This is an optimization exercise on Yosys and OpenROAD, whose aim is small area and a short achievable clock period, not a production implementation.
Where RTL was checked, it was by simulation tests only, not by an equivalence proof against the original.
Not every run is shown, and edits may drop behaviour that the tests do not exercise.
For runs 2 to 4 and 9 to 11, only the layout was checked, not whether the RTL still works.
Power and IR drop assume default switching activity.

[flow/design.v]
`timescale 1ns/10ps
module CannyEdge(dAddrRegRow, dAddrRegCol, bWE, bCE, InData, OutData,
	OPMode, bOPEnable, dReadReg, dWriteReg, clk, rst_b);
input  [2:0] dAddrRegRow, dAddrRegCol;
input        bWE, bCE;
input  [7:0] InData;
output [7:0] OutData;
reg    [7:0] OutData;
input  [2:0] OPMode;
input        bOPEnable;
input  [3:0] dReadReg, dWriteReg;
input        clk, rst_b;
reg [7:0] x [0:24];
reg [1:0] S;
reg       y6v;           
reg [1:0] y6c;           
reg [1:0] pd;            
reg [7:0] z1;            
reg [7:0] gsum;          
reg [7:0] out_gf, out_grad, gpre, out_nms;
reg [1:0] dpre, out_dir;  
reg       out_bt;
wire wr = !bCE && !bWE;
wire rd = !bCE && bWE;
wire op = bCE && !bOPEnable;
wire op0 = op && S == 2'd0;
wire op1 = op && S == 2'd1;
wire op3 = op && S == 2'd3;
wire [4:0] rdec, cdec;
genvar gi;
generate for (gi = 0; gi < 5; gi = gi + 1) begin : g_dec
	assign rdec[gi] = dAddrRegRow == gi;
	assign cdec[gi] = dAddrRegCol == gi;
end endgenerate
wire [24:0] sel;
generate for (gi = 0; gi < 25; gi = gi + 1) begin : g_sel
	assign sel[gi] = rdec[gi/5] & cdec[gi%5];
end endgenerate
wire [14:0] gs =
	  {7'd0, x[0]} + x[4] + x[20] + x[24]
	+ 3 * ({7'd0, x[1]} + x[3] + x[5] + x[9] + x[15] + x[19] + x[21] + x[23])
	+ 4 * ({7'd0, x[2]} + x[10] + x[14] + x[22])
	+ 7 * ({7'd0, x[6]} + x[8] + x[16] + x[18])
	+ 10 * ({7'd0, x[7]} + x[11] + x[13] + x[17])
	+ 16 * {7'd0, x[12]};
wire [11:0] gx = {4'd0, x[2]} - {4'd0, x[0]} + {3'd0, x[7], 1'b0} - {3'd0, x[5], 1'b0}
	+ {4'd0, x[12]} - {4'd0, x[10]};
wire [11:0] gy = {4'd0, x[0]} + {3'd0, x[1], 1'b0} + {4'd0, x[2]}
	- {4'd0, x[10]} - {3'd0, x[11], 1'b0} - {4'd0, x[12]};
wire [10:0] ax = gx[11] ? -gx : gx;
wire [10:0] ay = gy[11] ? -gy : gy;
wire [10:0] gsumxy = ax + ay;
wire [13:0] b5 = ay * 5;
wire [13:0] a2 = ax * 2;
wire [13:0] a12 = ax * 12;
wire [1:0] dcls = (b5 <= a2) ? 2'd0 :
	(b5 <= a12) ? ((gx[11] == gy[11]) ? 2'd1 : 2'd3) : 2'd2;
reg [7:0] xa, xb;
reg       za, zb;
always @* begin
	case (pd)
	2'd0: begin xa = x[5];  xb = x[7];  za = z1[3]; zb = z1[4]; end
	2'd1: begin xa = x[1];  xb = x[11]; za = z1[1]; zb = z1[6]; end
	2'd2: begin xa = x[2];  xb = x[10]; za = z1[2]; zb = z1[5]; end
	default: begin xa = x[0]; xb = x[12]; za = z1[0]; zb = z1[7]; end
	endcase
end
wire nms_max = x[6] >= xa && x[6] >= xb;
wire nms_zero = op1 && OPMode == 3'd2 && nms_max;
wire [3:0] pdz;    
assign pdz[0] = nms_zero && pd == 2'd0;
assign pdz[1] = nms_zero && pd == 2'd1;
assign pdz[2] = nms_zero && pd == 2'd2;
assign pdz[3] = nms_zero && pd == 2'd3;
reg [7:0] xsel;
integer k;
always @* begin
	xsel = 8'd0;
	for (k = 0; k < 25; k = k + 1)
		xsel = xsel | ({8{sel[k]}} & x[k]);
end
wire hi6 = x[6] >= 8'd15;
wire lo6 = x[6] <= 8'd10;
wire bt = hi6 || (!lo6 && (xa >= 8'd15 || xb >= 8'd15 || za || zb));
always @(posedge clk or negedge rst_b) begin
	if (!rst_b)
		S <= 2'd0;
	else if (bCE) begin
		if (bOPEnable)
			S <= 2'd0;
		else case (OPMode)
			3'd0: if (S[1] == 1'b0) S <= S + 2'd1;
			3'd1: if (S != 2'd3) S <= S + 2'd1;
			3'd2: if (S == 2'd0) S <= 2'd1; else if (S == 2'd1) S <= 2'd0;
			3'd3: if (S == 2'd0) S <= 2'd1;
			default: ;
		endcase
	end
end
wire xw = rst_b && wr && dWriteReg == 4'd0;
wire yw = rst_b && wr && dWriteReg == 4'd1;
wire zw = rst_b && wr && dWriteReg == 4'd2;
generate for (gi = 0; gi < 25; gi = gi + 1) begin : g_x
	wire clr;
	if (gi == 5 || gi == 7) assign clr = pdz[0];
	else if (gi == 1 || gi == 11) assign clr = pdz[1];
	else if (gi == 2 || gi == 10) assign clr = pdz[2];
	else if (gi == 0 || gi == 12) assign clr = pdz[3];
	else assign clr = 1'b0;
	always @(posedge clk)
		if (xw && sel[gi])
			x[gi] <= InData;
		else if (rst_b && clr)
			x[gi] <= 8'd0;
end endgenerate
wire in_is1 = InData == 8'd1;
always @(posedge clk) begin
	if (yw && sel[6]) begin
		y6v <= InData == 8'd0 || InData == 8'd90 || InData == 8'd45 || InData == 8'd135;
		y6c <= {InData == 8'd45 || InData == 8'd135, InData == 8'd90 || InData == 8'd135};
	end
	if (zw && sel[0])  z1[0] <= in_is1;
	if (zw && sel[1])  z1[1] <= in_is1;
	if (zw && sel[2])  z1[2] <= in_is1;
	if (zw && sel[5])  z1[3] <= in_is1;
	if (zw && sel[7])  z1[4] <= in_is1;
	if (zw && sel[10]) z1[5] <= in_is1;
	if (zw && sel[11]) z1[6] <= in_is1;
	if (zw && sel[12]) z1[7] <= in_is1;
end
reg [7:0] dir8;
always @* case (out_dir)
	2'd0: dir8 = 8'd0;
	2'd1: dir8 = 8'd45;
	2'd2: dir8 = 8'd90;
	default: dir8 = 8'd135;
endcase
always @(posedge clk) begin
	if (rst_b) begin
		if (rd) case (dReadReg)
			4'd0: OutData <= out_gf;
			4'd1: OutData <= out_grad;
			4'd2: OutData <= dir8;
			4'd3: OutData <= out_nms;
			4'd4: OutData <= {7'd0, out_bt};
			default: OutData <= 8'd0;
		endcase
		if (op0 && OPMode == 3'd0) gsum <= gs[14:7];
		if (op1 && OPMode == 3'd0) out_gf <= gsum;
		if (op0 && OPMode == 3'd1) begin gpre <= gsumxy[10:3]; dpre <= dcls; end
		if (op1 && OPMode == 3'd1) out_grad <= gpre;
		if (op3 && OPMode == 3'd1) out_dir <= dpre;
		if (op0 && OPMode == 3'd2 && y6v) pd <= y6c;
		if (op0 && OPMode == 3'd3 && y6v) pd <= y6c ^ 2'd1;
		if (op1 && OPMode == 3'd2) out_nms <= nms_max ? xsel : 8'd0;
		if (op1 && OPMode == 3'd3) out_bt <= bt;
	end
end
endmodule
[flow/config.mk]
export PLATFORM = sky130hd
export DESIGN_NAME = CannyEdge
export DESIGN_NICKNAME = CannyEdge
export VERILOG_FILES = /design/flow/design.v
export SDC_FILE = /design/flow/constraint.sdc
export NUM_CORES = 4
export LEC_CHECK = 0
export CAP_MARGIN = 20
export CORE_MARGIN = 2
export CORE_UTILIZATION = 40
export PLACE_DENSITY = 0.6
export SLEW_MARGIN = 20
[flow/constraint.sdc]
create_clock -name core_clock -period 10.0 [get_ports {clk}]
set_input_delay 2.0000 -clock core_clock [delete_from_list [all_inputs] [get_ports {clk}]]
set_output_delay 2.0000 -clock core_clock [all_outputs]
set_load 0.01 [all_outputs]
[flow/run.sh]
#!/bin/bash
# synth_recipe.tcl (not shown) runs the flow's synth.tcl, then flattens the netlist and writes it again
# the make line also repeats each setting of config.mk as NAME=value (left out here)
make -C /OpenROAD-flow-scripts/flow DESIGN_CONFIG=/design/flow/config.mk WORK_HOME=/design/flow/orfs CLKGATE_MAP_FILE= SYNTH_SCRIPT=/design/flow/synth_recipe.tcl finish
==> run notes, run 1 <==
Status - complete, no violations
DR WL met3 - 5422 um
Comb_multi_in - 1,303
Switch share - 23.71%
Max stage delay on crit path - 560 ps
First-pass GRT wire length - 105,300 um
Skew final - 13.55 ps
Design Area, Final - 25,490 um^2
Share of layout cells above drive strength 1 - 6.456%
Mapped Cells - 2,031
Cell depth of the worst hold path - 0
Xor-xnor portion of the synthesized cell area - 3.414%
Cts hold-fix bufs - 0
Num CTS Buffers - 30
Fraction of area in multi-input gates - 52.00%
Placed insts - 2,819
Power Dens Cells - 102.6 nW/um^2
Crit. End Element - flip-flop
Clk sink count - 268
Main synth FF type - edfxtp_1
Seq cells - 268
Power Combinational - 0.230 mW
Worst-path clk slew - 70 ps
Vias per cell - 5.606
Seq cells post-synth - 268
NumNets Final - 2,574
CP max stage cell - fa_1
Filler instances - 5,284
Met2 WL - 31,950 um
Full die area - 59,290 um^2
Signal buffers - 77
RSZ-0062 raised after global routing - no
Die Span Y - 243.5 um
Longest Clk Path Bufs - 3
Most common cell after layout, fill and taps aside - inv_1
CP Buf/Inv Count - 8
WL met1 - 29,930 um
==> run_1/density.png <==
24 x 24 tiles, from dark purple (low) to yellow (high), 0 to 100% covered.
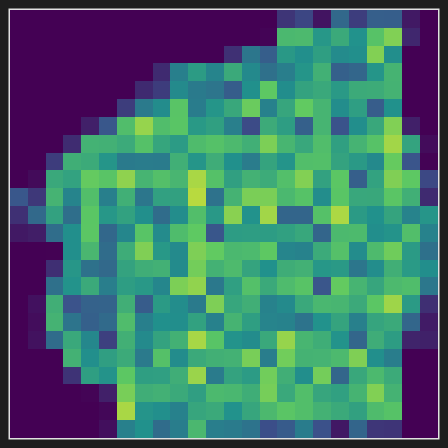
The emptiest ninth of the die: north-west. The mean over all tiles is 41%. The fullest tile reaches 89%. 22% of the tiles are nearly empty. 7.5% of the tiles are over 75% full.
Final Core Density: 45.02%
Starting Density: 40.53%
core area: 56,600 um^2

==> run_1/final_congestion.png <==
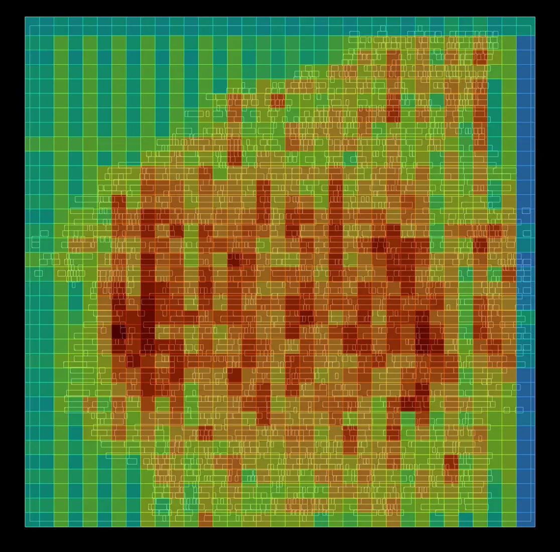
grt peak-use layer: met2
M2 GR Usage: 37.82%
WL/cell: 24.36 um

==> run_1/clock_map.png <==
Scale bar: 50 um.
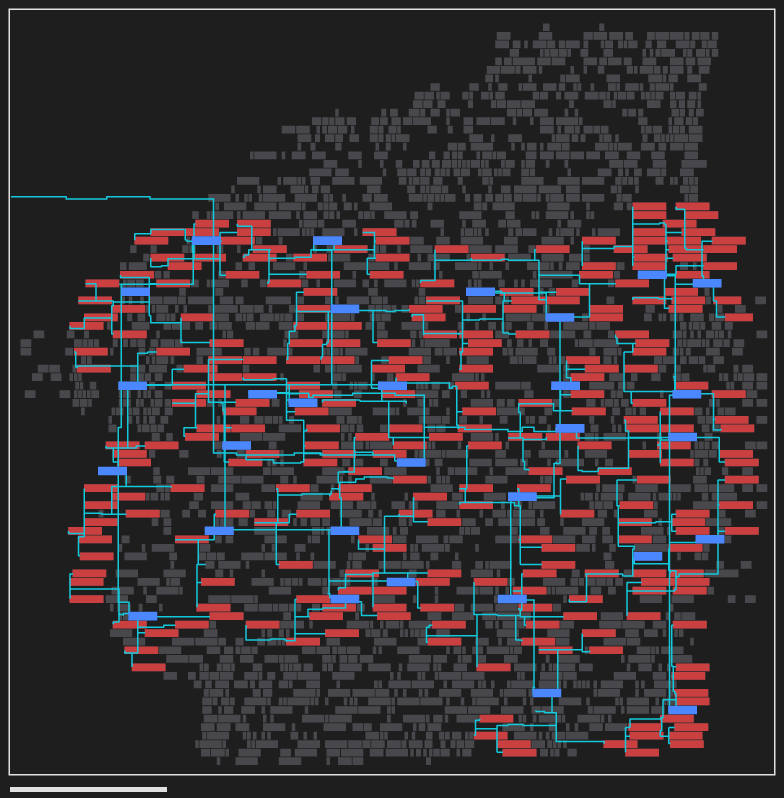
Key: red = flip-flops [count 268]; blue = cells driving clock nets [count 30]; cyan = clock wires [length 3,820 um]
There are 31 routed clock nets.
Skew-Pair Late Insertion Delay: 580 ps
Clock group: 1.15 mW
Clk pwr share: 43.8%

==> run_1/met4.png <==
Scale bar: 50 um. Supply wires on this layer in gray.
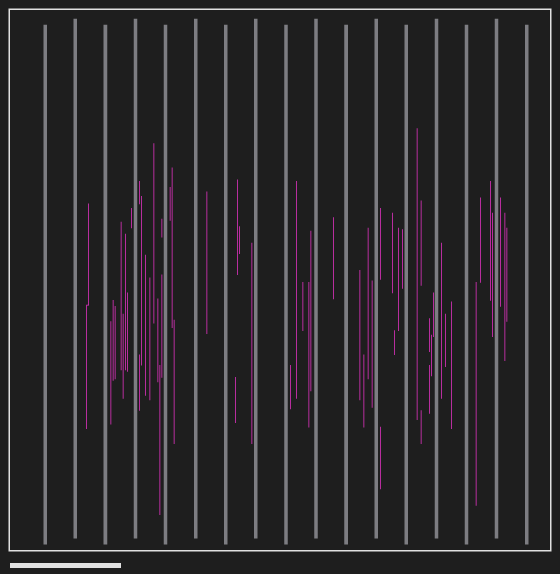
The layer holds 4.0% of the routed length. The longest straight run is 131 um. The layer carries 2,800 um of wire.
DR vias: 16.13k
final WL: 70,100 um

==> run_1/met2.png <==
Scale bar: 50 um.
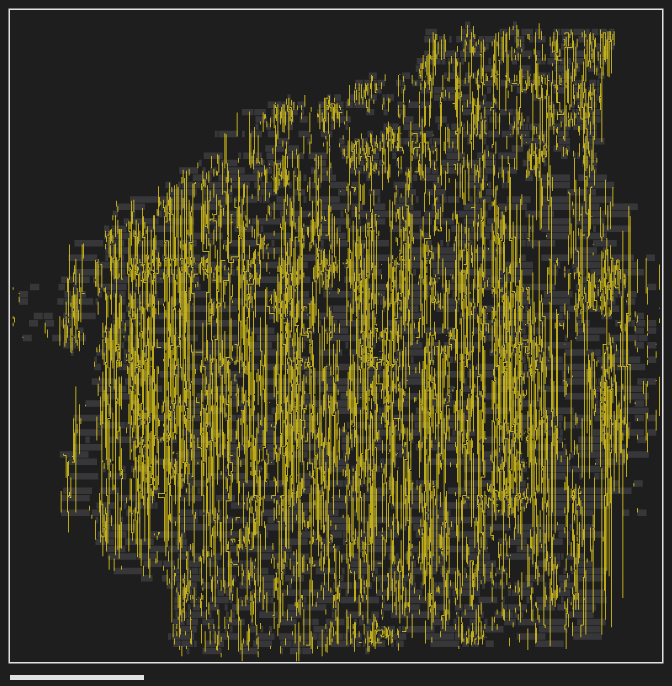

==> run 2: a larger rewrite; changed files in full <==
==> flow/design.v <==
`timescale 1ns/10ps
module CannyEdge(dAddrRegRow, dAddrRegCol, bWE, bCE, InData, OutData,
	OPMode, bOPEnable, dReadReg, dWriteReg,	clk, rst_b);
input 	[2:0]			dAddrRegRow, dAddrRegCol;
input				bWE, bCE;
input 	[8-1:0] 	InData;
output 	[8-1:0] 	OutData;
reg     [8-1:0] 	OutData;
input 	[2:0]			OPMode;
input 				bOPEnable;
input 	[3:0]			dReadReg, dWriteReg;
input				clk, rst_b;
reg 	[8-1:0]	regX[0:24];	 
reg 	[8-1:0]	regY[0:24];	 
reg 	[8-1:0]	regZ[0:24];	 
reg 	[8-1:0]	Out_gf, Out_gradient, Out_direction, Out_bThres;
reg 	[8-1:0]	Out_nms;
parameter 			dThresHigh = 15;
parameter			dThresLow = 10;
reg 		[31:0]		tpSum;
integer tempX;
integer	tempY;
integer tempGx;
integer	tempGy;
reg		[1:0]		IntSignal;
reg signed 	[31:0] 		Gx, Gy, fGx, fGy;
reg signed	[1:0]		dx, dy;
integer i,k,j,l;
function integer gf;
	input integer idx;
	begin
		case (idx)
			0, 4, 20, 24:		gf = 1;
			1, 3, 5, 9, 15, 19, 21, 23:	gf = 3;
			2, 10, 14, 22:		gf = 4;
			6, 8, 16, 18:		gf = 7;
			7, 11, 13, 17:		gf = 10;
			default:		gf = 16;	 
		endcase
	end
endfunction
function integer sobelx;
	input integer idx;
	begin
		case (idx)
			0, 6:		sobelx = -1;
			2, 8:		sobelx = 1;
			3:		sobelx = -2;
			5:		sobelx = 2;
			default:	sobelx = 0;
		endcase
	end
endfunction
function integer sobely;
	input integer idx;
	begin
		case (idx)
			0, 2:		sobely = 1;
			1:		sobely = 2;
			6, 8:		sobely = -1;
			7:		sobely = -2;
			default:	sobely = 0;
		endcase
	end
endfunction
always @(posedge clk or negedge rst_b)
begin
	if(!rst_b) begin
		IntSignal <= 2'b00;
	end
	else if(bCE==1'b0 && bWE==1'b0) 
	begin
		if(dWriteReg == 0)
			regX[dAddrRegRow*5+dAddrRegCol] <= InData;
        else if(dWriteReg == 1)
            regY[dAddrRegRow*5+dAddrRegCol] <= InData;
        else if(dWriteReg == 2)
            regZ[dAddrRegRow*5+dAddrRegCol] <= InData;
	end
	else if(bCE==1'b0 && bWE==1'b1)
	begin
		if(dReadReg == 0)
			OutData <= Out_gf;
        else if (dReadReg == 1)
            OutData <= Out_gradient;
        else if (dReadReg == 2)
            OutData <= Out_direction; 
        else if (dReadReg == 3)
            OutData <= Out_nms;
        else if (dReadReg == 4)
            OutData <= Out_bThres;
        else OutData <= 0;
	end
	else
	begin
	if(bOPEnable==1'b0)
	begin
		if(OPMode == 0)
		begin
			if(IntSignal == 2'b00)	begin
                tpSum=0;
                for (i =0; i< 5 ; i = i+1) 
                    for  (j =0; j< 5 ; j = j+1) begin
                         tpSum = tpSum + regX[i*5+j]*gf(i*5+j);
                    end
				IntSignal <= 2'b01;
			end
			else if(IntSignal == 2'b01) begin
                 Out_gf <= tpSum/128;
                 IntSignal <= 2'b10;
			end
			else begin
				Out_gf <= Out_gf;
				IntSignal <= IntSignal;
			end
		end
		else if(OPMode == 1)
		begin
			if(IntSignal == 2'b00)	begin
                tempX =0;
                tempY =0;
                for (i =0; i< 3 ; i = i+1) 
        		for  (j =0; j< 3 ; j = j+1) begin 
                         tempX = tempX+regX[i*5+j]*sobelx(i*3+j);
                         tempY = tempY+regX[i*5+j]*sobely(i*3+j);
                    end
				Gx <= tempX;
				Gy <= tempY;
				IntSignal <= 2'b01;
			end
			else if(IntSignal == 2'b01) begin
				if (Gx[31] == 1) tempGx =-Gx; else tempGx = Gx;
				if (Gy[31] == 1 ) tempGy =-Gy; else tempGy = Gy;
                		Out_gradient <= (tempGx + tempGy) >> 3;
				IntSignal <= 2'b10;
			end	
			else if(IntSignal == 2'b10) begin
				if(Gy < 0)
				begin
					fGx <= -Gx;
					fGy <= -Gy;
				end
				else
				begin
					fGx <= Gx;
					fGy <= Gy;
				end
				IntSignal <= 2'b11;
			end
			else if(IntSignal == 2'b11) begin
				if(fGx >=0)
				begin
                    if (5*fGy <= 2*fGx) Out_direction <= 0;
                    else if (5*fGy > 2*fGx && 5*fGy <= 12*fGx) Out_direction <= 45; 
                    else 
			    Out_direction <= 90;
				    end
				else  
				begin
                    if (5*fGy <= -2*fGx) Out_direction <= 0;
                    else if (5*fGy > -2*fGx && 5*fGy <= -12*fGx) Out_direction <= 135; 
                    else 
			    Out_direction <= 90;
				    end
				IntSignal <= IntSignal;
			end
		end
		else if(OPMode == 2)
		begin
			if(IntSignal == 2'b00) begin
                    if (regY[6] == 0) 
                        begin 
                            dx<=1;
                            dy<=0;
                        end
                    else if (regY[6] == 90) 
                        begin 
                            dx<=0;
                            dy<=-1;
                        end    
                    else if (regY[6] == 45) 
                        begin 
                            dx<=1;
                            dy<=-1;
                        end
					else if (regY[6] ==135) begin
						dx <=-1;
						dy<=-1;
					end	
				IntSignal <= 2'b01;
			end
			else if(IntSignal == 2'b01) begin
				if (regX[6] >= regX[6+dx+(5*dy)] &&  regX[6] >= regX[6-dx-5*dy]) begin 
						regX[6+dx+(5*dy)] <=0;
						regX[6-dx-(5*dy)] <=0;
					Out_nms <= regX[dAddrRegRow*5+dAddrRegCol];
					end
				else  
					Out_nms <= 0 ;  
				IntSignal = 2'b00;
			end
		end
		else if(OPMode == 3)
		begin
			if(IntSignal == 2'b00) begin
                    if (regY[6] == 0) 
                        begin 
                            dx<=0;
                            dy<=1;
                        end
                    else if (regY[6] == 90) 
                        begin 
                            dx<=1;
                            dy<=0;
                        end    
                    else if (regY[6] == 45) 
                        begin 
                            dx<=-1;
                            dy<=-1;
                        end
					else if (regY[6] ==135) begin
						dx <=1;
						dy<=-1;
					end	
				IntSignal <= 2'b01;
			end	
			else if(IntSignal == 2'b01) begin
				if(regX[6] >= dThresHigh)		 
					Out_bThres <= 1;
				else if(regX[6] <= dThresLow)		 
					Out_bThres <= 0;
				else					 
				begin
					if(regX[6-5*dy-dx] >= dThresHigh || regX[6+5*dy+dx] >= dThresHigh)
						Out_bThres <= 1;
					else if(regZ[6-5*dy-dx] == 1 || regZ[6+5*dy+dx] == 1)
						Out_bThres <= 1;
					else
						Out_bThres <= 0;
				end
				IntSignal <= IntSignal;
			end
		end
	end	
	else
		IntSignal <= 2'b00;
	end  
end
endmodule
==> run_2/met2.png <==
Scale bar: 100 um.
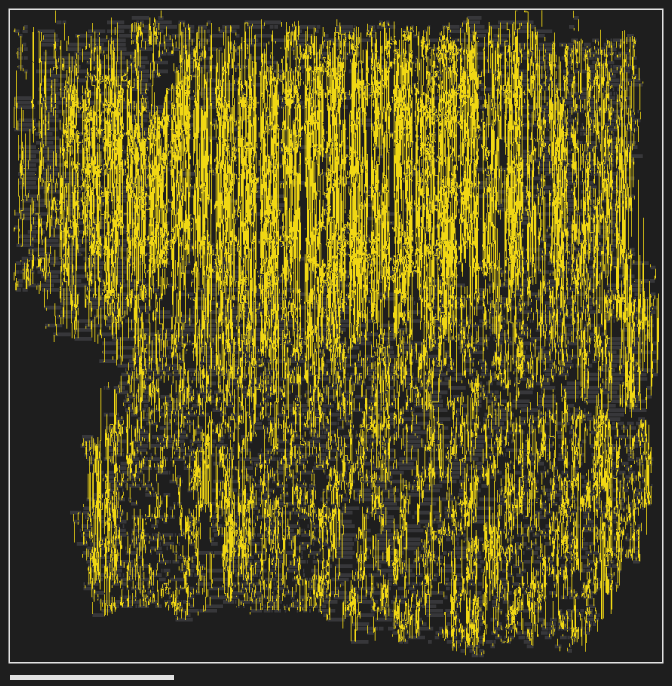
The layer holds 40% of the routed length. The wires run mostly vertical.
final WL: 253,700 um
DR vias: 48.05k
M2 GR Usage: 44.30%

==> run_2/met4.png <==
Scale bar: 100 um. Supply wires on this layer in gray.
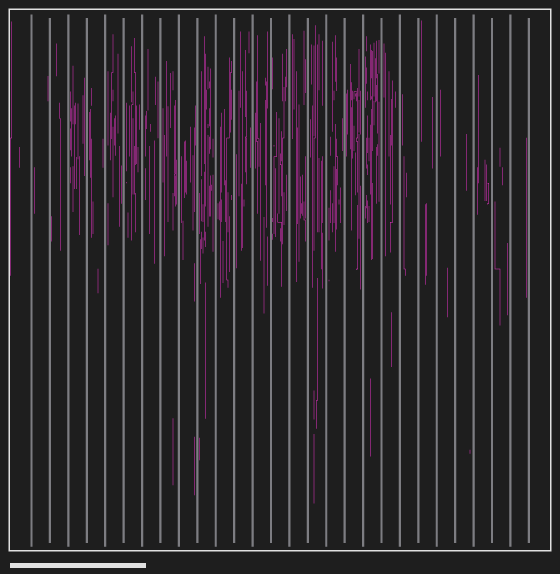
The wires run mostly vertical. 196 nets have wire on it. The longest straight run is 155 um. The layer holds 4.9% of the routed length. The layer carries 12,300 um of wire.

==> run_2/density.png <==
40 x 40 tiles, from dark purple (low) to yellow (high), 0 to 100% covered.
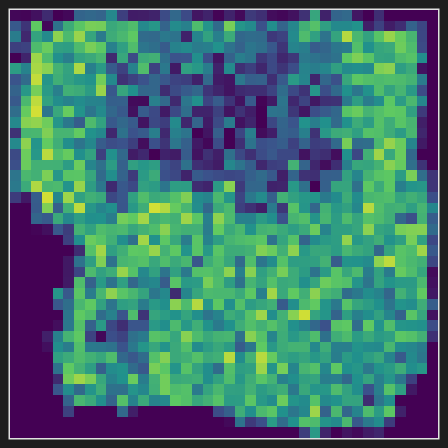
7.7% of the tiles are over 75% full. The fullest tile reaches 93%. The mean over all tiles is 42%. 12% of the tiles are nearly empty.
Starting Density: 40.28%
core area: 154,000 um^2
Final Core Density: 44.85%

==> run_2/final_congestion.png <==
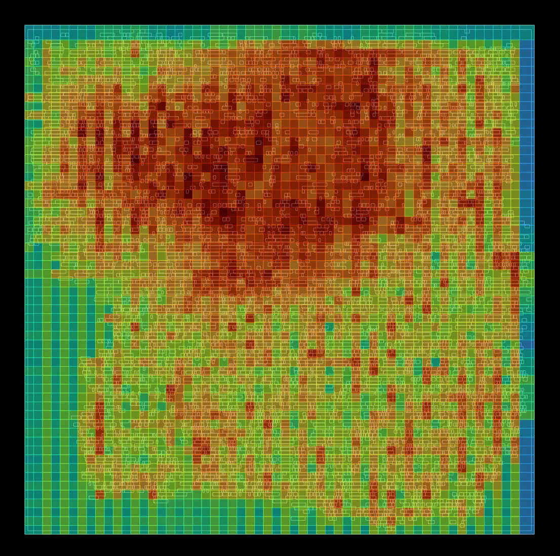
GRT Util Overall: 31.90%
met1 GRT Util: 45.22%
M3 GR Usage: 10.90%

==> run notes, run 2 <==
Num CTS Buffers - 70 (+130%)
Critical Path RT - 10,460 ps
Full die area - 158,300 um^2 (+170%)
Clk pwr share - 42.2% (-1.6 points)
Yosys top cell by area - edfxtp_1
Switch share - 28.61% (+4.9 points)
Placed insts - 7,936 (+180%)
Power Combinational - 1.03 mW (+350%)
Mapped Cells - 5,771 (+180%)
Post-Synth Simple-Gate Area - 8.539%
Setup Fix Bufs, Post-CTS - 0
Die Span Y - 397.9 um (+63%)
Crit. End Element - flip-flop
Xor-xnor portion of the synthesized cell area - 4.333% (+0.92 points)
Status - complete, no violations
WL/cell - 31.43 um (+29%)
Clk sink count - 589 (+120%)
Met2 WL - 101,700 um (+220%)
Vias per cell - 5.953 (+6.2%)
Skew-Pair Late Insertion Delay - 730 ps (+150 ps)
Cell depth of the worst hold path - 0 (unchanged)
Most common cell after layout, fill and taps aside - inv_1
DR WL met3 - 29,330 um (+440%)
CP max stage cell - fa_1
Comb_multi_in - 3,945 (+200%)
Worst EP arrival - 10,010 ps
Power Dens Cells - 94.63 nW/um^2 (-7.8%)
First-pass GRT wire length - 355,800 um (+240%)
Fraction of area in multi-input gates - 58.30% (+6.3 points)
Seq cells - 589 (+120%)
CP Buf/Inv Count - 7 (-1)
Design Area, Final - 69,090 um^2 (+170%)
Share of layout cells above drive strength 1 - 7.671% (+1.2 points)
Cts hold-fix bufs - 0 (unchanged)
Signal buffers - 243 (+220%)
RSZ-0062 raised after global routing - no
Worst-path clk slew - 60 ps (about the same)
Clk tree area frac - 3.550%
Longest Clk Path Bufs - 3 (unchanged)
Main synth FF type - edfxtp_1
Clock group - 2.76 mW (+140%)
Filler instances - 14.44k (+170%)
==> run_2/clock_map.png <==
Scale bar: 100 um.
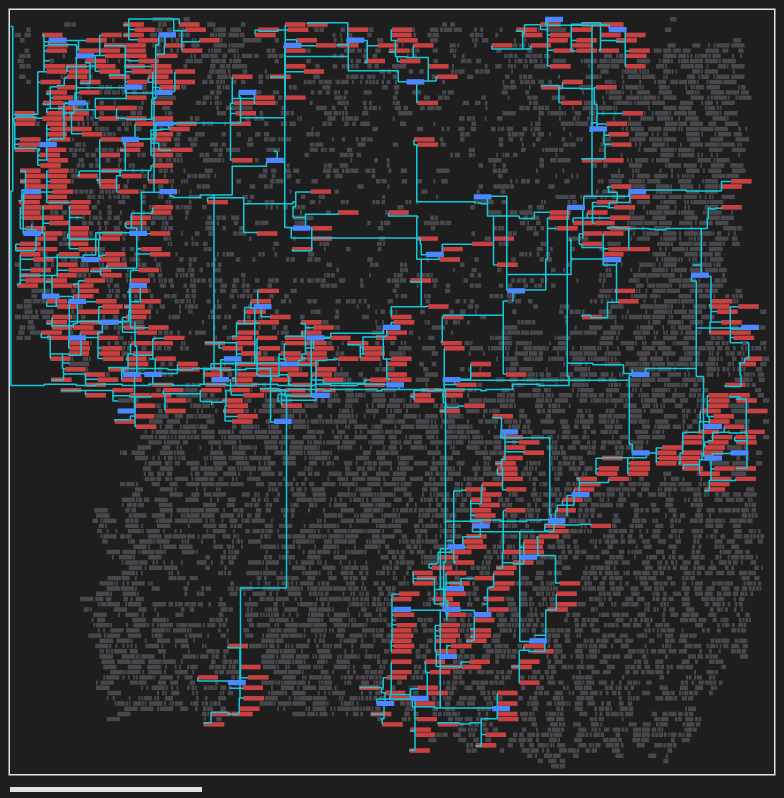

## Run 3: large edit since run 2, in outline
flow/design.v: 249 -> 783 lines; modules unchanged: 0
  CannyEdge: edited, 248 -> 782 lines
--- a/flow/config.mk
+++ b/flow/config.mk
@@ -8,5 +8,6 @@
 export CAP_MARGIN = 20
 export CORE_MARGIN = 2
-export CORE_UTILIZATION = 40
-export PLACE_DENSITY = 0.6
+export CORE_UTILIZATION = 55
+export PLACE_DENSITY = 0.7
+export SETUP_SLACK_MARGIN = 5
 export SLEW_MARGIN = 20
==> run_3/clock_map.png <==
Scale bar: 50 um.
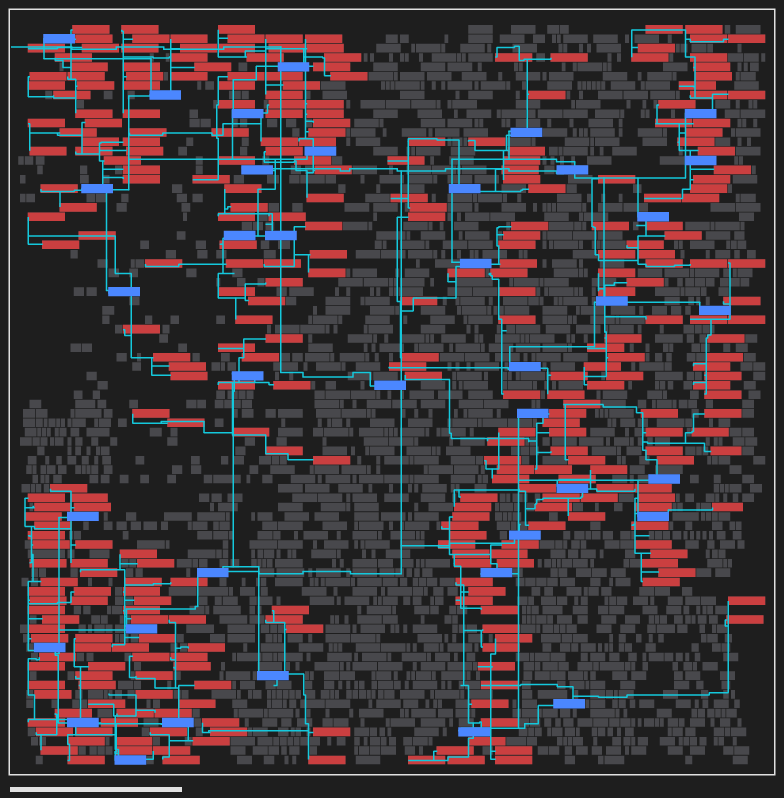
Key: red = flip-flops [count 325]; blue = cells driving clock nets [count 38]; cyan = clock wires [length 4,460 um]
Position of the flops: spread over the die. There are 39 routed clock nets.
skew final: 33.29 ps
Clk pwr share: 45.3%
Skew-Pair Late Insertion Delay: 570 ps

==> run_3/met2.png <==
Scale bar: 50 um.
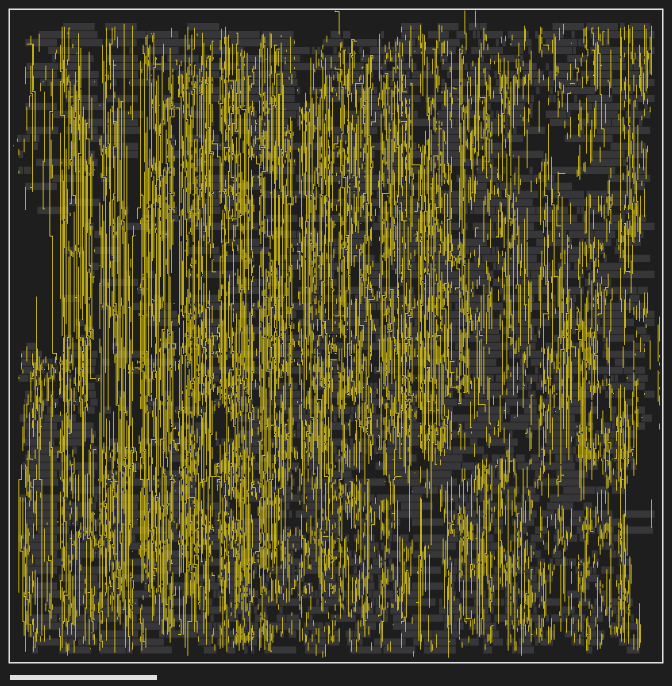
The layer holds 41% of the routed length. The layer carries 37.4 mm of wire.
DR vias: 17.57k
M2 GR Usage: 53.39%
final WL: 90,560 um

==> run notes, run 3 <==
Critical Path RT - 10,320 ps (-140 ps)
Clk sink count - 325 (-45%)
Num CTS Buffers - 38 (-46%)
Cell depth of the worst hold path - 0 (unchanged)
Switch share - 22.61% (-6.0 points)
Seq cells - 325 (-45%)
Clock group - 1.35 mW (-51%)
Cts hold-fix bufs - 0 (unchanged)
Worst-path clk slew - 60 ps (about the same)
DR WL met3 - 12,420 um (-58%)
First-pass GRT wire length - 128,200 um (-64%)
Post-Synth Simple-Gate Area - 7.620% (-0.92 points)
Clk tree area frac - 4.132% (+0.58 points)
Full die area - 49,230 um^2 (-69%)
Xor-xnor portion of the synthesized cell area - 3.096% (-1.2 points)
Vias per cell - 6.168 (+3.6%)
Design Area, Final - 28,620 um^2 (-59%)
CP max stage cell - edfxtp_1
Most common cell after layout, fill and taps aside - inv_1
WL/cell - 31.79 um (+1.1%)
Comb_multi_in - 1,233 (-69%)
Filler instances - 3,784 (-74%)
Power Dens Cells - 104.4 nW/um^2 (+10%)
Status - complete, no violations
GRT Util Overall - 37.71% (+5.8 points)
Signal buffers - 80 (-67%)
CP Buf/Inv Count - 3 (-4)
Fraction of area in multi-input gates - 49.73% (-8.6 points)
Main synth FF type - edfxtp_1
Die Span Y - 221.9 um (-44%)
Setup Fix Bufs, Post-CTS - 4 (+4)
Mapped Cells - 2,139 (-63%)
Share of layout cells above drive strength 1 - 7.095% (-0.58 points)
==> run_3/final_congestion.png <==
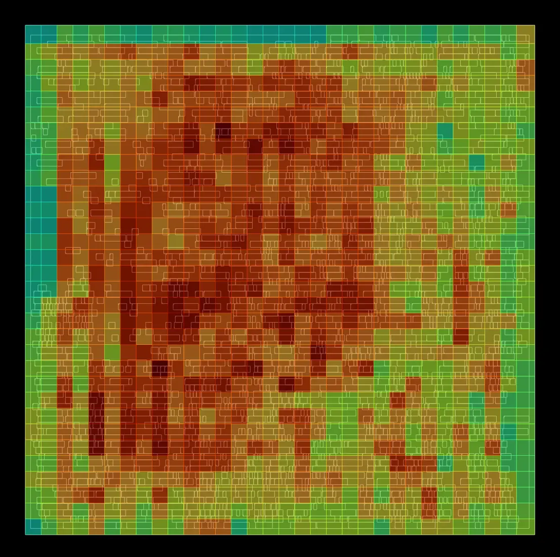
met1 GRT Util: 50.70%
Final Core Density: 61.34%

==> run_3/density.png <==
22 x 22 tiles, from dark purple (low) to yellow (high), 0 to 100% covered.
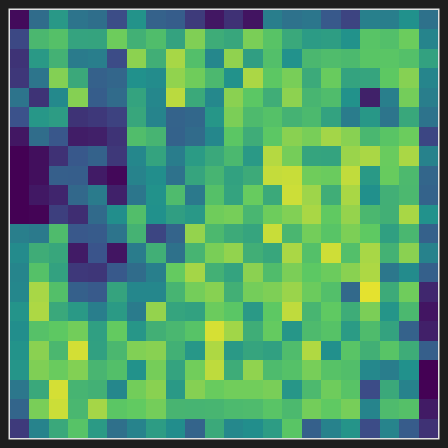
The fullest tile reaches 96%. The mean over all tiles is 57%. The emptiest ninth of the die: west. 1.4% of the tiles are nearly empty.
core area: 46,650 um^2
Starting Density: 55.96%

==> run_3/met4.png <==
Scale bar: 50 um. Supply wires on this layer in gray.
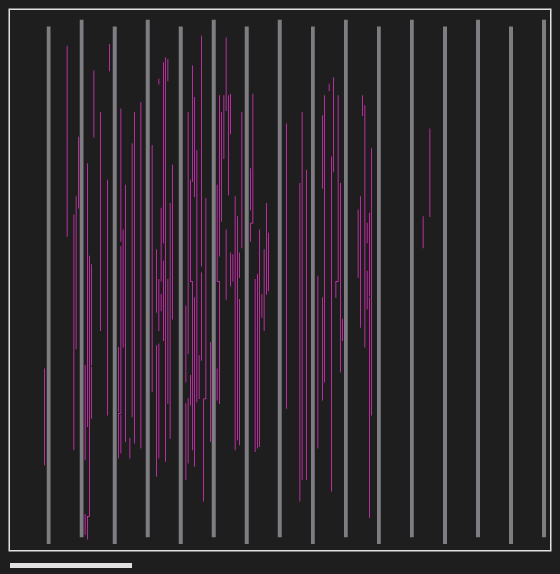

==> inputs of run 4 (changes only) <==
--- a/flow/config.mk
+++ b/flow/config.mk
@@ -9,5 +9,4 @@
 export CORE_MARGIN = 2
-export CORE_UTILIZATION = 55
-export PLACE_DENSITY = 0.7
-export SETUP_SLACK_MARGIN = 5
+export CORE_UTILIZATION = 40
+export PLACE_DENSITY = 0.6
 export SLEW_MARGIN = 20
==> run_4/met4.png <==
Scale bar: 100 um. Supply wires on this layer in gray.
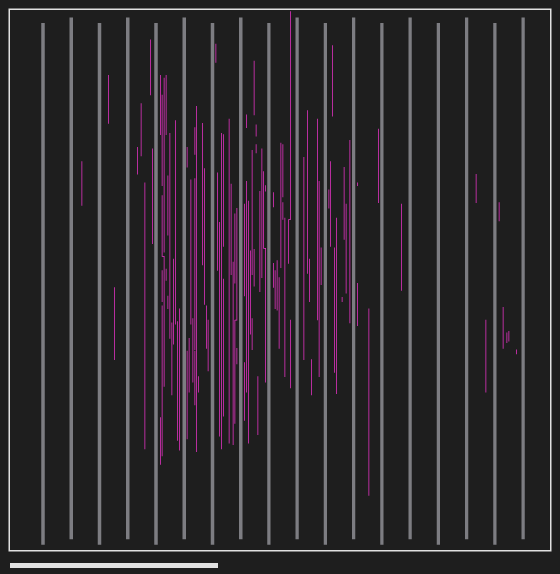
The longest straight run is 166 um. The layer holds 5.5% of the routed length. 80 nets have wire on it. The wires run mostly vertical.
DR vias: 17.33k
final WL: 88,880 um

==> run_4/clock_map.png <==
Scale bar: 100 um.
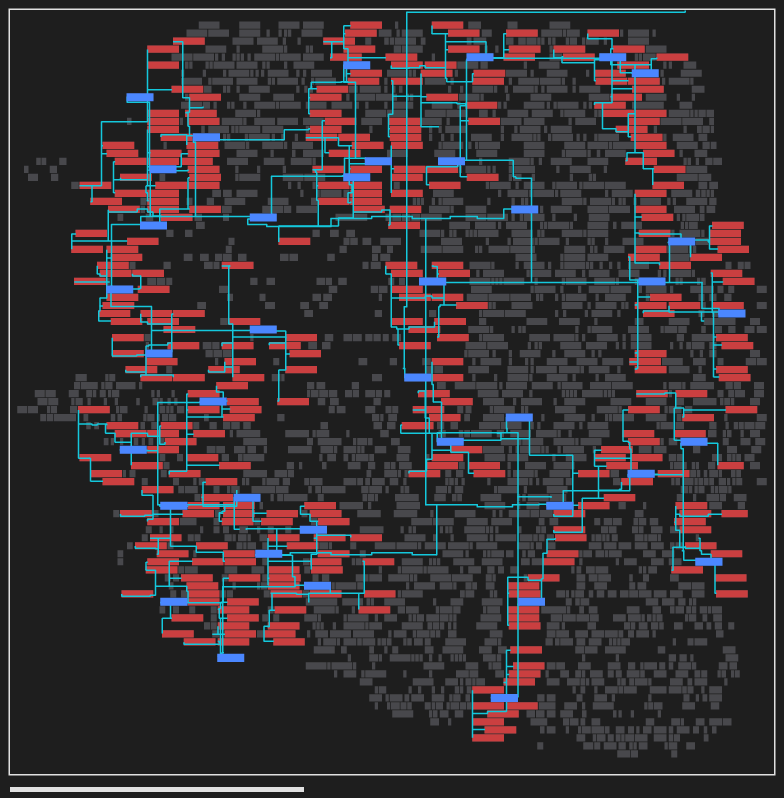
Key: red = flip-flops [count 325]; cyan = clock wires [length 4,450 um]; blue = cells driving clock nets [count 38]
Position of the flops: spread over the die.
skew final: 31.28 ps
Clk pwr share: 45.8%
Skew-Pair Late Insertion Delay: 580 ps
Clock group: 1.38 mW

==> run_4/met2.png <==
Scale bar: 100 um.
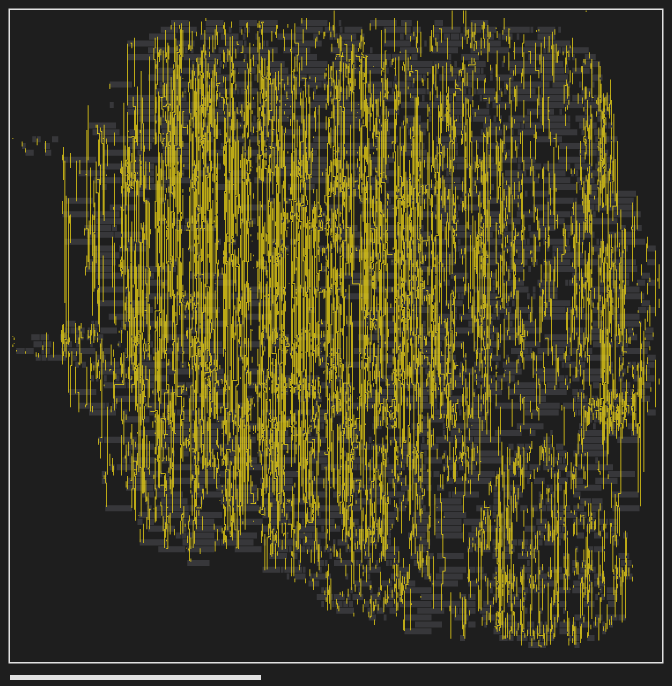
The layer holds 43% of the routed length. The longest straight run is 95.0 um. The wires run mostly vertical. 2,279 nets have wire on it.
M2 GR Usage: 40.07%

==> run_4/density.png <==
26 x 26 tiles, from dark purple (low) to yellow (high), 0 to 100% covered.
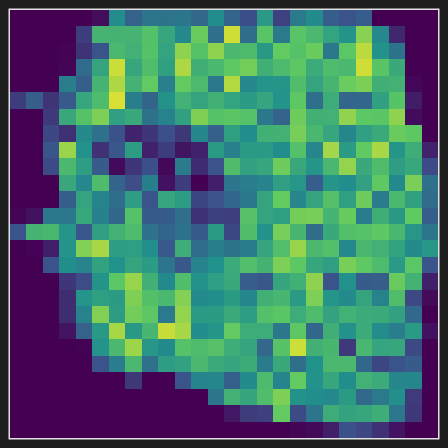
The emptiest ninth of the die: south-west. The fullest tile reaches 94%. The mean over all tiles is 41%.
Starting Density: 40.50%
core area: 64,460 um^2
Final Core Density: 44.69%

==> run notes, run 4 <==
Setup Fix Bufs, Post-CTS - 0 (-4)
Sw Pwr - 0.6660 mW
Mapped Cells - 2,139 (unchanged)
CP Buf/Inv Count - 0 (-3)
Num CTS Buffers - 38 (unchanged)
Seq cells - 325 (unchanged)
Crit path cell chain - xor2_1, ha_1, nand3_1, nor3b_1, xnor2_1, ha_1, ha_1, a21oi_1, nor2b_1, a311oi_1, xnor2_1, ha_1, a21o_1, a211oi_1, nand3b_1, a31oi_1, a22oi_1
Most common cell after layout, fill and taps aside - inv_1
Main synth FF type - edfxtp_1
Design Area, Final - 28,810 um^2 (+0.66%)
DR WL met3 - 9830 um (-21%)
Vias per cell - 5.624 (-8.8%)
Worst-path clk slew - 60 ps (about the same)
Clk sink count - 325 (unchanged)
Xor-xnor portion of the synthesized cell area - 3.096% (unchanged)
Switch share - 22.08% (-0.53 points)
Max reg flops - 200
Signal buffers - 65 (-19%)
Clk tree area frac - 4.231% (+0.099 points)
Longest Clk Path Bufs - 3
FF-to-FF path depth - 17
Post-Synth Simple-Gate Area - 7.620% (unchanged)
CP max stage cell - edfxtp_1
Power Dens Cells - 104.7 nW/um^2 (+0.27%)
Met1 GRT Util - 36.55% (-14 points)
Share of layout cells above drive strength 1 - 6.155% (-0.94 points)
Sequential share of the synthesized area - 37.34%
Fraction of area in multi-input gates - 49.27% (-0.46 points)
Status - complete, no violations
Critical Path RT - 10,290 ps (-30 ps)
Full die area - 67,330 um^2 (+37%)
GRT Util Overall - 26.90% (-11 points)
Cell depth of the worst hold path - 0 (unchanged)
First-pass GRT wire length - 126,800 um (-1.1%)
Die Span Y - 259.5 um (+17%)
WL/cell - 28.85 um (-9.3%)
==> run_4/final_congestion.png <==
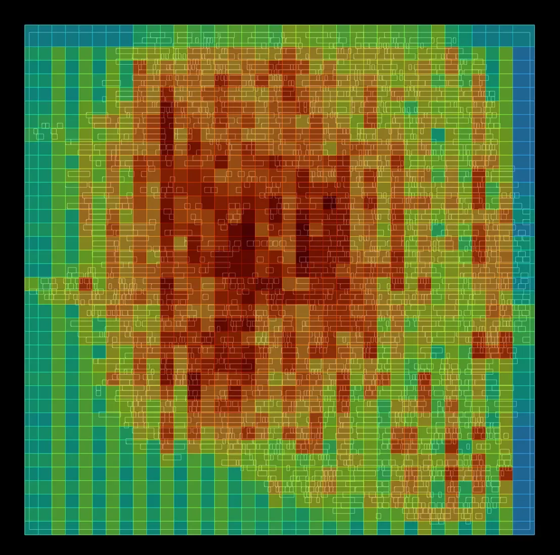

--- run 5: outline of the changes from run 4 ---
flow/design.v: 783 -> 1067 lines; modules unchanged: 0
  CannyEdge: edited, 782 -> 1066 lines
--- a/flow/config.mk
+++ b/flow/config.mk
@@ -8,5 +8,6 @@
 export CAP_MARGIN = 20
 export CORE_MARGIN = 2
-export CORE_UTILIZATION = 40
-export PLACE_DENSITY = 0.6
+export CORE_UTILIZATION = 55
+export PLACE_DENSITY = 0.7
+export SETUP_SLACK_MARGIN = 5
 export SLEW_MARGIN = 20
==> run_5/final_congestion.png <==
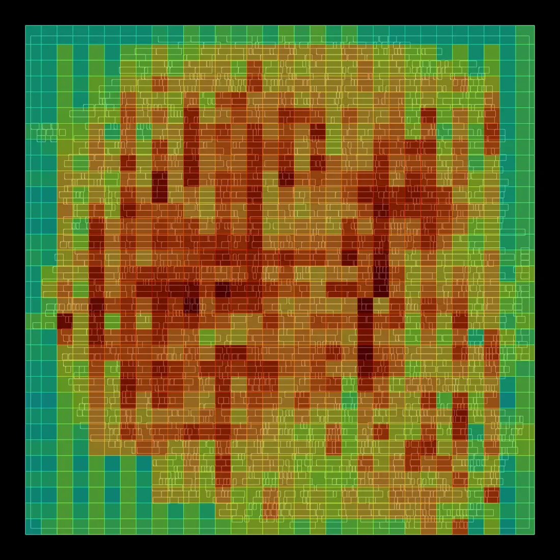
GRT Util Overall: 29.99%
Final Core Density: 60.83%
WL/cell: 25.97 um
met1 GRT Util: 39.44%
M3 GR Usage: 10.19%

==> run_5/met2.png <==
Scale bar: 50 um.
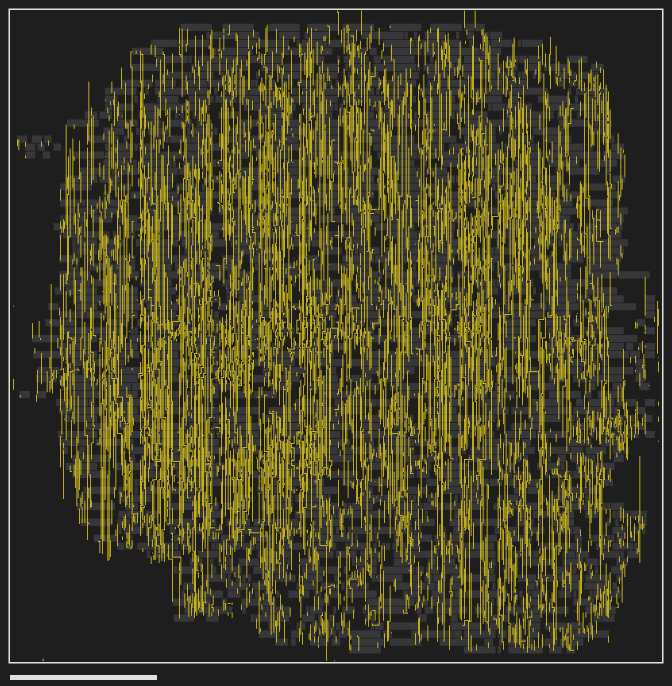
2,309 nets have wire on it. The layer holds 44% of the routed length. The layer carries 31.3 mm of wire. The longest straight run is 84.7 um. The wires run mostly vertical.
DR vias: 16.12k
final WL: 70,770 um
M2 GR Usage: 44.66%

==> run_5/density.png <==
22 x 22 tiles, from dark purple (low) to yellow (high), 0 to 100% covered.
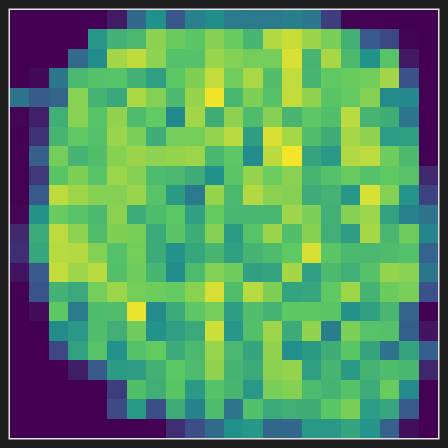
The mean over all tiles is 56%. 30% of the tiles are over 75% full. 13% of the tiles are nearly empty.
Starting Density: 55.99%
core area: 46,750 um^2

==> run_5/met4.png <==
Scale bar: 50 um. Supply wires on this layer in gray.
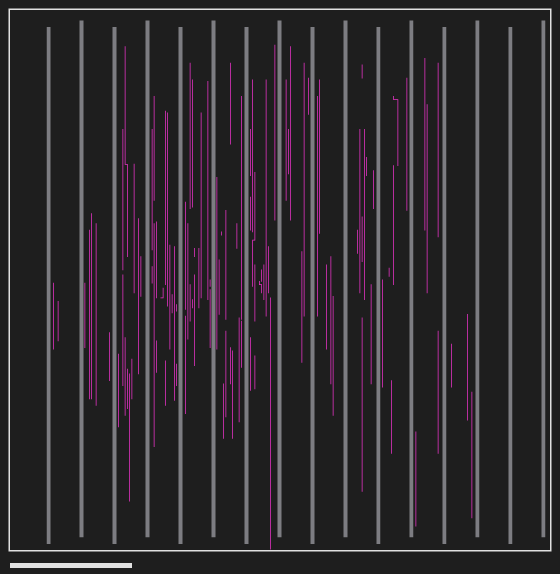
The wires run mostly vertical. The layer carries 4,330 um of wire. 85 nets have wire on it. The layer holds 6.1% of the routed length.

==> run notes, run 5 <==
Status - complete, no violations
Cell depth of the worst hold path - 0 (unchanged)
Max stage delay on crit path - 860 ps
Die Span Y - 222.2 um (-14%)
Seq cells - 325 (unchanged)
RSZ-0062 raised after global routing - no
Setup Fix Bufs, Post-CTS - 0 (unchanged)
Sequential share of the synthesized area - 37.24% (-0.098 points)
Fraction of area in multi-input gates - 50.10% (+0.83 points)
CP max stage cell - nor3b_2
First-pass GRT wire length - 106,800 um (-16%)
Max reg flops - 200 (unchanged)
Share of layout cells above drive strength 1 - 7.460% (+1.3 points)
Skew-Pair Late Insertion Delay - 550 ps (-30 ps)
CP Buf/Inv Count - 2 (+2)
Most common cell in the synthesized netlist - inv_1
Signal buffers - 54 (-17%)
Clk pwr share - 44.0% (-1.8 points)
Switch share - 22.17% (+0.087 points)
Full die area - 49,360 um^2 (-27%)
Sw Pwr - 0.6686 mW (+0.39%)
Critical path depth in cells - 6
DR WL met3 - 8773 um (-11%)
Skew final - 15.39 ps (-15.89 ps)
Clock group - 1.33 mW (-4%)
FF-to-FF path depth - 13 (-4)
Design Area, Final - 28,440 um^2 (-1.3%)
Most common cell after layout, fill and taps aside - inv_1
Xor-xnor portion of the synthesized cell area - 2.041% (-1.1 points)
Mapped Cells - 2,046 (-4.3%)
Clk tree area frac - 4.043% (-0.19 points)
Power Dens Cells - 106.1 nW/um^2 (+1.3%)
Clk sink count - 325 (unchanged)
Post-Synth Simple-Gate Area - 5.946% (-1.7 points)
Num CTS Buffers - 36 (-5.3%)
Vias per cell - 5.917 (+5.2%)
==> run_5/clock_map.png <==
Scale bar: 50 um.
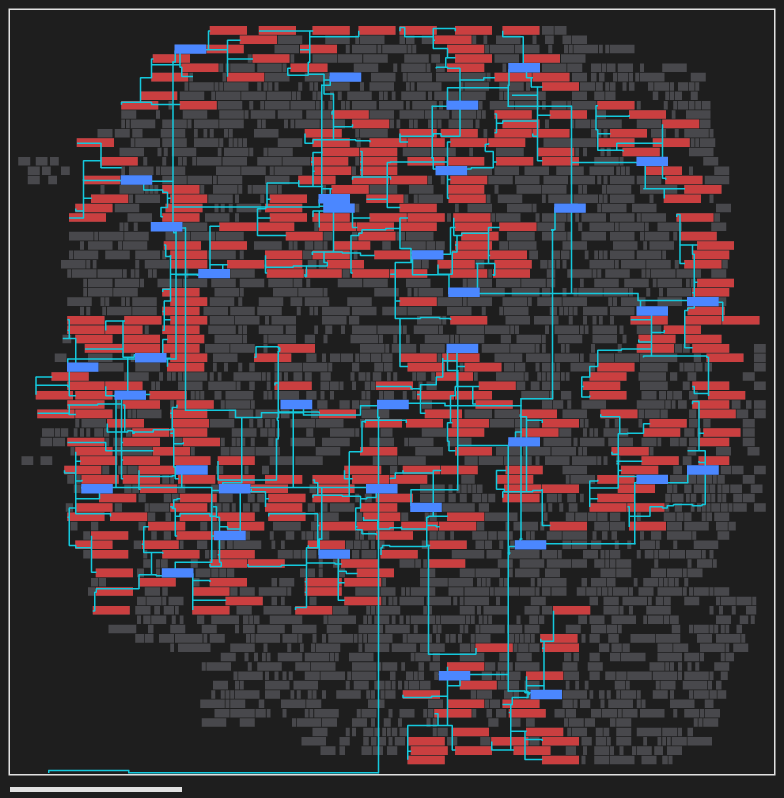

==> inputs of run 6 (changes only) <==
==> flow/flow/run.sh (new file) <==
#!/bin/bash
# Standard layout with two changes:
#  - after the standard synthesis, flow/polarity.py removes inverters between
#    full adders (a full adder is self-dual, so an adder can be implemented in
#    its inverted form); registers and all other cells are untouched;
#  - timing repair aims at a setup slack margin of MARGIN ns, and the port
#    buffers are plain buffers instead of the delay cell buffer_ports picks.
set -euo pipefail
MARGIN=5
R=orfs/results/sky130hd/CannyEdge/base
bash standard.sh synth > log_synth.txt 2>&1
cp $R/1_2_yosys.v $R/1_2_yosys_std.v
python3 flow/polarity.py $R/1_2_yosys_std.v $R/1_2_yosys.v > log_polarity.txt 2>&1
rm -f $R/1_synth.odb $R/1_synth.sdc
bash standard.sh SETUP_SLACK_MARGIN=$MARGIN "BUFFER_PORTS_ARGS=-buffer_cell sky130_fd_sc_hd__buf_2" finish > log_finish.txt 2>&1
==> flow/flow/polarity.py (new file) <==
#!/usr/bin/env python3
# Full-adder polarity clean-up on a Yosys netlist of sky130 cells.
# A full adder is self-dual: FA(~a,~b,~c) = (~cout, ~sum). Yosys's extract_fa
# picks input/output inversions freely, which leaves many inverters between
# adders. This pass chooses, for each fa cell, whether to implement it in the
# inverted form, so that as few signals as possible need an inverter, and then
# rebuilds the inverters (one per signal that needs the inverted polarity).
# Registers and all other cells are left as they are.
# usage: polarity.py in.v out.v
import re, sys, random

OUTPINS = {"X", "Y", "Q", "Q_N", "SUM", "COUT", "HI", "LO"}
src = open(sys.argv[1]).read()
cell_re = re.compile(r"^  (sky130_fd_sc_hd__\w+) (\S+)\s+\((.*?)\n  \);\n", re.S | re.M)
pin_re = re.compile(r"\.(\w+)\(([^()]*)\)")

cells = []
for m in cell_re.finditer(src):
    pins = [(p, n.strip()) for p, n in pin_re.findall(m.group(3))]
    cells.append([m.group(1), m.group(2), pins, m.start(), m.end()])

def is_inv(t):
    return t in ("sky130_fd_sc_hd__inv_1", "sky130_fd_sc_hd__clkinv_1")
def is_fa(t):
    return t.startswith("sky130_fd_sc_hd__fa_")

inv_of = {}       # inverter output net -> input net
for c in cells:
    if is_inv(c[0]):
        d = dict(c[2])
        inv_of[d["Y"]] = d["A"]
drv = {}          # net -> cell index (non-inverter drivers)
for i, c in enumerate(cells):
    if is_inv(c[0]):
        continue
    for p, n in c[2]:
        if p in OUTPINS:
            drv[n] = i

def root(n):
    par = 0
    seen = 0
    while n in inv_of:
        n = inv_of[n]; par ^= 1; seen += 1
        if seen > 100:
            raise SystemExit("inverter loop")
    return n, par

# consumers of each root: list of (cell index, pin, parity)
cons = {}
ext_inv_roots = set()
for i, c in enumerate(cells):
    if is_inv(c[0]):
        continue
    for p, n in c[2]:
        if p in OUTPINS:
            continue
        r, par = root(n)
        cons.setdefault(r, []).append((i, p, par))
# inverter outputs that are not consumed by any cell (e.g. ports) keep their inverters
consumed = set()
for c in cells:
    for p, n in c[2]:
        if p not in OUTPINS:
            consumed.add(n)
port_nets = set()
for m in re.finditer(r"^\s*output\s+(?:\[(\d+):(\d+)\]\s+)?(\S+);", src, re.M):
    if m.group(1):
        for b in range(int(m.group(2)), int(m.group(1)) + 1):
            port_nets.add("%s[%d]" % (m.group(3), b))
    else:
        port_nets.add(m.group(3))
for n in inv_of:
    if n in port_nets:
        raise SystemExit("inverter drives a port; not handled")

fa_idx = [i for i, c in enumerate(cells) if is_fa(c[0])]
f = {i: 0 for i in fa_idx}
def fl(i):
    return f.get(i, 0)
def root_cost(r):
    fd = fl(drv[r]) if r in drv else 0
    return 1 if any(par ^ fl(ci) ^ fd for ci, p, par in cons.get(r, [])) else 0

# roots touched by each fa: its outputs and its inputs
touch = {}
for i in fa_idx:
    rs = set()
    for p, n in cells[i][2]:
        if p in OUTPINS:
            rs.add(n)
        else:
            rs.add(root(n)[0])
    touch[i] = rs
before = sum(root_cost(r) for r in cons)
improved = True
it = 0
while improved and it < 50:
    improved = False
    it += 1
    order = fa_idx[:]
    random.Random(it).shuffle(order)
    for i in order:
        rs = touch[i]
        c0 = sum(root_cost(r) for r in rs)
        f[i] ^= 1
        c1 = sum(root_cost(r) for r in rs)
        if c1 < c0:
            improved = True
        else:
            f[i] ^= 1
after = sum(root_cost(r) for r in cons)
sys.stderr.write("polarity: %d fa cells, %d flipped, inverted signals %d -> %d, old inverter cells %d\n"
                 % (len(fa_idx), sum(f.values()), before, after, len(inv_of)))

# rebuild connections
newconn = {}   # (cell index, pin) -> net
newinv = []
k = 0
for r, lst in cons.items():
    fd = fl(drv[r]) if r in drv else 0
    need = [(ci, p) for ci, p, par in lst if par ^ fl(ci) ^ fd]
    keep = [(ci, p) for ci, p, par in lst if not (par ^ fl(ci) ^ fd)]
    for ci, p in keep:
        newconn[(ci, p)] = r
    if need:
        k += 1
        nn = "_pol%d_" % k
        newinv.append((nn, r))
        for ci, p in need:
            newconn[(ci, p)] = nn

out = []
pos = 0
wire_decl = "".join("  wire %s;\n" % nn for nn, r in newinv)
for i, c in enumerate(cells):
    out.append(src[pos:c[3]])
    pos = c[4]
    if is_inv(c[0]):
        continue
    pins = []
    for p, n in c[2]:
        if p not in OUTPINS:
            n = newconn[(i, p)]
        pins.append("    .%s(%s)" % (p, n if not n.startswith("\\") else n + " "))
    nm = c[1] + " " if c[1].startswith("\\") else c[1]
    out.append("  %s %s (\n%s\n  );\n" % (c[0], nm, ",\n".join(pins)))
tail = src[pos:]
for j, (nn, r) in enumerate(newinv):
    tail_cell = "  sky130_fd_sc_hd__inv_1 _polinv%d_ (\n    .A(%s),\n    .Y(%s)\n  );\n" % (
        j + 1, r if not r.startswith("\\") else r + " ", nn)
    out.append(tail_cell)
out.append(tail)
res = "".join(out)
# declare the new wires after the module header
mh = re.search(r"^module [^;]*;\n", res, re.M | re.S)
res = res[:mh.end()] + wire_decl + res[mh.end():]
n_in = len(re.findall(r"^  sky130_fd_sc_hd__", src, re.M))
if n_in != len(cells):
    raise SystemExit("parsed %d of %d cells" % (len(cells), n_in))
open(sys.argv[2], "w").write(res)
==> flow/standard.sh (new file) <==
#!/bin/bash
# synth_recipe.tcl (not shown) runs the flow's synth.tcl, then flattens the netlist and writes it again
# the make line also repeats each setting of config.mk as NAME=value (left out here)
make -C /OpenROAD-flow-scripts/flow DESIGN_CONFIG=/design/flow/config.mk WORK_HOME=/design/flow/orfs CLKGATE_MAP_FILE= SYNTH_SCRIPT=/design/flow/synth_recipe.tcl "${@:-finish}"
--- a/flow/config.mk
+++ b/flow/config.mk
@@ -11,3 +11,2 @@
 export PLACE_DENSITY = 0.7
-export SETUP_SLACK_MARGIN = 5
 export SLEW_MARGIN = 20
removed: flow/run.sh
==> run_6/clock_map.png <==
Scale bar: 50 um.
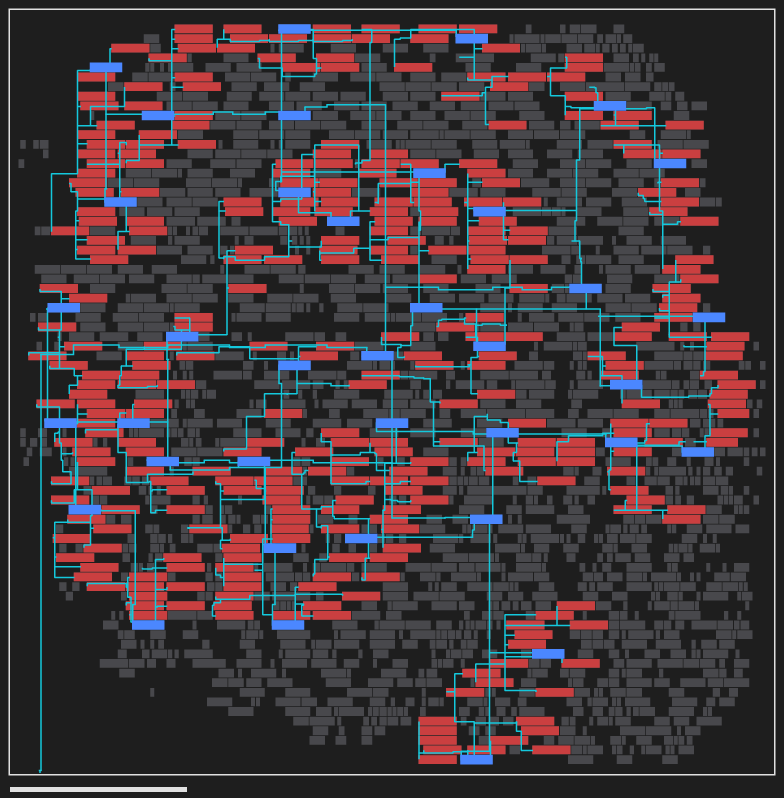
Key: red = flip-flops [count 325]; blue = cells driving clock nets [count 37]; cyan = clock wires [length 4,340 um]
Position of the flops: spread over the die. There are 38 routed clock nets.
Clock group: 1.42 mW
skew final: 18.72 ps
Skew-Pair Late Insertion Delay: 570 ps

==> run_6/final_congestion.png <==
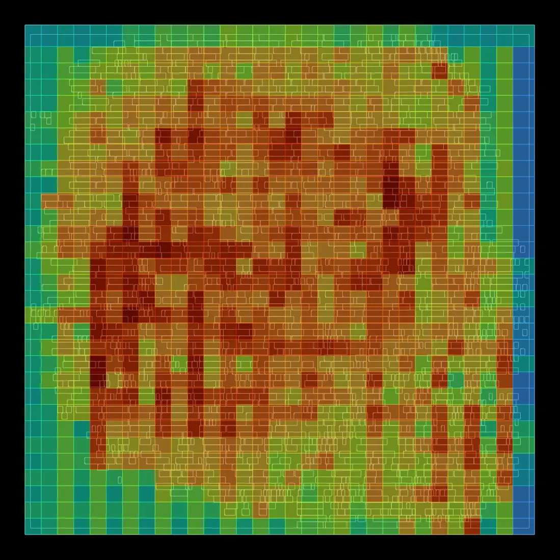
Final Core Density: 60.70%
WL/cell: 29.33 um
GRT Util Overall: 30.90%
M3 GR Usage: 8.744%

==> run_6/density.png <==
22 x 22 tiles, from dark purple (low) to yellow (high), 0 to 100% covered.
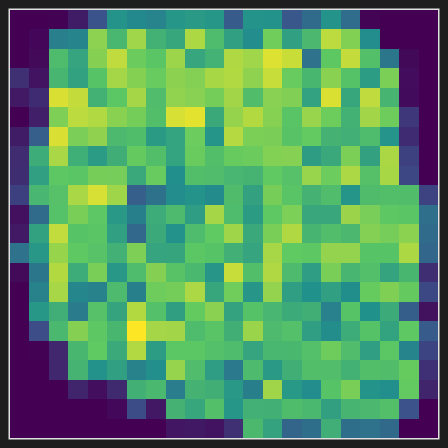
The fullest tile reaches 100%. The mean over all tiles is 56%. The emptiest ninth of the die: south-west. 9.7% of the tiles are nearly empty. 28% of the tiles are over 75% full.
Starting Density: 55.86%
core area: 44,320 um^2

==> run_6/met2.png <==
Scale bar: 50 um.
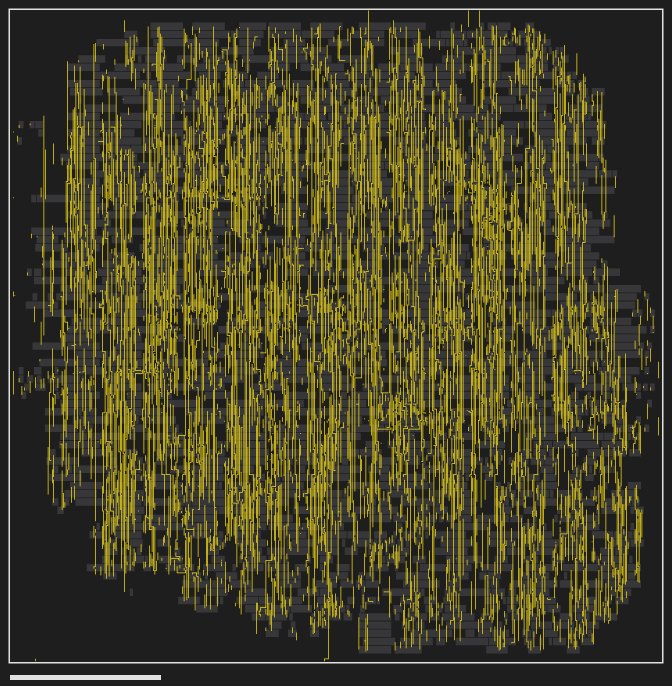
The longest straight run is 84.0 um. The wires run mostly vertical. 1,995 nets have wire on it. The layer carries 31.1 mm of wire.
M2 GR Usage: 46.62%
final WL: 68,520 um

==> run notes, run 6 <==
Seq group - 1.50 mW
DR WL met3 - 8012 um (-8.7%)
Sw Pwr - 0.6970 mW (+4.2%)
DR vias - 14.69k (-8.9%)
Max stage delay on crit path - 990 ps (+130 ps)
Design Area, Final - 26,900 um^2 (-5.4%)
RSZ-0062 raised after global routing - no
Mapped Cells - 1,668 (-18%)
Num CTS Buffers - 37 (+2.8%)
Met1 GRT Util - 42.70% (+3.3 points)
Power Dens Cells - 115.2 nW/um^2 (+8.6%)
CP Buf/Inv Count - 1 (-1)
Critical path depth in cells - 10 (+4)
Most common cell after layout, fill and taps aside - fa_1
Status - complete, no violations
Cell depth of the worst hold path - 0 (unchanged)
Seq cells - 325 (unchanged)
Clk pwr share - 45.8% (+1.8 points)
Switch share - 22.50% (+0.33 points)
Full die area - 46,730 um^2 (-5.3%)
Reg2reg end - x[11][7]
Fraction of area in multi-input gates - 52.92% (+2.8 points)
Signal buffers - 51 (-5.6%)
Clk sink count - 325 (unchanged)
Setup Fix Bufs, Post-CTS - 0 (unchanged)
First-pass GRT wire length - 102,700 um (-3.8%)
FF-to-FF path depth - 10 (-3)
Share of layout cells above drive strength 1 - 11.25% (+3.8 points)
Die Span Y - 216.2 um (-2.7%)
==> run_6/met4.png <==
Scale bar: 50 um. Supply wires on this layer in gray.
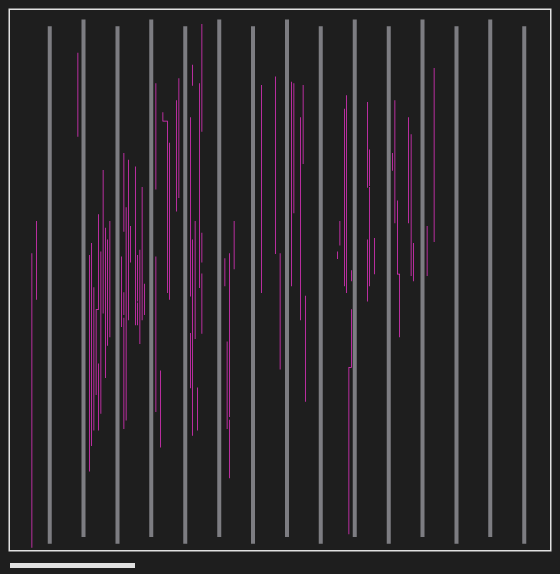

==> inputs of run 7 (changes only) <==
--- a/flow/flow/run.sh
+++ b/flow/flow/run.sh
@@ -8,3 +8,3 @@
 set -euo pipefail
-MARGIN=5
+MARGIN=7
 R=orfs/results/sky130hd/CannyEdge/base
==> run_7/met4.png <==
Scale bar: 50 um. Supply wires on this layer in gray.
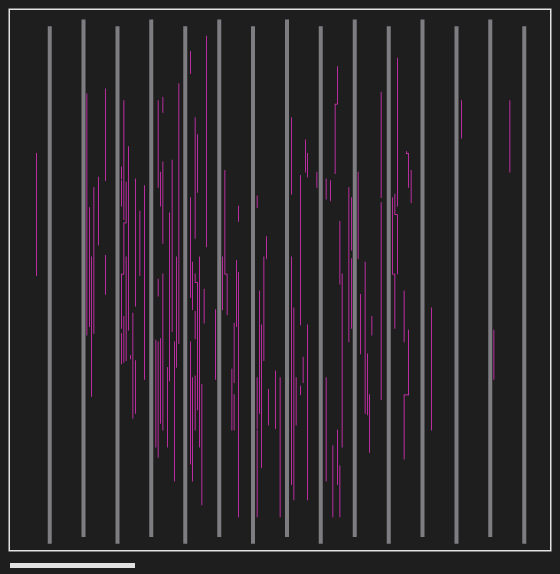
The layer holds 5.3% of the routed length. 93 nets have wire on it. The longest straight run is 104 um. The layer carries 4,100 um of wire.
DR vias: 16.14k
final WL: 77,040 um

==> run_7/met2.png <==
Scale bar: 50 um.
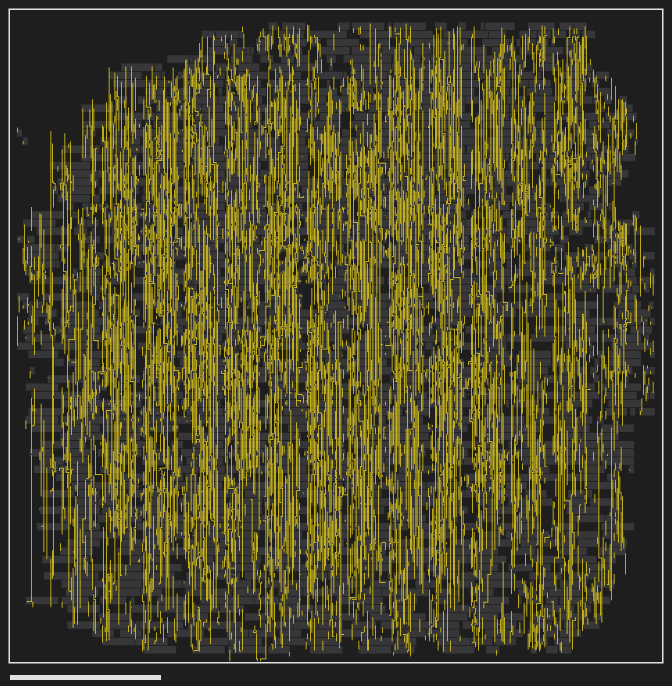
The layer holds 47% of the routed length. The wires run mostly vertical. The longest straight run is 72.4 um. The layer carries 35.9 mm of wire.
M2 GR Usage: 52.91%

==> run_7/density.png <==
22 x 22 tiles, from dark purple (low) to yellow (high), 0 to 100% covered.
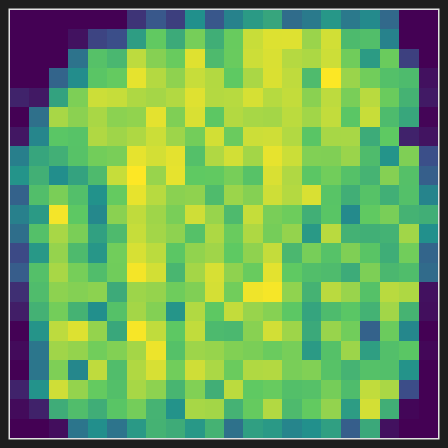
50% of the tiles are over 75% full. The fullest tile reaches 100%. 6.8% of the tiles are nearly empty. The mean over all tiles is 66%. The emptiest ninth of the die: north-west.
Final Core Density: 71.30%

==> run_7/clock_map.png <==
Scale bar: 50 um.
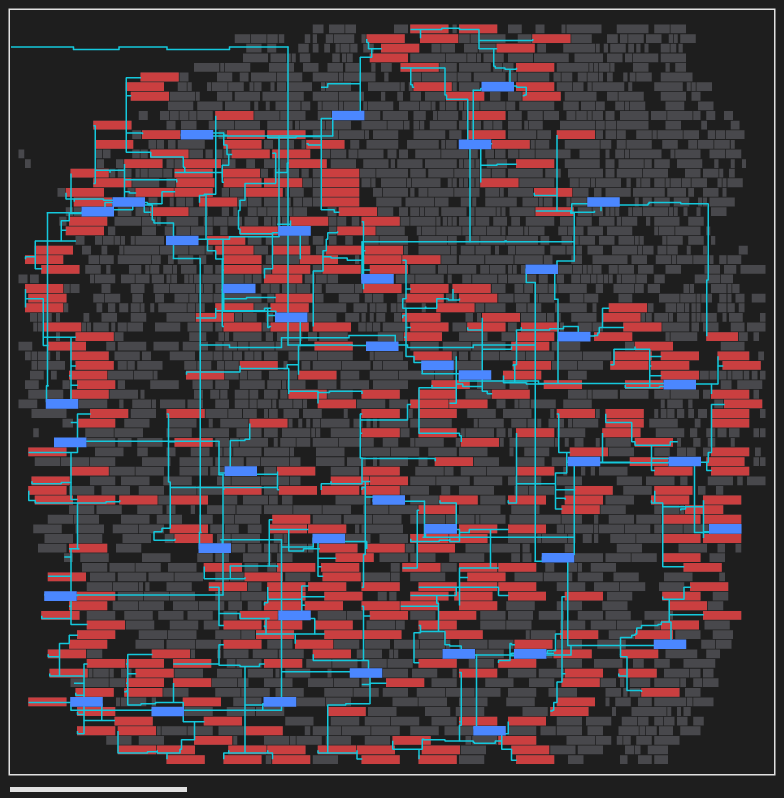
Key: blue = cells driving clock nets [count 39]; red = flip-flops [count 325]; cyan = clock wires [length 4,570 um]
There are 40 routed clock nets. Position of the flops: spread over the die.
skew final: 19.50 ps
Skew-Pair Late Insertion Delay: 560 ps
Clock group: 1.41 mW
Clk pwr share: 44.4%

==> run notes, run 7 <==
Status - complete, no violations
DR WL met3 - 8716 um (+8.8%)
Power Dens Cells - 100.2 nW/um^2 (-13%)
Signal buffers - 284 (+460%)
Max stage delay on crit path - 640 ps (-350 ps)
Seq/total area - 30.86%
Design Area, Final - 31,600 um^2 (+17%)
FF-to-FF path depth - 11 (+1)
Post-cts resize count - 245
Largest cell class - multi-input gates
Filler instances - 2,762
Cell depth of the worst hold path - 0 (unchanged)
WL/cell - 29.96 um (+2.1%)
Share of layout cells above drive strength 1 - 38.76% (+28 points)
N_taps - 592
Met1 GRT Util - 45.87% (+3.2 points)
Seq group - 1.50 mW (about the same)
Fin cells - 2,571
Sw Pwr - 0.7418 mW (+6.4%)
Most common cell after layout, fill and taps aside - edfxtp_1
Buffering overhead - 9.551%
Worst-Margin Slew - 816.3 ps
Reg2reg end - Gy[9]
Initial antenna violation count - 1
Critical path depth in cells - 11 (+1)
Seq cells - 325 (unchanged)
Clk sink count - 325 (unchanged)
CP max stage cell - fa_2
Setup Fix Bufs, Post-CTS - 194 (+194)
CP Buf/Inv Count - 0 (-1)
Die Span Y - 216.2 um (unchanged)
Starting Density - 55.86% (unchanged)
Core area - 44,320 um^2 (unchanged)
RSZ-0062 raised after global routing - yes
GRT Util Overall - 33.98% (+3.1 points)
Full die area - 46,730 um^2 (unchanged)
VDD IR-drop max - 0.0001048 V
Switch share - 23.42% (+0.92 points)
Fraction of area in multi-input gates - 51.26% (-1.7 points)
Mapped Cells - 1,668 (unchanged)
Num CTS Buffers - 39 (+5.4%)
Most frequent cells in the layout - edfxtp_1, fa_1, inv_1
==> run_7/final_congestion.png <==
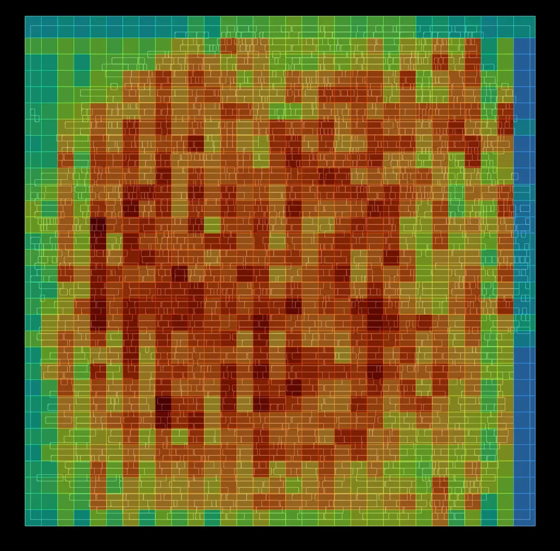

==> inputs of run 8 (changes only) <==
--- a/flow/flow/run.sh
+++ b/flow/flow/run.sh
@@ -8,3 +8,3 @@
 set -euo pipefail
-MARGIN=7
+MARGIN=6
 R=orfs/results/sky130hd/CannyEdge/base
==> run_8/final_congestion.png <==
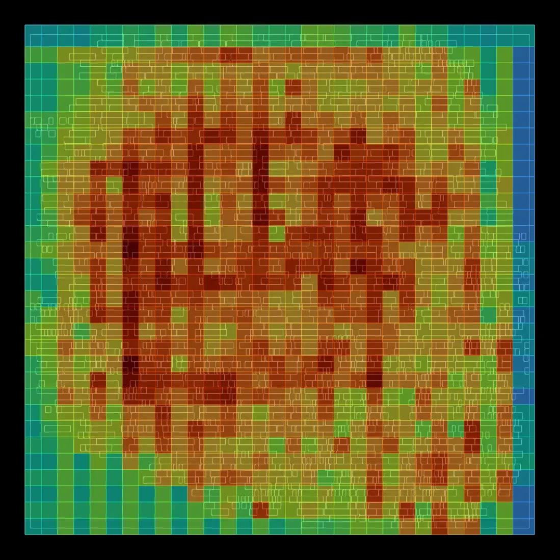
WL/cell: 29.63 um
M3 GR Usage: 10.74%

==> run_8/density.png <==
22 x 22 tiles, from dark purple (low) to yellow (high), 0 to 100% covered.
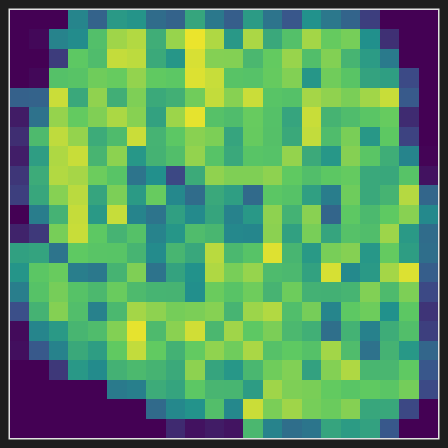
9.3% of the tiles are nearly empty. The fullest tile reaches 97%. The mean over all tiles is 57%. 31% of the tiles are over 75% full. The densest ninth of the die: north.
Final Core Density: 62.33%

==> run_8/met2.png <==
Scale bar: 50 um.
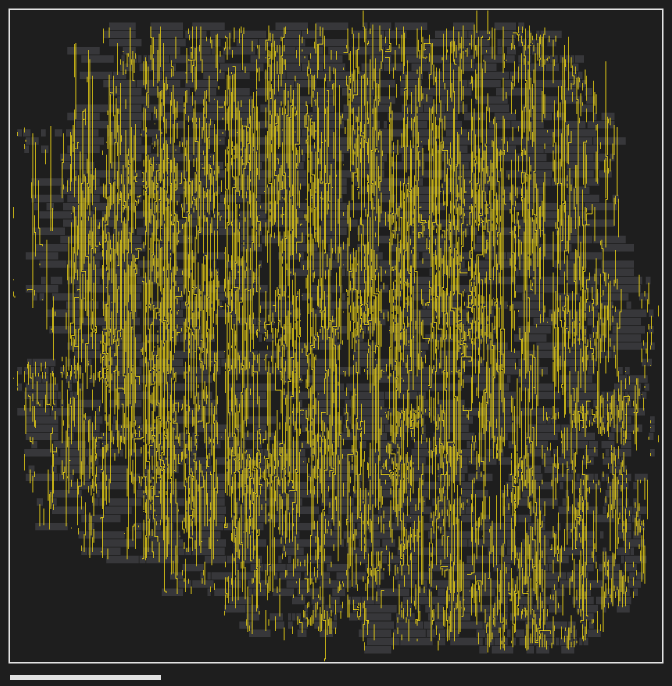
The layer carries 31.8 mm of wire. 2,016 nets have wire on it.
final WL: 70,490 um
M2 GR Usage: 47.28%
DR vias: 14.85k

==> run_8/met4.png <==
Scale bar: 50 um. Supply wires on this layer in gray.
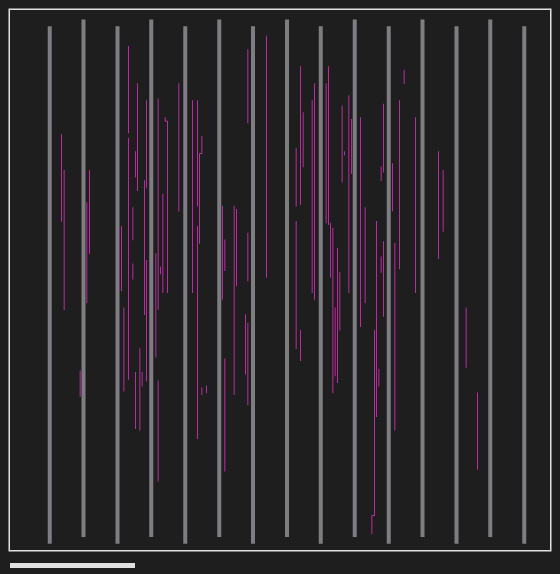
The layer carries 3,100 um of wire. 66 nets have wire on it. The layer holds 4.4% of the routed length.

==> run notes, run 8 <==
N_taps - 592 (unchanged)
CP Buf/Inv Count - 0 (unchanged)
Num CTS Buffers - 37 (-5.1%)
Max stage delay on crit path - 590 ps (-50 ps)
Clk sink count - 325 (unchanged)
Filler instances - 3,349 (+21%)
Starting Density - 55.86% (unchanged)
RSZ-0062 raised after global routing - yes
Reg2reg end - Gy[9]
Clk pwr share - 47.3% (+2.9 points)
Sw Pwr - 0.7120 mW (-4.0%)
Status - complete, no violations
Setup Fix Bufs, Post-CTS - 23 (-88%)
FF-to-FF path depth - 11 (unchanged)
GRT Util Overall - 31.60% (-2.4 points)
Seq cells - 325 (unchanged)
Met1 GRT Util - 43.04% (-2.8 points)
Post-cts resize count - 5 (-98%)
Signal buffers - 94 (-67%)
Seq/total area - 35.29% (+4.4 points)
Skew final - 28.69 ps (+9.189 ps)
Seq group - 1.50 mW (about the same)
VDD IR-drop max - 0.0001236 V (+18%)
Mapped Cells - 1,668 (unchanged)
Design Area, Final - 27,620 um^2 (-13%)
Largest cell class - multi-input gates
Fraction of area in multi-input gates - 52.64% (+1.4 points)
Worst-Margin Slew - 1102 ps (+285.6 ps)
Skew-Pair Late Insertion Delay - 570 ps (about the same)
Most frequent cells in the layout - fa_1, edfxtp_1, inv_1
DR WL met3 - 9296 um (+6.7%)
Core area - 44,320 um^2 (unchanged)
==> run_8/clock_map.png <==
Scale bar: 50 um.
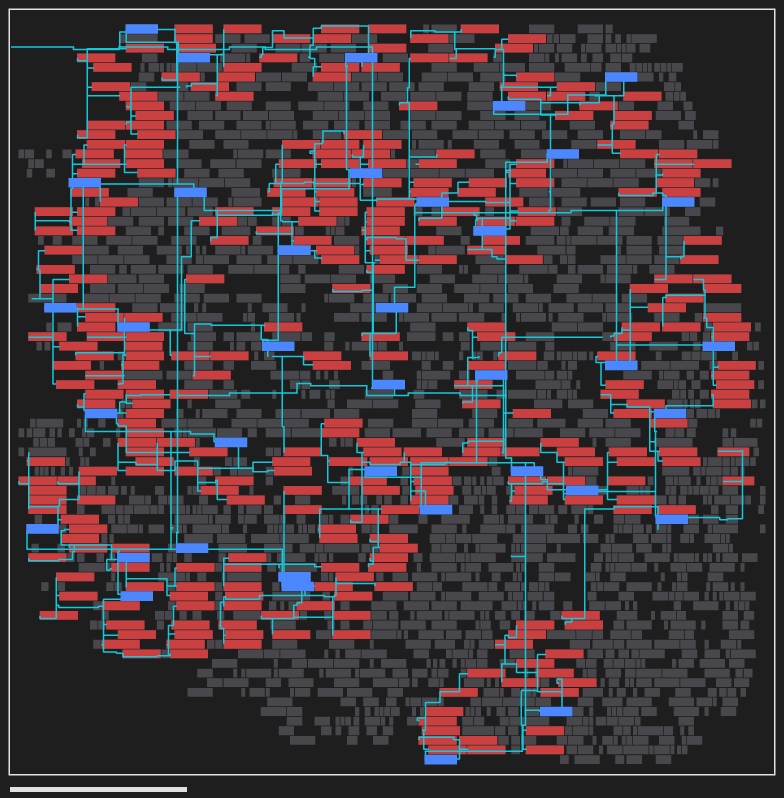

## Run 9: large edit since run 8, in outline
flow/design.v: 1067 -> 1021 lines; modules unchanged: 0
  CannyEdge: edited, 1066 -> 1020 lines
--- a/flow/flow/run.sh
+++ b/flow/flow/run.sh
@@ -7,5 +7,5 @@
 #    buffers are plain buffers instead of the delay cell buffer_ports picks.
 set -euo pipefail
-MARGIN=6
+MARGIN=6.5
 R=orfs/results/sky130hd/CannyEdge/base
 bash standard.sh synth > log_synth.txt 2>&1
--- a/flow/flow/polarity.py
+++ b/flow/flow/polarity.py
@@ -94,20 +94,35 @@
     touch[i] = rs
 before = sum(root_cost(r) for r in cons)
-improved = True
-it = 0
-while improved and it < 50:
-    improved = False
-    it += 1
-    order = fa_idx[:]
-    random.Random(it).shuffle(order)
-    for i in order:
-        rs = touch[i]
-        c0 = sum(root_cost(r) for r in rs)
+def local_search(seed):
+    improved = True
+    it = 0
+    while improved and it < 50:
+        improved = False
+        it += 1
+        order = fa_idx[:]
+        random.Random(seed * 1000 + it).shuffle(order)
+        for i in order:
+            rs = touch[i]
+            c0 = sum(root_cost(r) for r in rs)
+            f[i] ^= 1
+            c1 = sum(root_cost(r) for r in rs)
+            if c1 < c0 or (c1 == c0 and random.Random(seed * 7 + i + it).random() < 0.3):
+                improved = improved or c1 < c0
+            else:
+                f[i] ^= 1
+local_search(0)
+best = dict(f); bestc = sum(root_cost(r) for r in cons)
+# perturb and re-optimise a few times; keep the best assignment
+rng = random.Random(12345)
+for rnd in range(1, 200):
+    for i in rng.sample(fa_idx, max(1, len(fa_idx) // 20)):
         f[i] ^= 1
-        c1 = sum(root_cost(r) for r in rs)
-        if c1 < c0:
-            improved = True
-        else:
-            f[i] ^= 1
+    local_search(rnd)
+    c = sum(root_cost(r) for r in cons)
+    if c < bestc:
+        best = dict(f); bestc = c
+    else:
+        f.clear(); f.update(best)
+f.clear(); f.update(best)
 after = sum(root_cost(r) for r in cons)
 sys.stderr.write("polarity: %d fa cells, %d flipped, inverted signals %d -> %d, old inverter cells %d\n"
==> run_9/clock_map.png <==
Scale bar: 50 um.
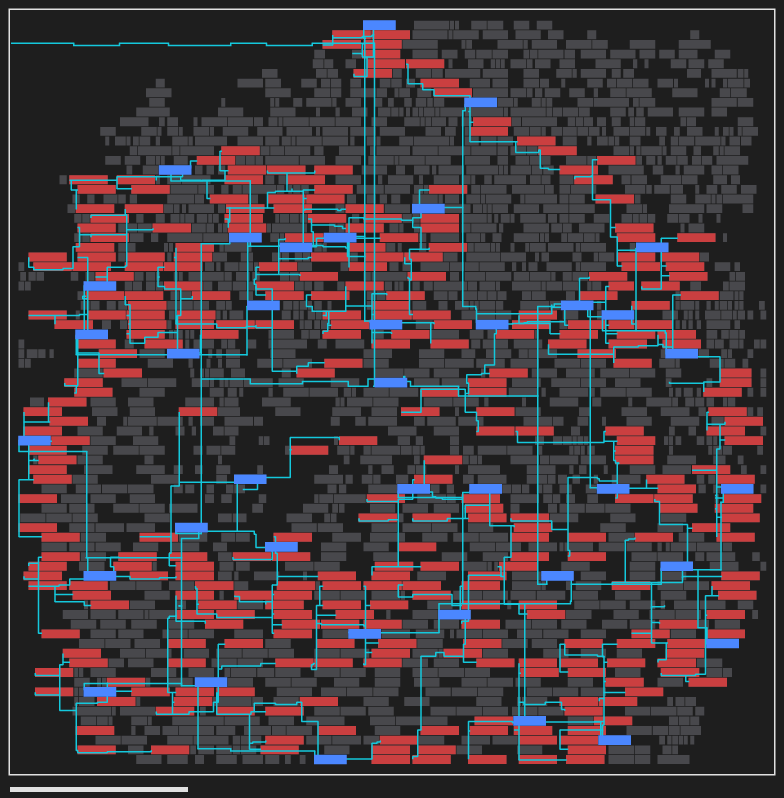
Key: cyan = clock wires [length 4,480 um]; blue = cells driving clock nets [count 37]; red = flip-flops [count 327]
There are 38 routed clock nets. Position of the flops: spread over the die.
Clk pwr share: 44.0%
Clock group: 1.38 mW
skew final: 21.67 ps

==> run_9/density.png <==
22 x 22 tiles, from dark purple (low) to yellow (high), 0 to 100% covered.
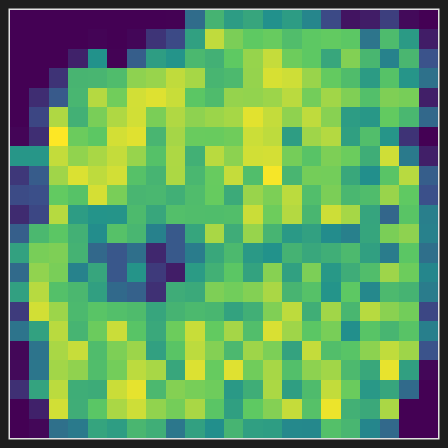
The fullest tile reaches 100%. The emptiest ninth of the die: north-west. The mean over all tiles is 61%. 7.6% of the tiles are nearly empty. 37% of the tiles are over 75% full.
Starting Density: 55.52%
core area: 44,120 um^2
Final Core Density: 65.59%

==> run notes, run 9 <==
Clk sink count - 327 (+0.62%)
Filler instances - 3,120 (-6.8%)
FF-to-FF path depth - 11 (unchanged)
Fraction of area in multi-input gates - 52.18% (-0.45 points)
Grt total ovfl - 0
Signal buffers - 178 (+89%)
P_int - 2.412 mW
Status - complete, no violations
Most frequent cells in the layout - fa_1, edfxtp_1, inv_1
Sw Pwr - 0.7269 mW (+2.1%)
CP Buf/Inv Count - 0 (unchanged)
DR WL met3 - 7193 um (-23%)
VDD IR-drop max - 0.0001425 V (+15%)
Reg2reg end - out_gf[7]
Worst-Margin Slew - 893.3 ps (-208.6 ps)
Placed insts - 2,229
Seq group - 1.51 mW (about the same)
Crit. End Element - flip-flop
Setup Fix Bufs, Post-CTS - 101 (+340%)
CP endpoint - out_gf[7]
Worst Hold Path EP - out_dir[0]
Mapped Cells - 1,635 (-2.0%)
Largest cell class - multi-input gates
RSZ-0062 raised after global routing - yes
Seq cells - 327 (+0.62%)
Total of warnings raised by yosys - 3
Post-cts resize count - 140 (+135)
Max stage delay on crit path - 610 ps (+20 ps)
Seq/total area - 33.82% (-1.5 points)
Num CTS Buffers - 37 (unchanged)
Design Area, Final - 28,940 um^2 (+4.8%)
N_taps - 592 (unchanged)
Crit path launch type - flip-flop
Max reg flops - 200
==> run_9/met2.png <==
Scale bar: 50 um.
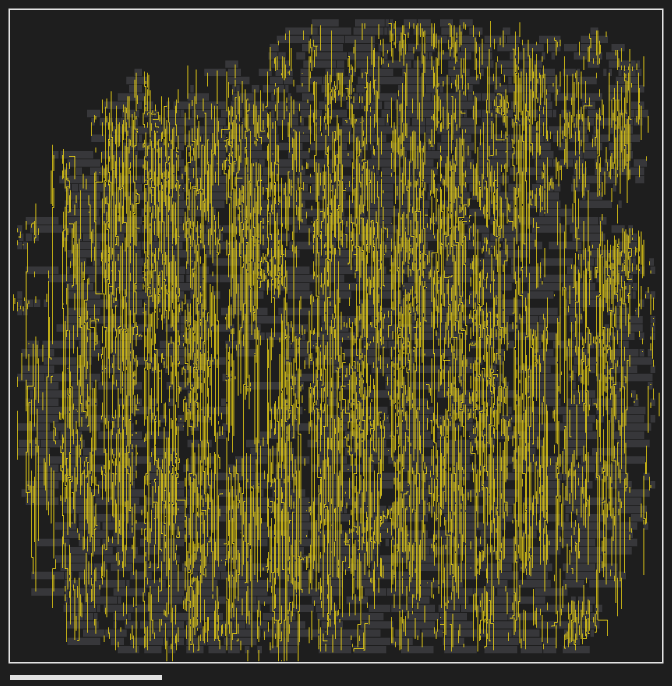
The longest straight run is 82.3 um. The layer holds 47% of the routed length.
DR vias: 15.17k
final WL: 71,960 um
M2 GR Usage: 50.41%

==> run_9/final_congestion.png <==
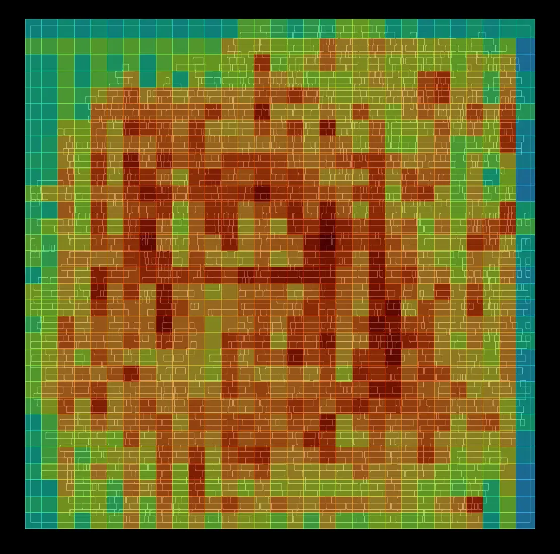
M3 GR Usage: 6.723%
WL/cell: 29.66 um
met1 GRT Util: 44.89%
GRT Util Overall: 31.96%

==> run_9/met4.png <==
Scale bar: 50 um. Supply wires on this layer in gray.
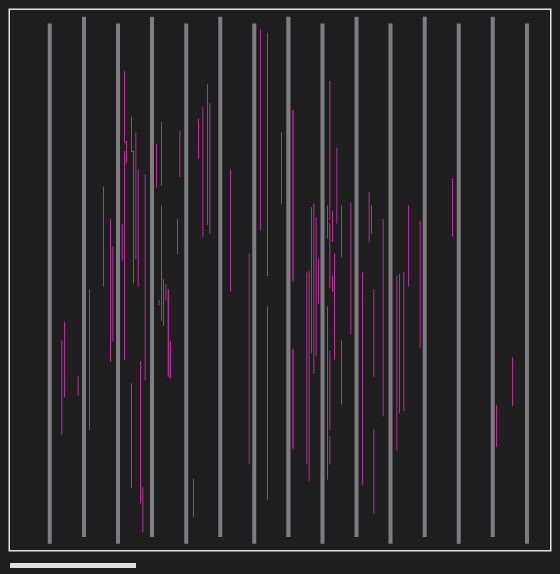

==> inputs of run 10 (changes only) <==
--- a/flow/flow/run.sh
+++ b/flow/flow/run.sh
@@ -8,3 +8,3 @@
 set -euo pipefail
-MARGIN=6.5
+MARGIN=6
 R=orfs/results/sky130hd/CannyEdge/base
--- a/flow/config.mk
+++ b/flow/config.mk
@@ -10,2 +10,5 @@
 export CORE_UTILIZATION = 55
+export CTS_BUF_LIST = sky130_fd_sc_hd__clkbuf_8
+export CTS_CLUSTER_DIAMETER = 60
+export CTS_CLUSTER_SIZE = 12
 export PLACE_DENSITY = 0.7
==> run_10/met4.png <==
Scale bar: 50 um. Supply wires on this layer in gray.
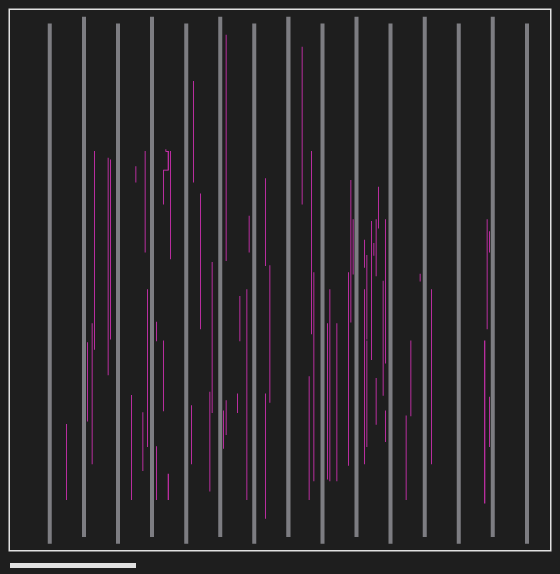
The layer carries 2,540 um of wire. The longest straight run is 89.8 um. 50 nets have wire on it.
final WL: 68,500 um
DR vias: 14.40k

==> run_10/density.png <==
22 x 22 tiles, from dark purple (low) to yellow (high), 0 to 100% covered.
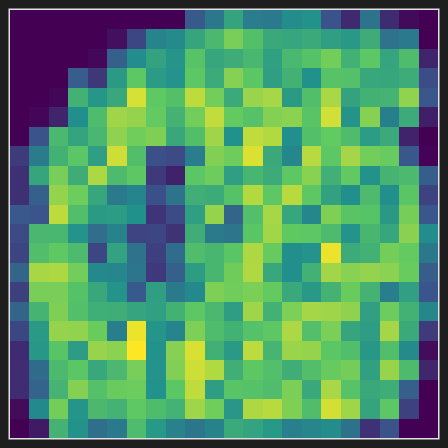
The emptiest ninth of the die: north-west. The mean over all tiles is 55%. 7.4% of the tiles are nearly empty. 25% of the tiles are over 75% full. The fullest tile reaches 100%.
Final Core Density: 59.76%

==> run notes, run 10 <==
Skew final - 58.94 ps (+37.27 ps)
Crit. End Element - flip-flop
Clock group - 1.03 mW (-25%)
Filler instances - 3,563 (+14%)
Largest cell class - multi-input gates
Total of warnings raised by yosys - 3 (unchanged)
Status - complete, no violations
N_taps - 592 (unchanged)
Worst-Margin Slew - 1024 ps (+130.3 ps)
Reg2reg end - Gx[10]
Fraction of area in multi-input gates - 53.22% (+1.0 points)
Worst Hold Path EP - out_dir[0]
Most frequent cells in the layout - fa_1, edfxtp_1, inv_1
P_int - 2.054 mW (-15%)
Starting Density - 55.52% (unchanged)
DR WL met3 - 7180 um (-0.18%)
Seq group - 1.51 mW (about the same)
Clk pwr share - 37.6% (-6.4 points)
Post-cts resize count - 1 (-99%)
Num CTS Buffers - 40 (+8.1%)
RSZ-0062 raised after global routing - yes
CP endpoint - x[1][2]
Max stage delay on crit path - 1090 ps (+480 ps)
Core area - 44,120 um^2 (unchanged)
Grt total ovfl - 0 (unchanged)
==> run_10/final_congestion.png <==
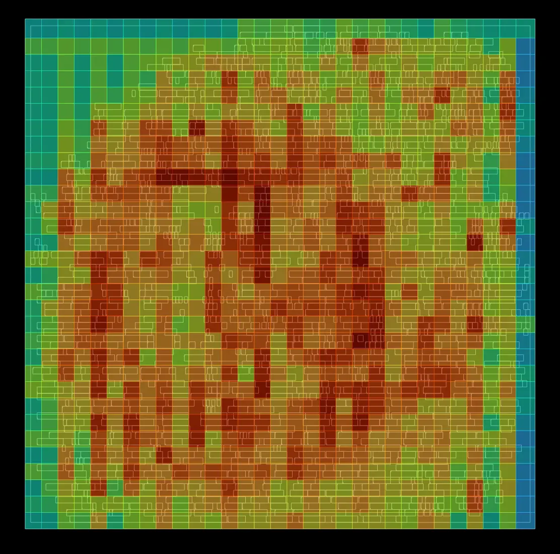
GRT Util Overall: 31.07%
M2 GR Usage: 47.52%
WL/cell: 29.57 um
M3 GR Usage: 7.445%
met1 GRT Util: 44.31%

==> run_10/met2.png <==
Scale bar: 50 um.
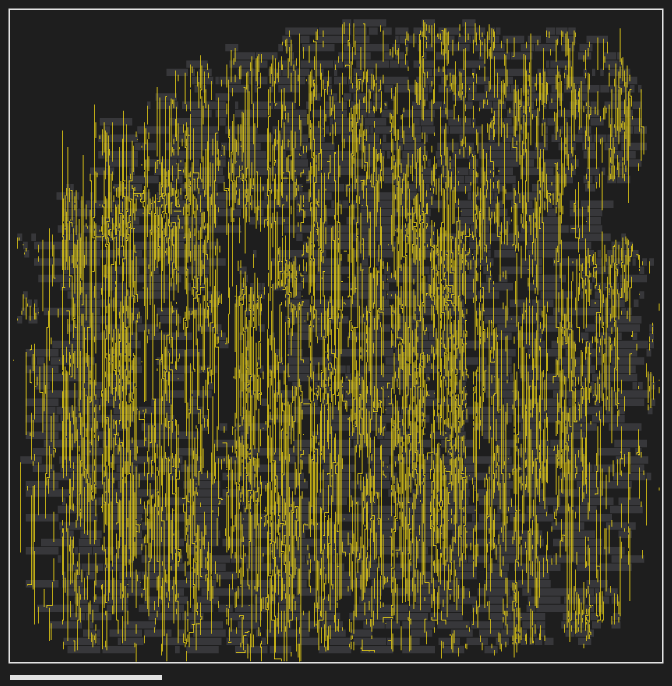
1,970 nets have wire on it. The wires run mostly vertical. The layer carries 31.5 mm of wire. The longest straight run is 91.5 um.

==> run_10/clock_map.png <==
Scale bar: 50 um.
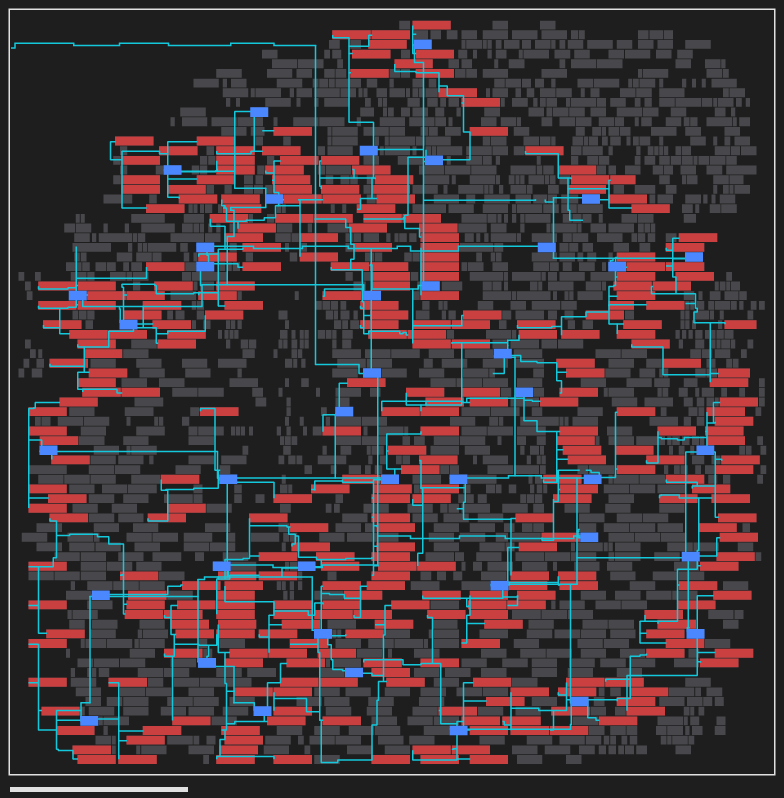

==> inputs of run 11 (changes only) <==
--- a/flow/design.v
+++ b/flow/design.v
@@ -929,14 +929,8 @@
 assign pdz[3] = nms_zero && pd == 2'd3;
-reg [7:0] xrow [0:4];
 reg [7:0] xsel;
-integer k, r;
+integer k;
 always @* begin
-	for (r = 0; r < 5; r = r + 1) begin
-		xrow[r] = 8'd0;
-		for (k = 0; k < 5; k = k + 1)
-			xrow[r] = xrow[r] | ({8{cdec[k]}} & x[r*5+k]);
-	end
 	xsel = 8'd0;
-	for (r = 0; r < 5; r = r + 1)
-		xsel = xsel | ({8{rdec[r]}} & xrow[r]);
+	for (k = 0; k < 25; k = k + 1)
+		xsel = xsel | ({8{sel[k]}} & x[k]);
 end
--- a/flow/flow/run.sh
+++ b/flow/flow/run.sh
@@ -8,3 +8,3 @@
 set -euo pipefail
-MARGIN=6
+MARGIN=6.5
 R=orfs/results/sky130hd/CannyEdge/base
==> run_11/clock_map.png <==
Scale bar: 50 um.
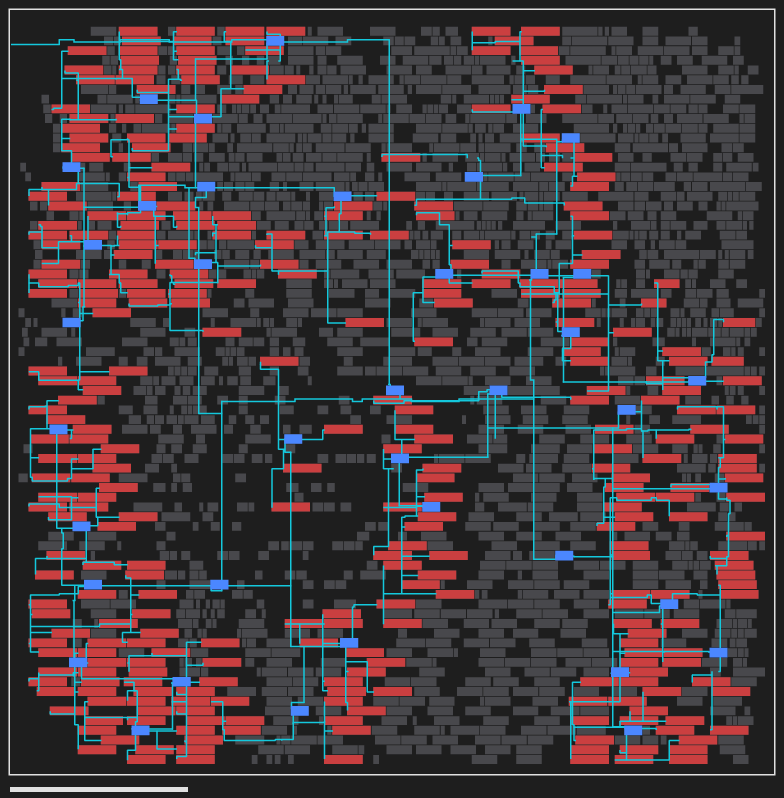
Key: cyan = clock wires [length 4,360 um]; blue = cells driving clock nets [count 39]; red = flip-flops [count 327]
Position of the flops: spread over the die.
Clock group: 0.951 mW
skew final: 50.70 ps

==> run_11/met2.png <==
Scale bar: 50 um.
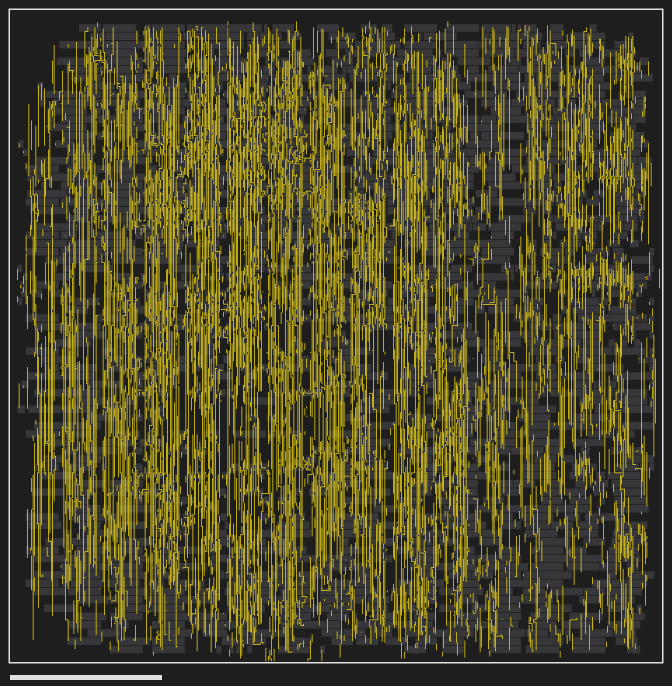
2,131 nets have wire on it. The layer holds 42% of the routed length. The layer carries 37.8 mm of wire. The wires run mostly vertical.
M2 GR Usage: 56.58%
DR vias: 16.34k

==> run notes, run 11 <==
HPWL after DPL - 66,870 um
WL/cell - 36.55 um (+24%)
Worst-Margin Slew - 889.0 ps (-134.7 ps)
P_int - 1.982 mW (-3.5%)
Mean post-synth cell area - 14.82 um^2
Filler instances - 3,044 (-15%)
Largest cell class - multi-input gates
Comb_multi_in - 1,123
Skew-Pair Late Insertion Delay - 630 ps
Seq group - 1.51 mW (about the same)
Buffering overhead - 6.991%
Met1 GRT Util - 52.58% (+8.3 points)
GRT Util Overall - 39.85% (+8.8 points)
Mapped Cells - 1,637
Placed insts - 2,222
Crit path cell chain - fa_1, fa_1, fa_1, ha_1, or4_1, a31o_1, a21oi_2, xnor2_1
I/O pin total - 38
Die Span Y - 214.0 um
CP max FO - 5
Full die area - 45,800 um^2
Total of warnings raised by yosys - 2 (-1)
Grt total ovfl - 0 (unchanged)
CP endpoint - Gy[9]
Status - complete, no violations
Relative slew slack - 39.20%
N_taps - 585 (-1.2%)
M3 GR Usage - 15.25% (+7.8 points)
Clk tree area frac - 2.464%
Net Count, Synth - 2,180
Max reg flops - 200
Pre-CTS setup slack - 5452 ps
WS Path Type - reg2reg
Initial antenna violation count - 4
Fraction of area in multi-input gates - 51.68% (-1.5 points)
Crit. End Element - flip-flop
Setup Fix Bufs, Post-CTS - 142
Most frequent cells in the layout - fa_1, edfxtp_1, buf_4
Grt peak-use layer - met2
Power Dens Cells - 91.73 nW/um^2
Post-cts resize count - 118 (+117)
DR WL met3 - 12,970 um (+81%)
Worst Hold Path EP - pd[1]
1st-iter DRT viols - 2,336
Num CTS Buffers - 39 (-2.5%)
Reg2reg end - Gy[9]
RSZ-0062 raised after global routing - yes
Number of routed nets with antenna violations - 0
Max stage delay on crit path - 660 ps (-430 ps)
==> run_11/met4.png <==
Scale bar: 50 um. Supply wires on this layer in gray.
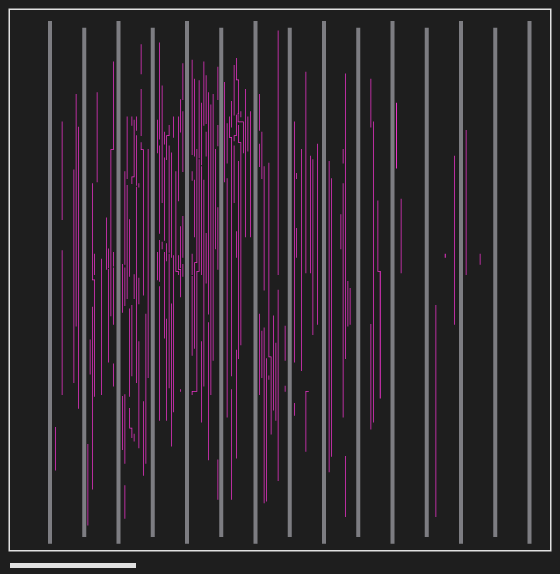
The layer carries 6,430 um of wire. The layer holds 7.1% of the routed length. 121 nets have wire on it. The wires run mostly vertical. The longest straight run is 123 um.
final WL: 90,020 um

==> run_11/density.png <==
21 x 21 tiles, from dark purple (low) to yellow (high), 0 to 100% covered.
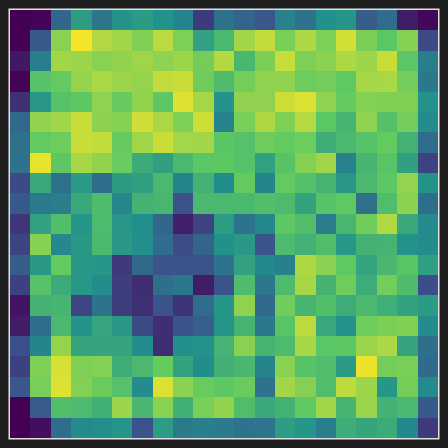
34% of the tiles are over 75% full. The densest ninth of the die: north. The fullest tile reaches 99%. The mean over all tiles is 61%. 1.4% of the tiles are nearly empty.
Starting Density: 56.07%
Final Core Density: 65.85%
core area: 43,270 um^2

==> run_11/final_congestion.png <==
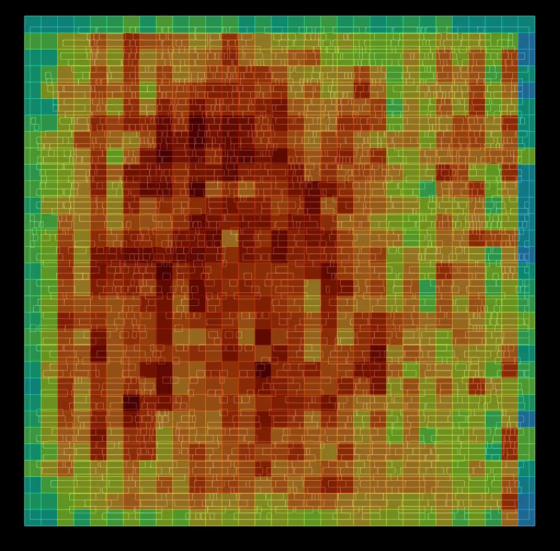

==> run 12: too many edits to list; what changed since run 11 <==
flow/design.v: 1015 -> 1191 lines; modules unchanged: 0
  CannyEdge: edited, 1014 -> 1190 lines
--- a/flow/flow/run.sh
+++ b/flow/flow/run.sh
@@ -7,5 +7,5 @@
 #    buffers are plain buffers instead of the delay cell buffer_ports picks.
 set -euo pipefail
-MARGIN=6.5
+MARGIN=7
 R=orfs/results/sky130hd/CannyEdge/base
 bash standard.sh synth > log_synth.txt 2>&1
==> run_12/final_congestion.png <==
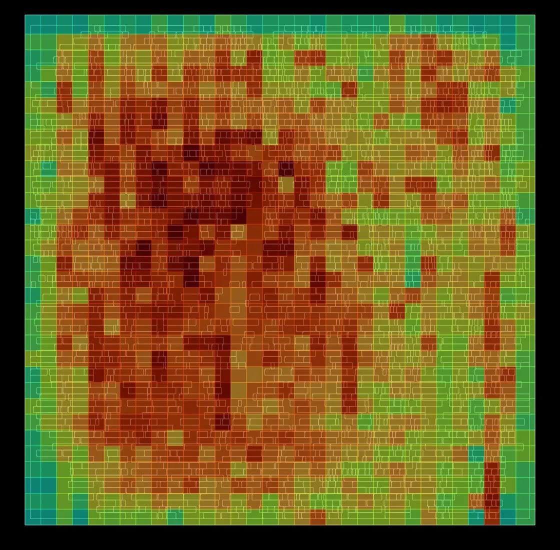
M3 GR Usage: 12.64%
met1 GRT Util: 49.96%

==> run_12/density.png <==
22 x 22 tiles, from dark purple (low) to yellow (high), 0 to 100% covered.
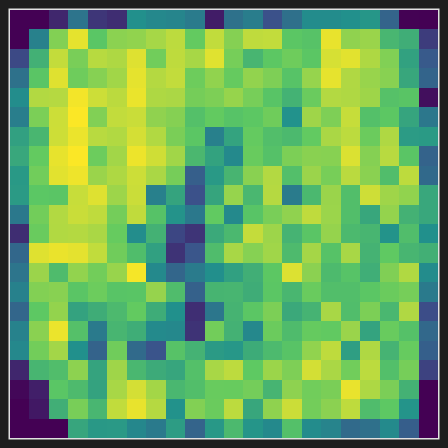
2.7% of the tiles are nearly empty. The mean over all tiles is 68%. 48% of the tiles are over 75% full.
core area: 46,750 um^2
Final Core Density: 73.08%
Starting Density: 56.01%

==> run notes, run 12 <==
Buffering overhead - 12.49% (+5.5 points)
I/O pin total - 38 (unchanged)
Grt peak-use layer - met2
Relative slew slack - 45.99% (+6.8 points)
P_int - 2.003 mW (+1.1%)
Initial antenna violation count - 5 (+1)
Die Span Y - 222.2 um (+3.8%)
Crit path cell chain - buf_4, buf_6, buf_8, fa_2, fa_2, fa_2, inv_2, xor2_1, xnor2_1, o21ai_1
Comb_multi_in - 1,587 (+41%)
Power Dens Cells - 78.82 nW/um^2 (-14%)
Filler instances - 2,997 (-1.5%)
Number of routed nets with antenna violations - 0 (unchanged)
M2 GR Usage - 52.43% (-4.1 points)
Pre-CTS setup slack - 5447 ps (-4.570 ps)
Skew final - 24.53 ps (-26.17 ps)
Setup Fix Bufs, Post-CTS - 296 (+110%)
Status - complete, no violations
WS Path Type - reg2reg
RSZ-0062 raised after global routing - yes
Mean post-synth cell area - 12.16 um^2 (-18%)
Placed insts - 2,745 (+24%)
Reg2reg end - gq[12]
GRT Util Overall - 36.63% (-3.2 points)
Fraction of area in multi-input gates - 52.55% (+0.88 points)
Worst Hold Path EP - out_dir[0]
CP max FO - 4 (-1)
Post-cts resize count - 350 (+200%)
Max reg flops - 200 (unchanged)
Grt total ovfl - 0 (unchanged)
CP endpoint - gq[12]
Num CTS Buffers - 38 (-2.6%)
DR WL met3 - 13,180 um (+1.6%)
Full die area - 49,370 um^2 (+7.8%)
N_taps - 607 (+3.8%)
Most frequent cells in the layout - edfxtp_1, buf_4, xnor2_1
WL/cell - 29.18 um (-20%)
Mapped Cells - 2,154 (+32%)
Seq group - 1.51 mW (about the same)
==> run_12/clock_map.png <==
Scale bar: 50 um.
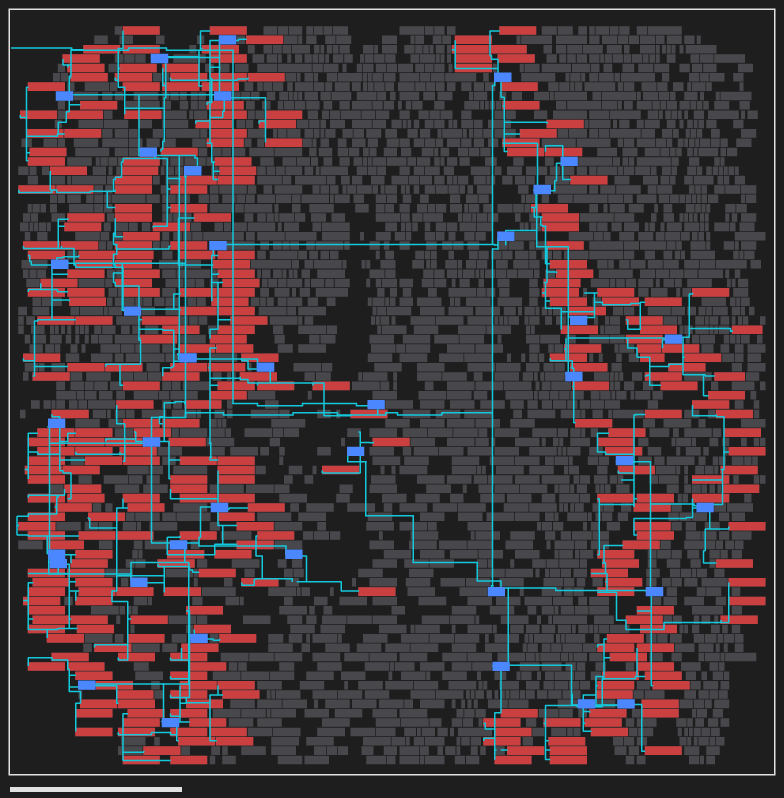
Key: red = flip-flops [count 327]; blue = cells driving clock nets [count 38]; cyan = clock wires [length 4,250 um]
Position of the flops: spread over the die. There are 39 routed clock nets.
Skew-Pair Late Insertion Delay: 640 ps
Clock group: 0.896 mW

==> run_12/met4.png <==
Scale bar: 50 um. Supply wires on this layer in gray.
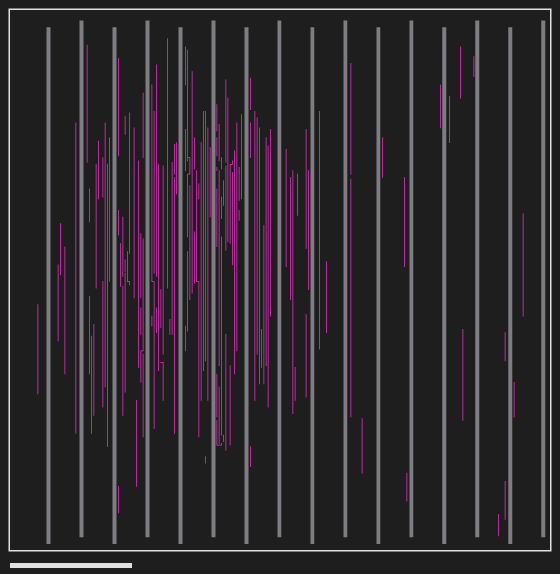
105 nets have wire on it. The layer carries 5,680 um of wire. The layer holds 6.1% of the routed length. The longest straight run is 128 um. The wires run mostly vertical.
final WL: 93,110 um
DR vias: 20.02k

## separate check: timing with driven ports
In the flow no input, the clock included, has a driving cell. The finished layouts below were timed again as built, in two steps.
Step 1 sets driving cells, clkbuf_16 on the clock port and buf_2 on the other inputs (assumed; they add their load-dependent delay and slew).
Step 2, shift: input delay + t, output delay - t, t = (earliest + latest rising clock arrival at the registers) / 2. This alone moves slack from input paths to output paths.
Three values: no drivers, after step 1, after step 2; two values: the first two.
run | shift t [ns] | setup slack, ns | latest minus earliest clock arrival (ns) | slew at the worst register clock pin (ns) | pins driven straight from the clock port
run 1 | 0.632 | 1.154 / 1.154 / 1.154 | 0.015 / 0.016 | 0.07 / 0.07 | 1
run 2 | 0.764 | 0.453 / 0.453 / 0.453 | 0.087 / 0.087 | 0.07 / 0.07 | 1
run 3 | 0.616 | 5.247 / 5.247 / 4.697 | 0.033 / 0.034 | 0.07 / 0.07 | 1
run 4 | 0.620 | 4.863 / 4.863 / 4.835 | 0.032 / 0.032 | 0.07 / 0.07 | 1
run 5 | 0.596 | 5.384 / 5.390 / 4.794 | 0.015 / 0.016 | 0.07 / 0.07 | 1
run 6 | 0.618 | 5.662 / 5.662 / 5.192 | 0.019 / 0.020 | 0.07 / 0.07 | 1
run 7 | 0.607 | 6.060 / 6.060 / 6.060 | 0.023 / 0.024 | 0.07 / 0.07 | 1
run 8 | 0.613 | 5.994 / 5.994 / 5.503 | 0.030 / 0.029 | 0.07 / 0.07 | 1
run 9 | 0.607 | 6.217 / 6.217 / 5.894 | 0.023 / 0.023 | 0.07 / 0.07 | 1
run 10 | 0.681 | 5.957 / 5.989 / 5.307 | 0.076 / 0.075 | 0.09 / 0.09 | 1
run 11 | 0.661 | 6.227 / 6.227 / 5.868 | 0.051 / 0.050 | 0.09 / 0.09 | 1
run 12 | 0.682 | 6.664 / 6.664 / 6.133 | 0.026 / 0.026 | 0.09 / 0.09 | 1
After both steps every run listed still meets setup and hold. For run 10, which loses most, drivers alone change the setup slack by +0.032 ns; drivers and shift together by -0.650 ns.
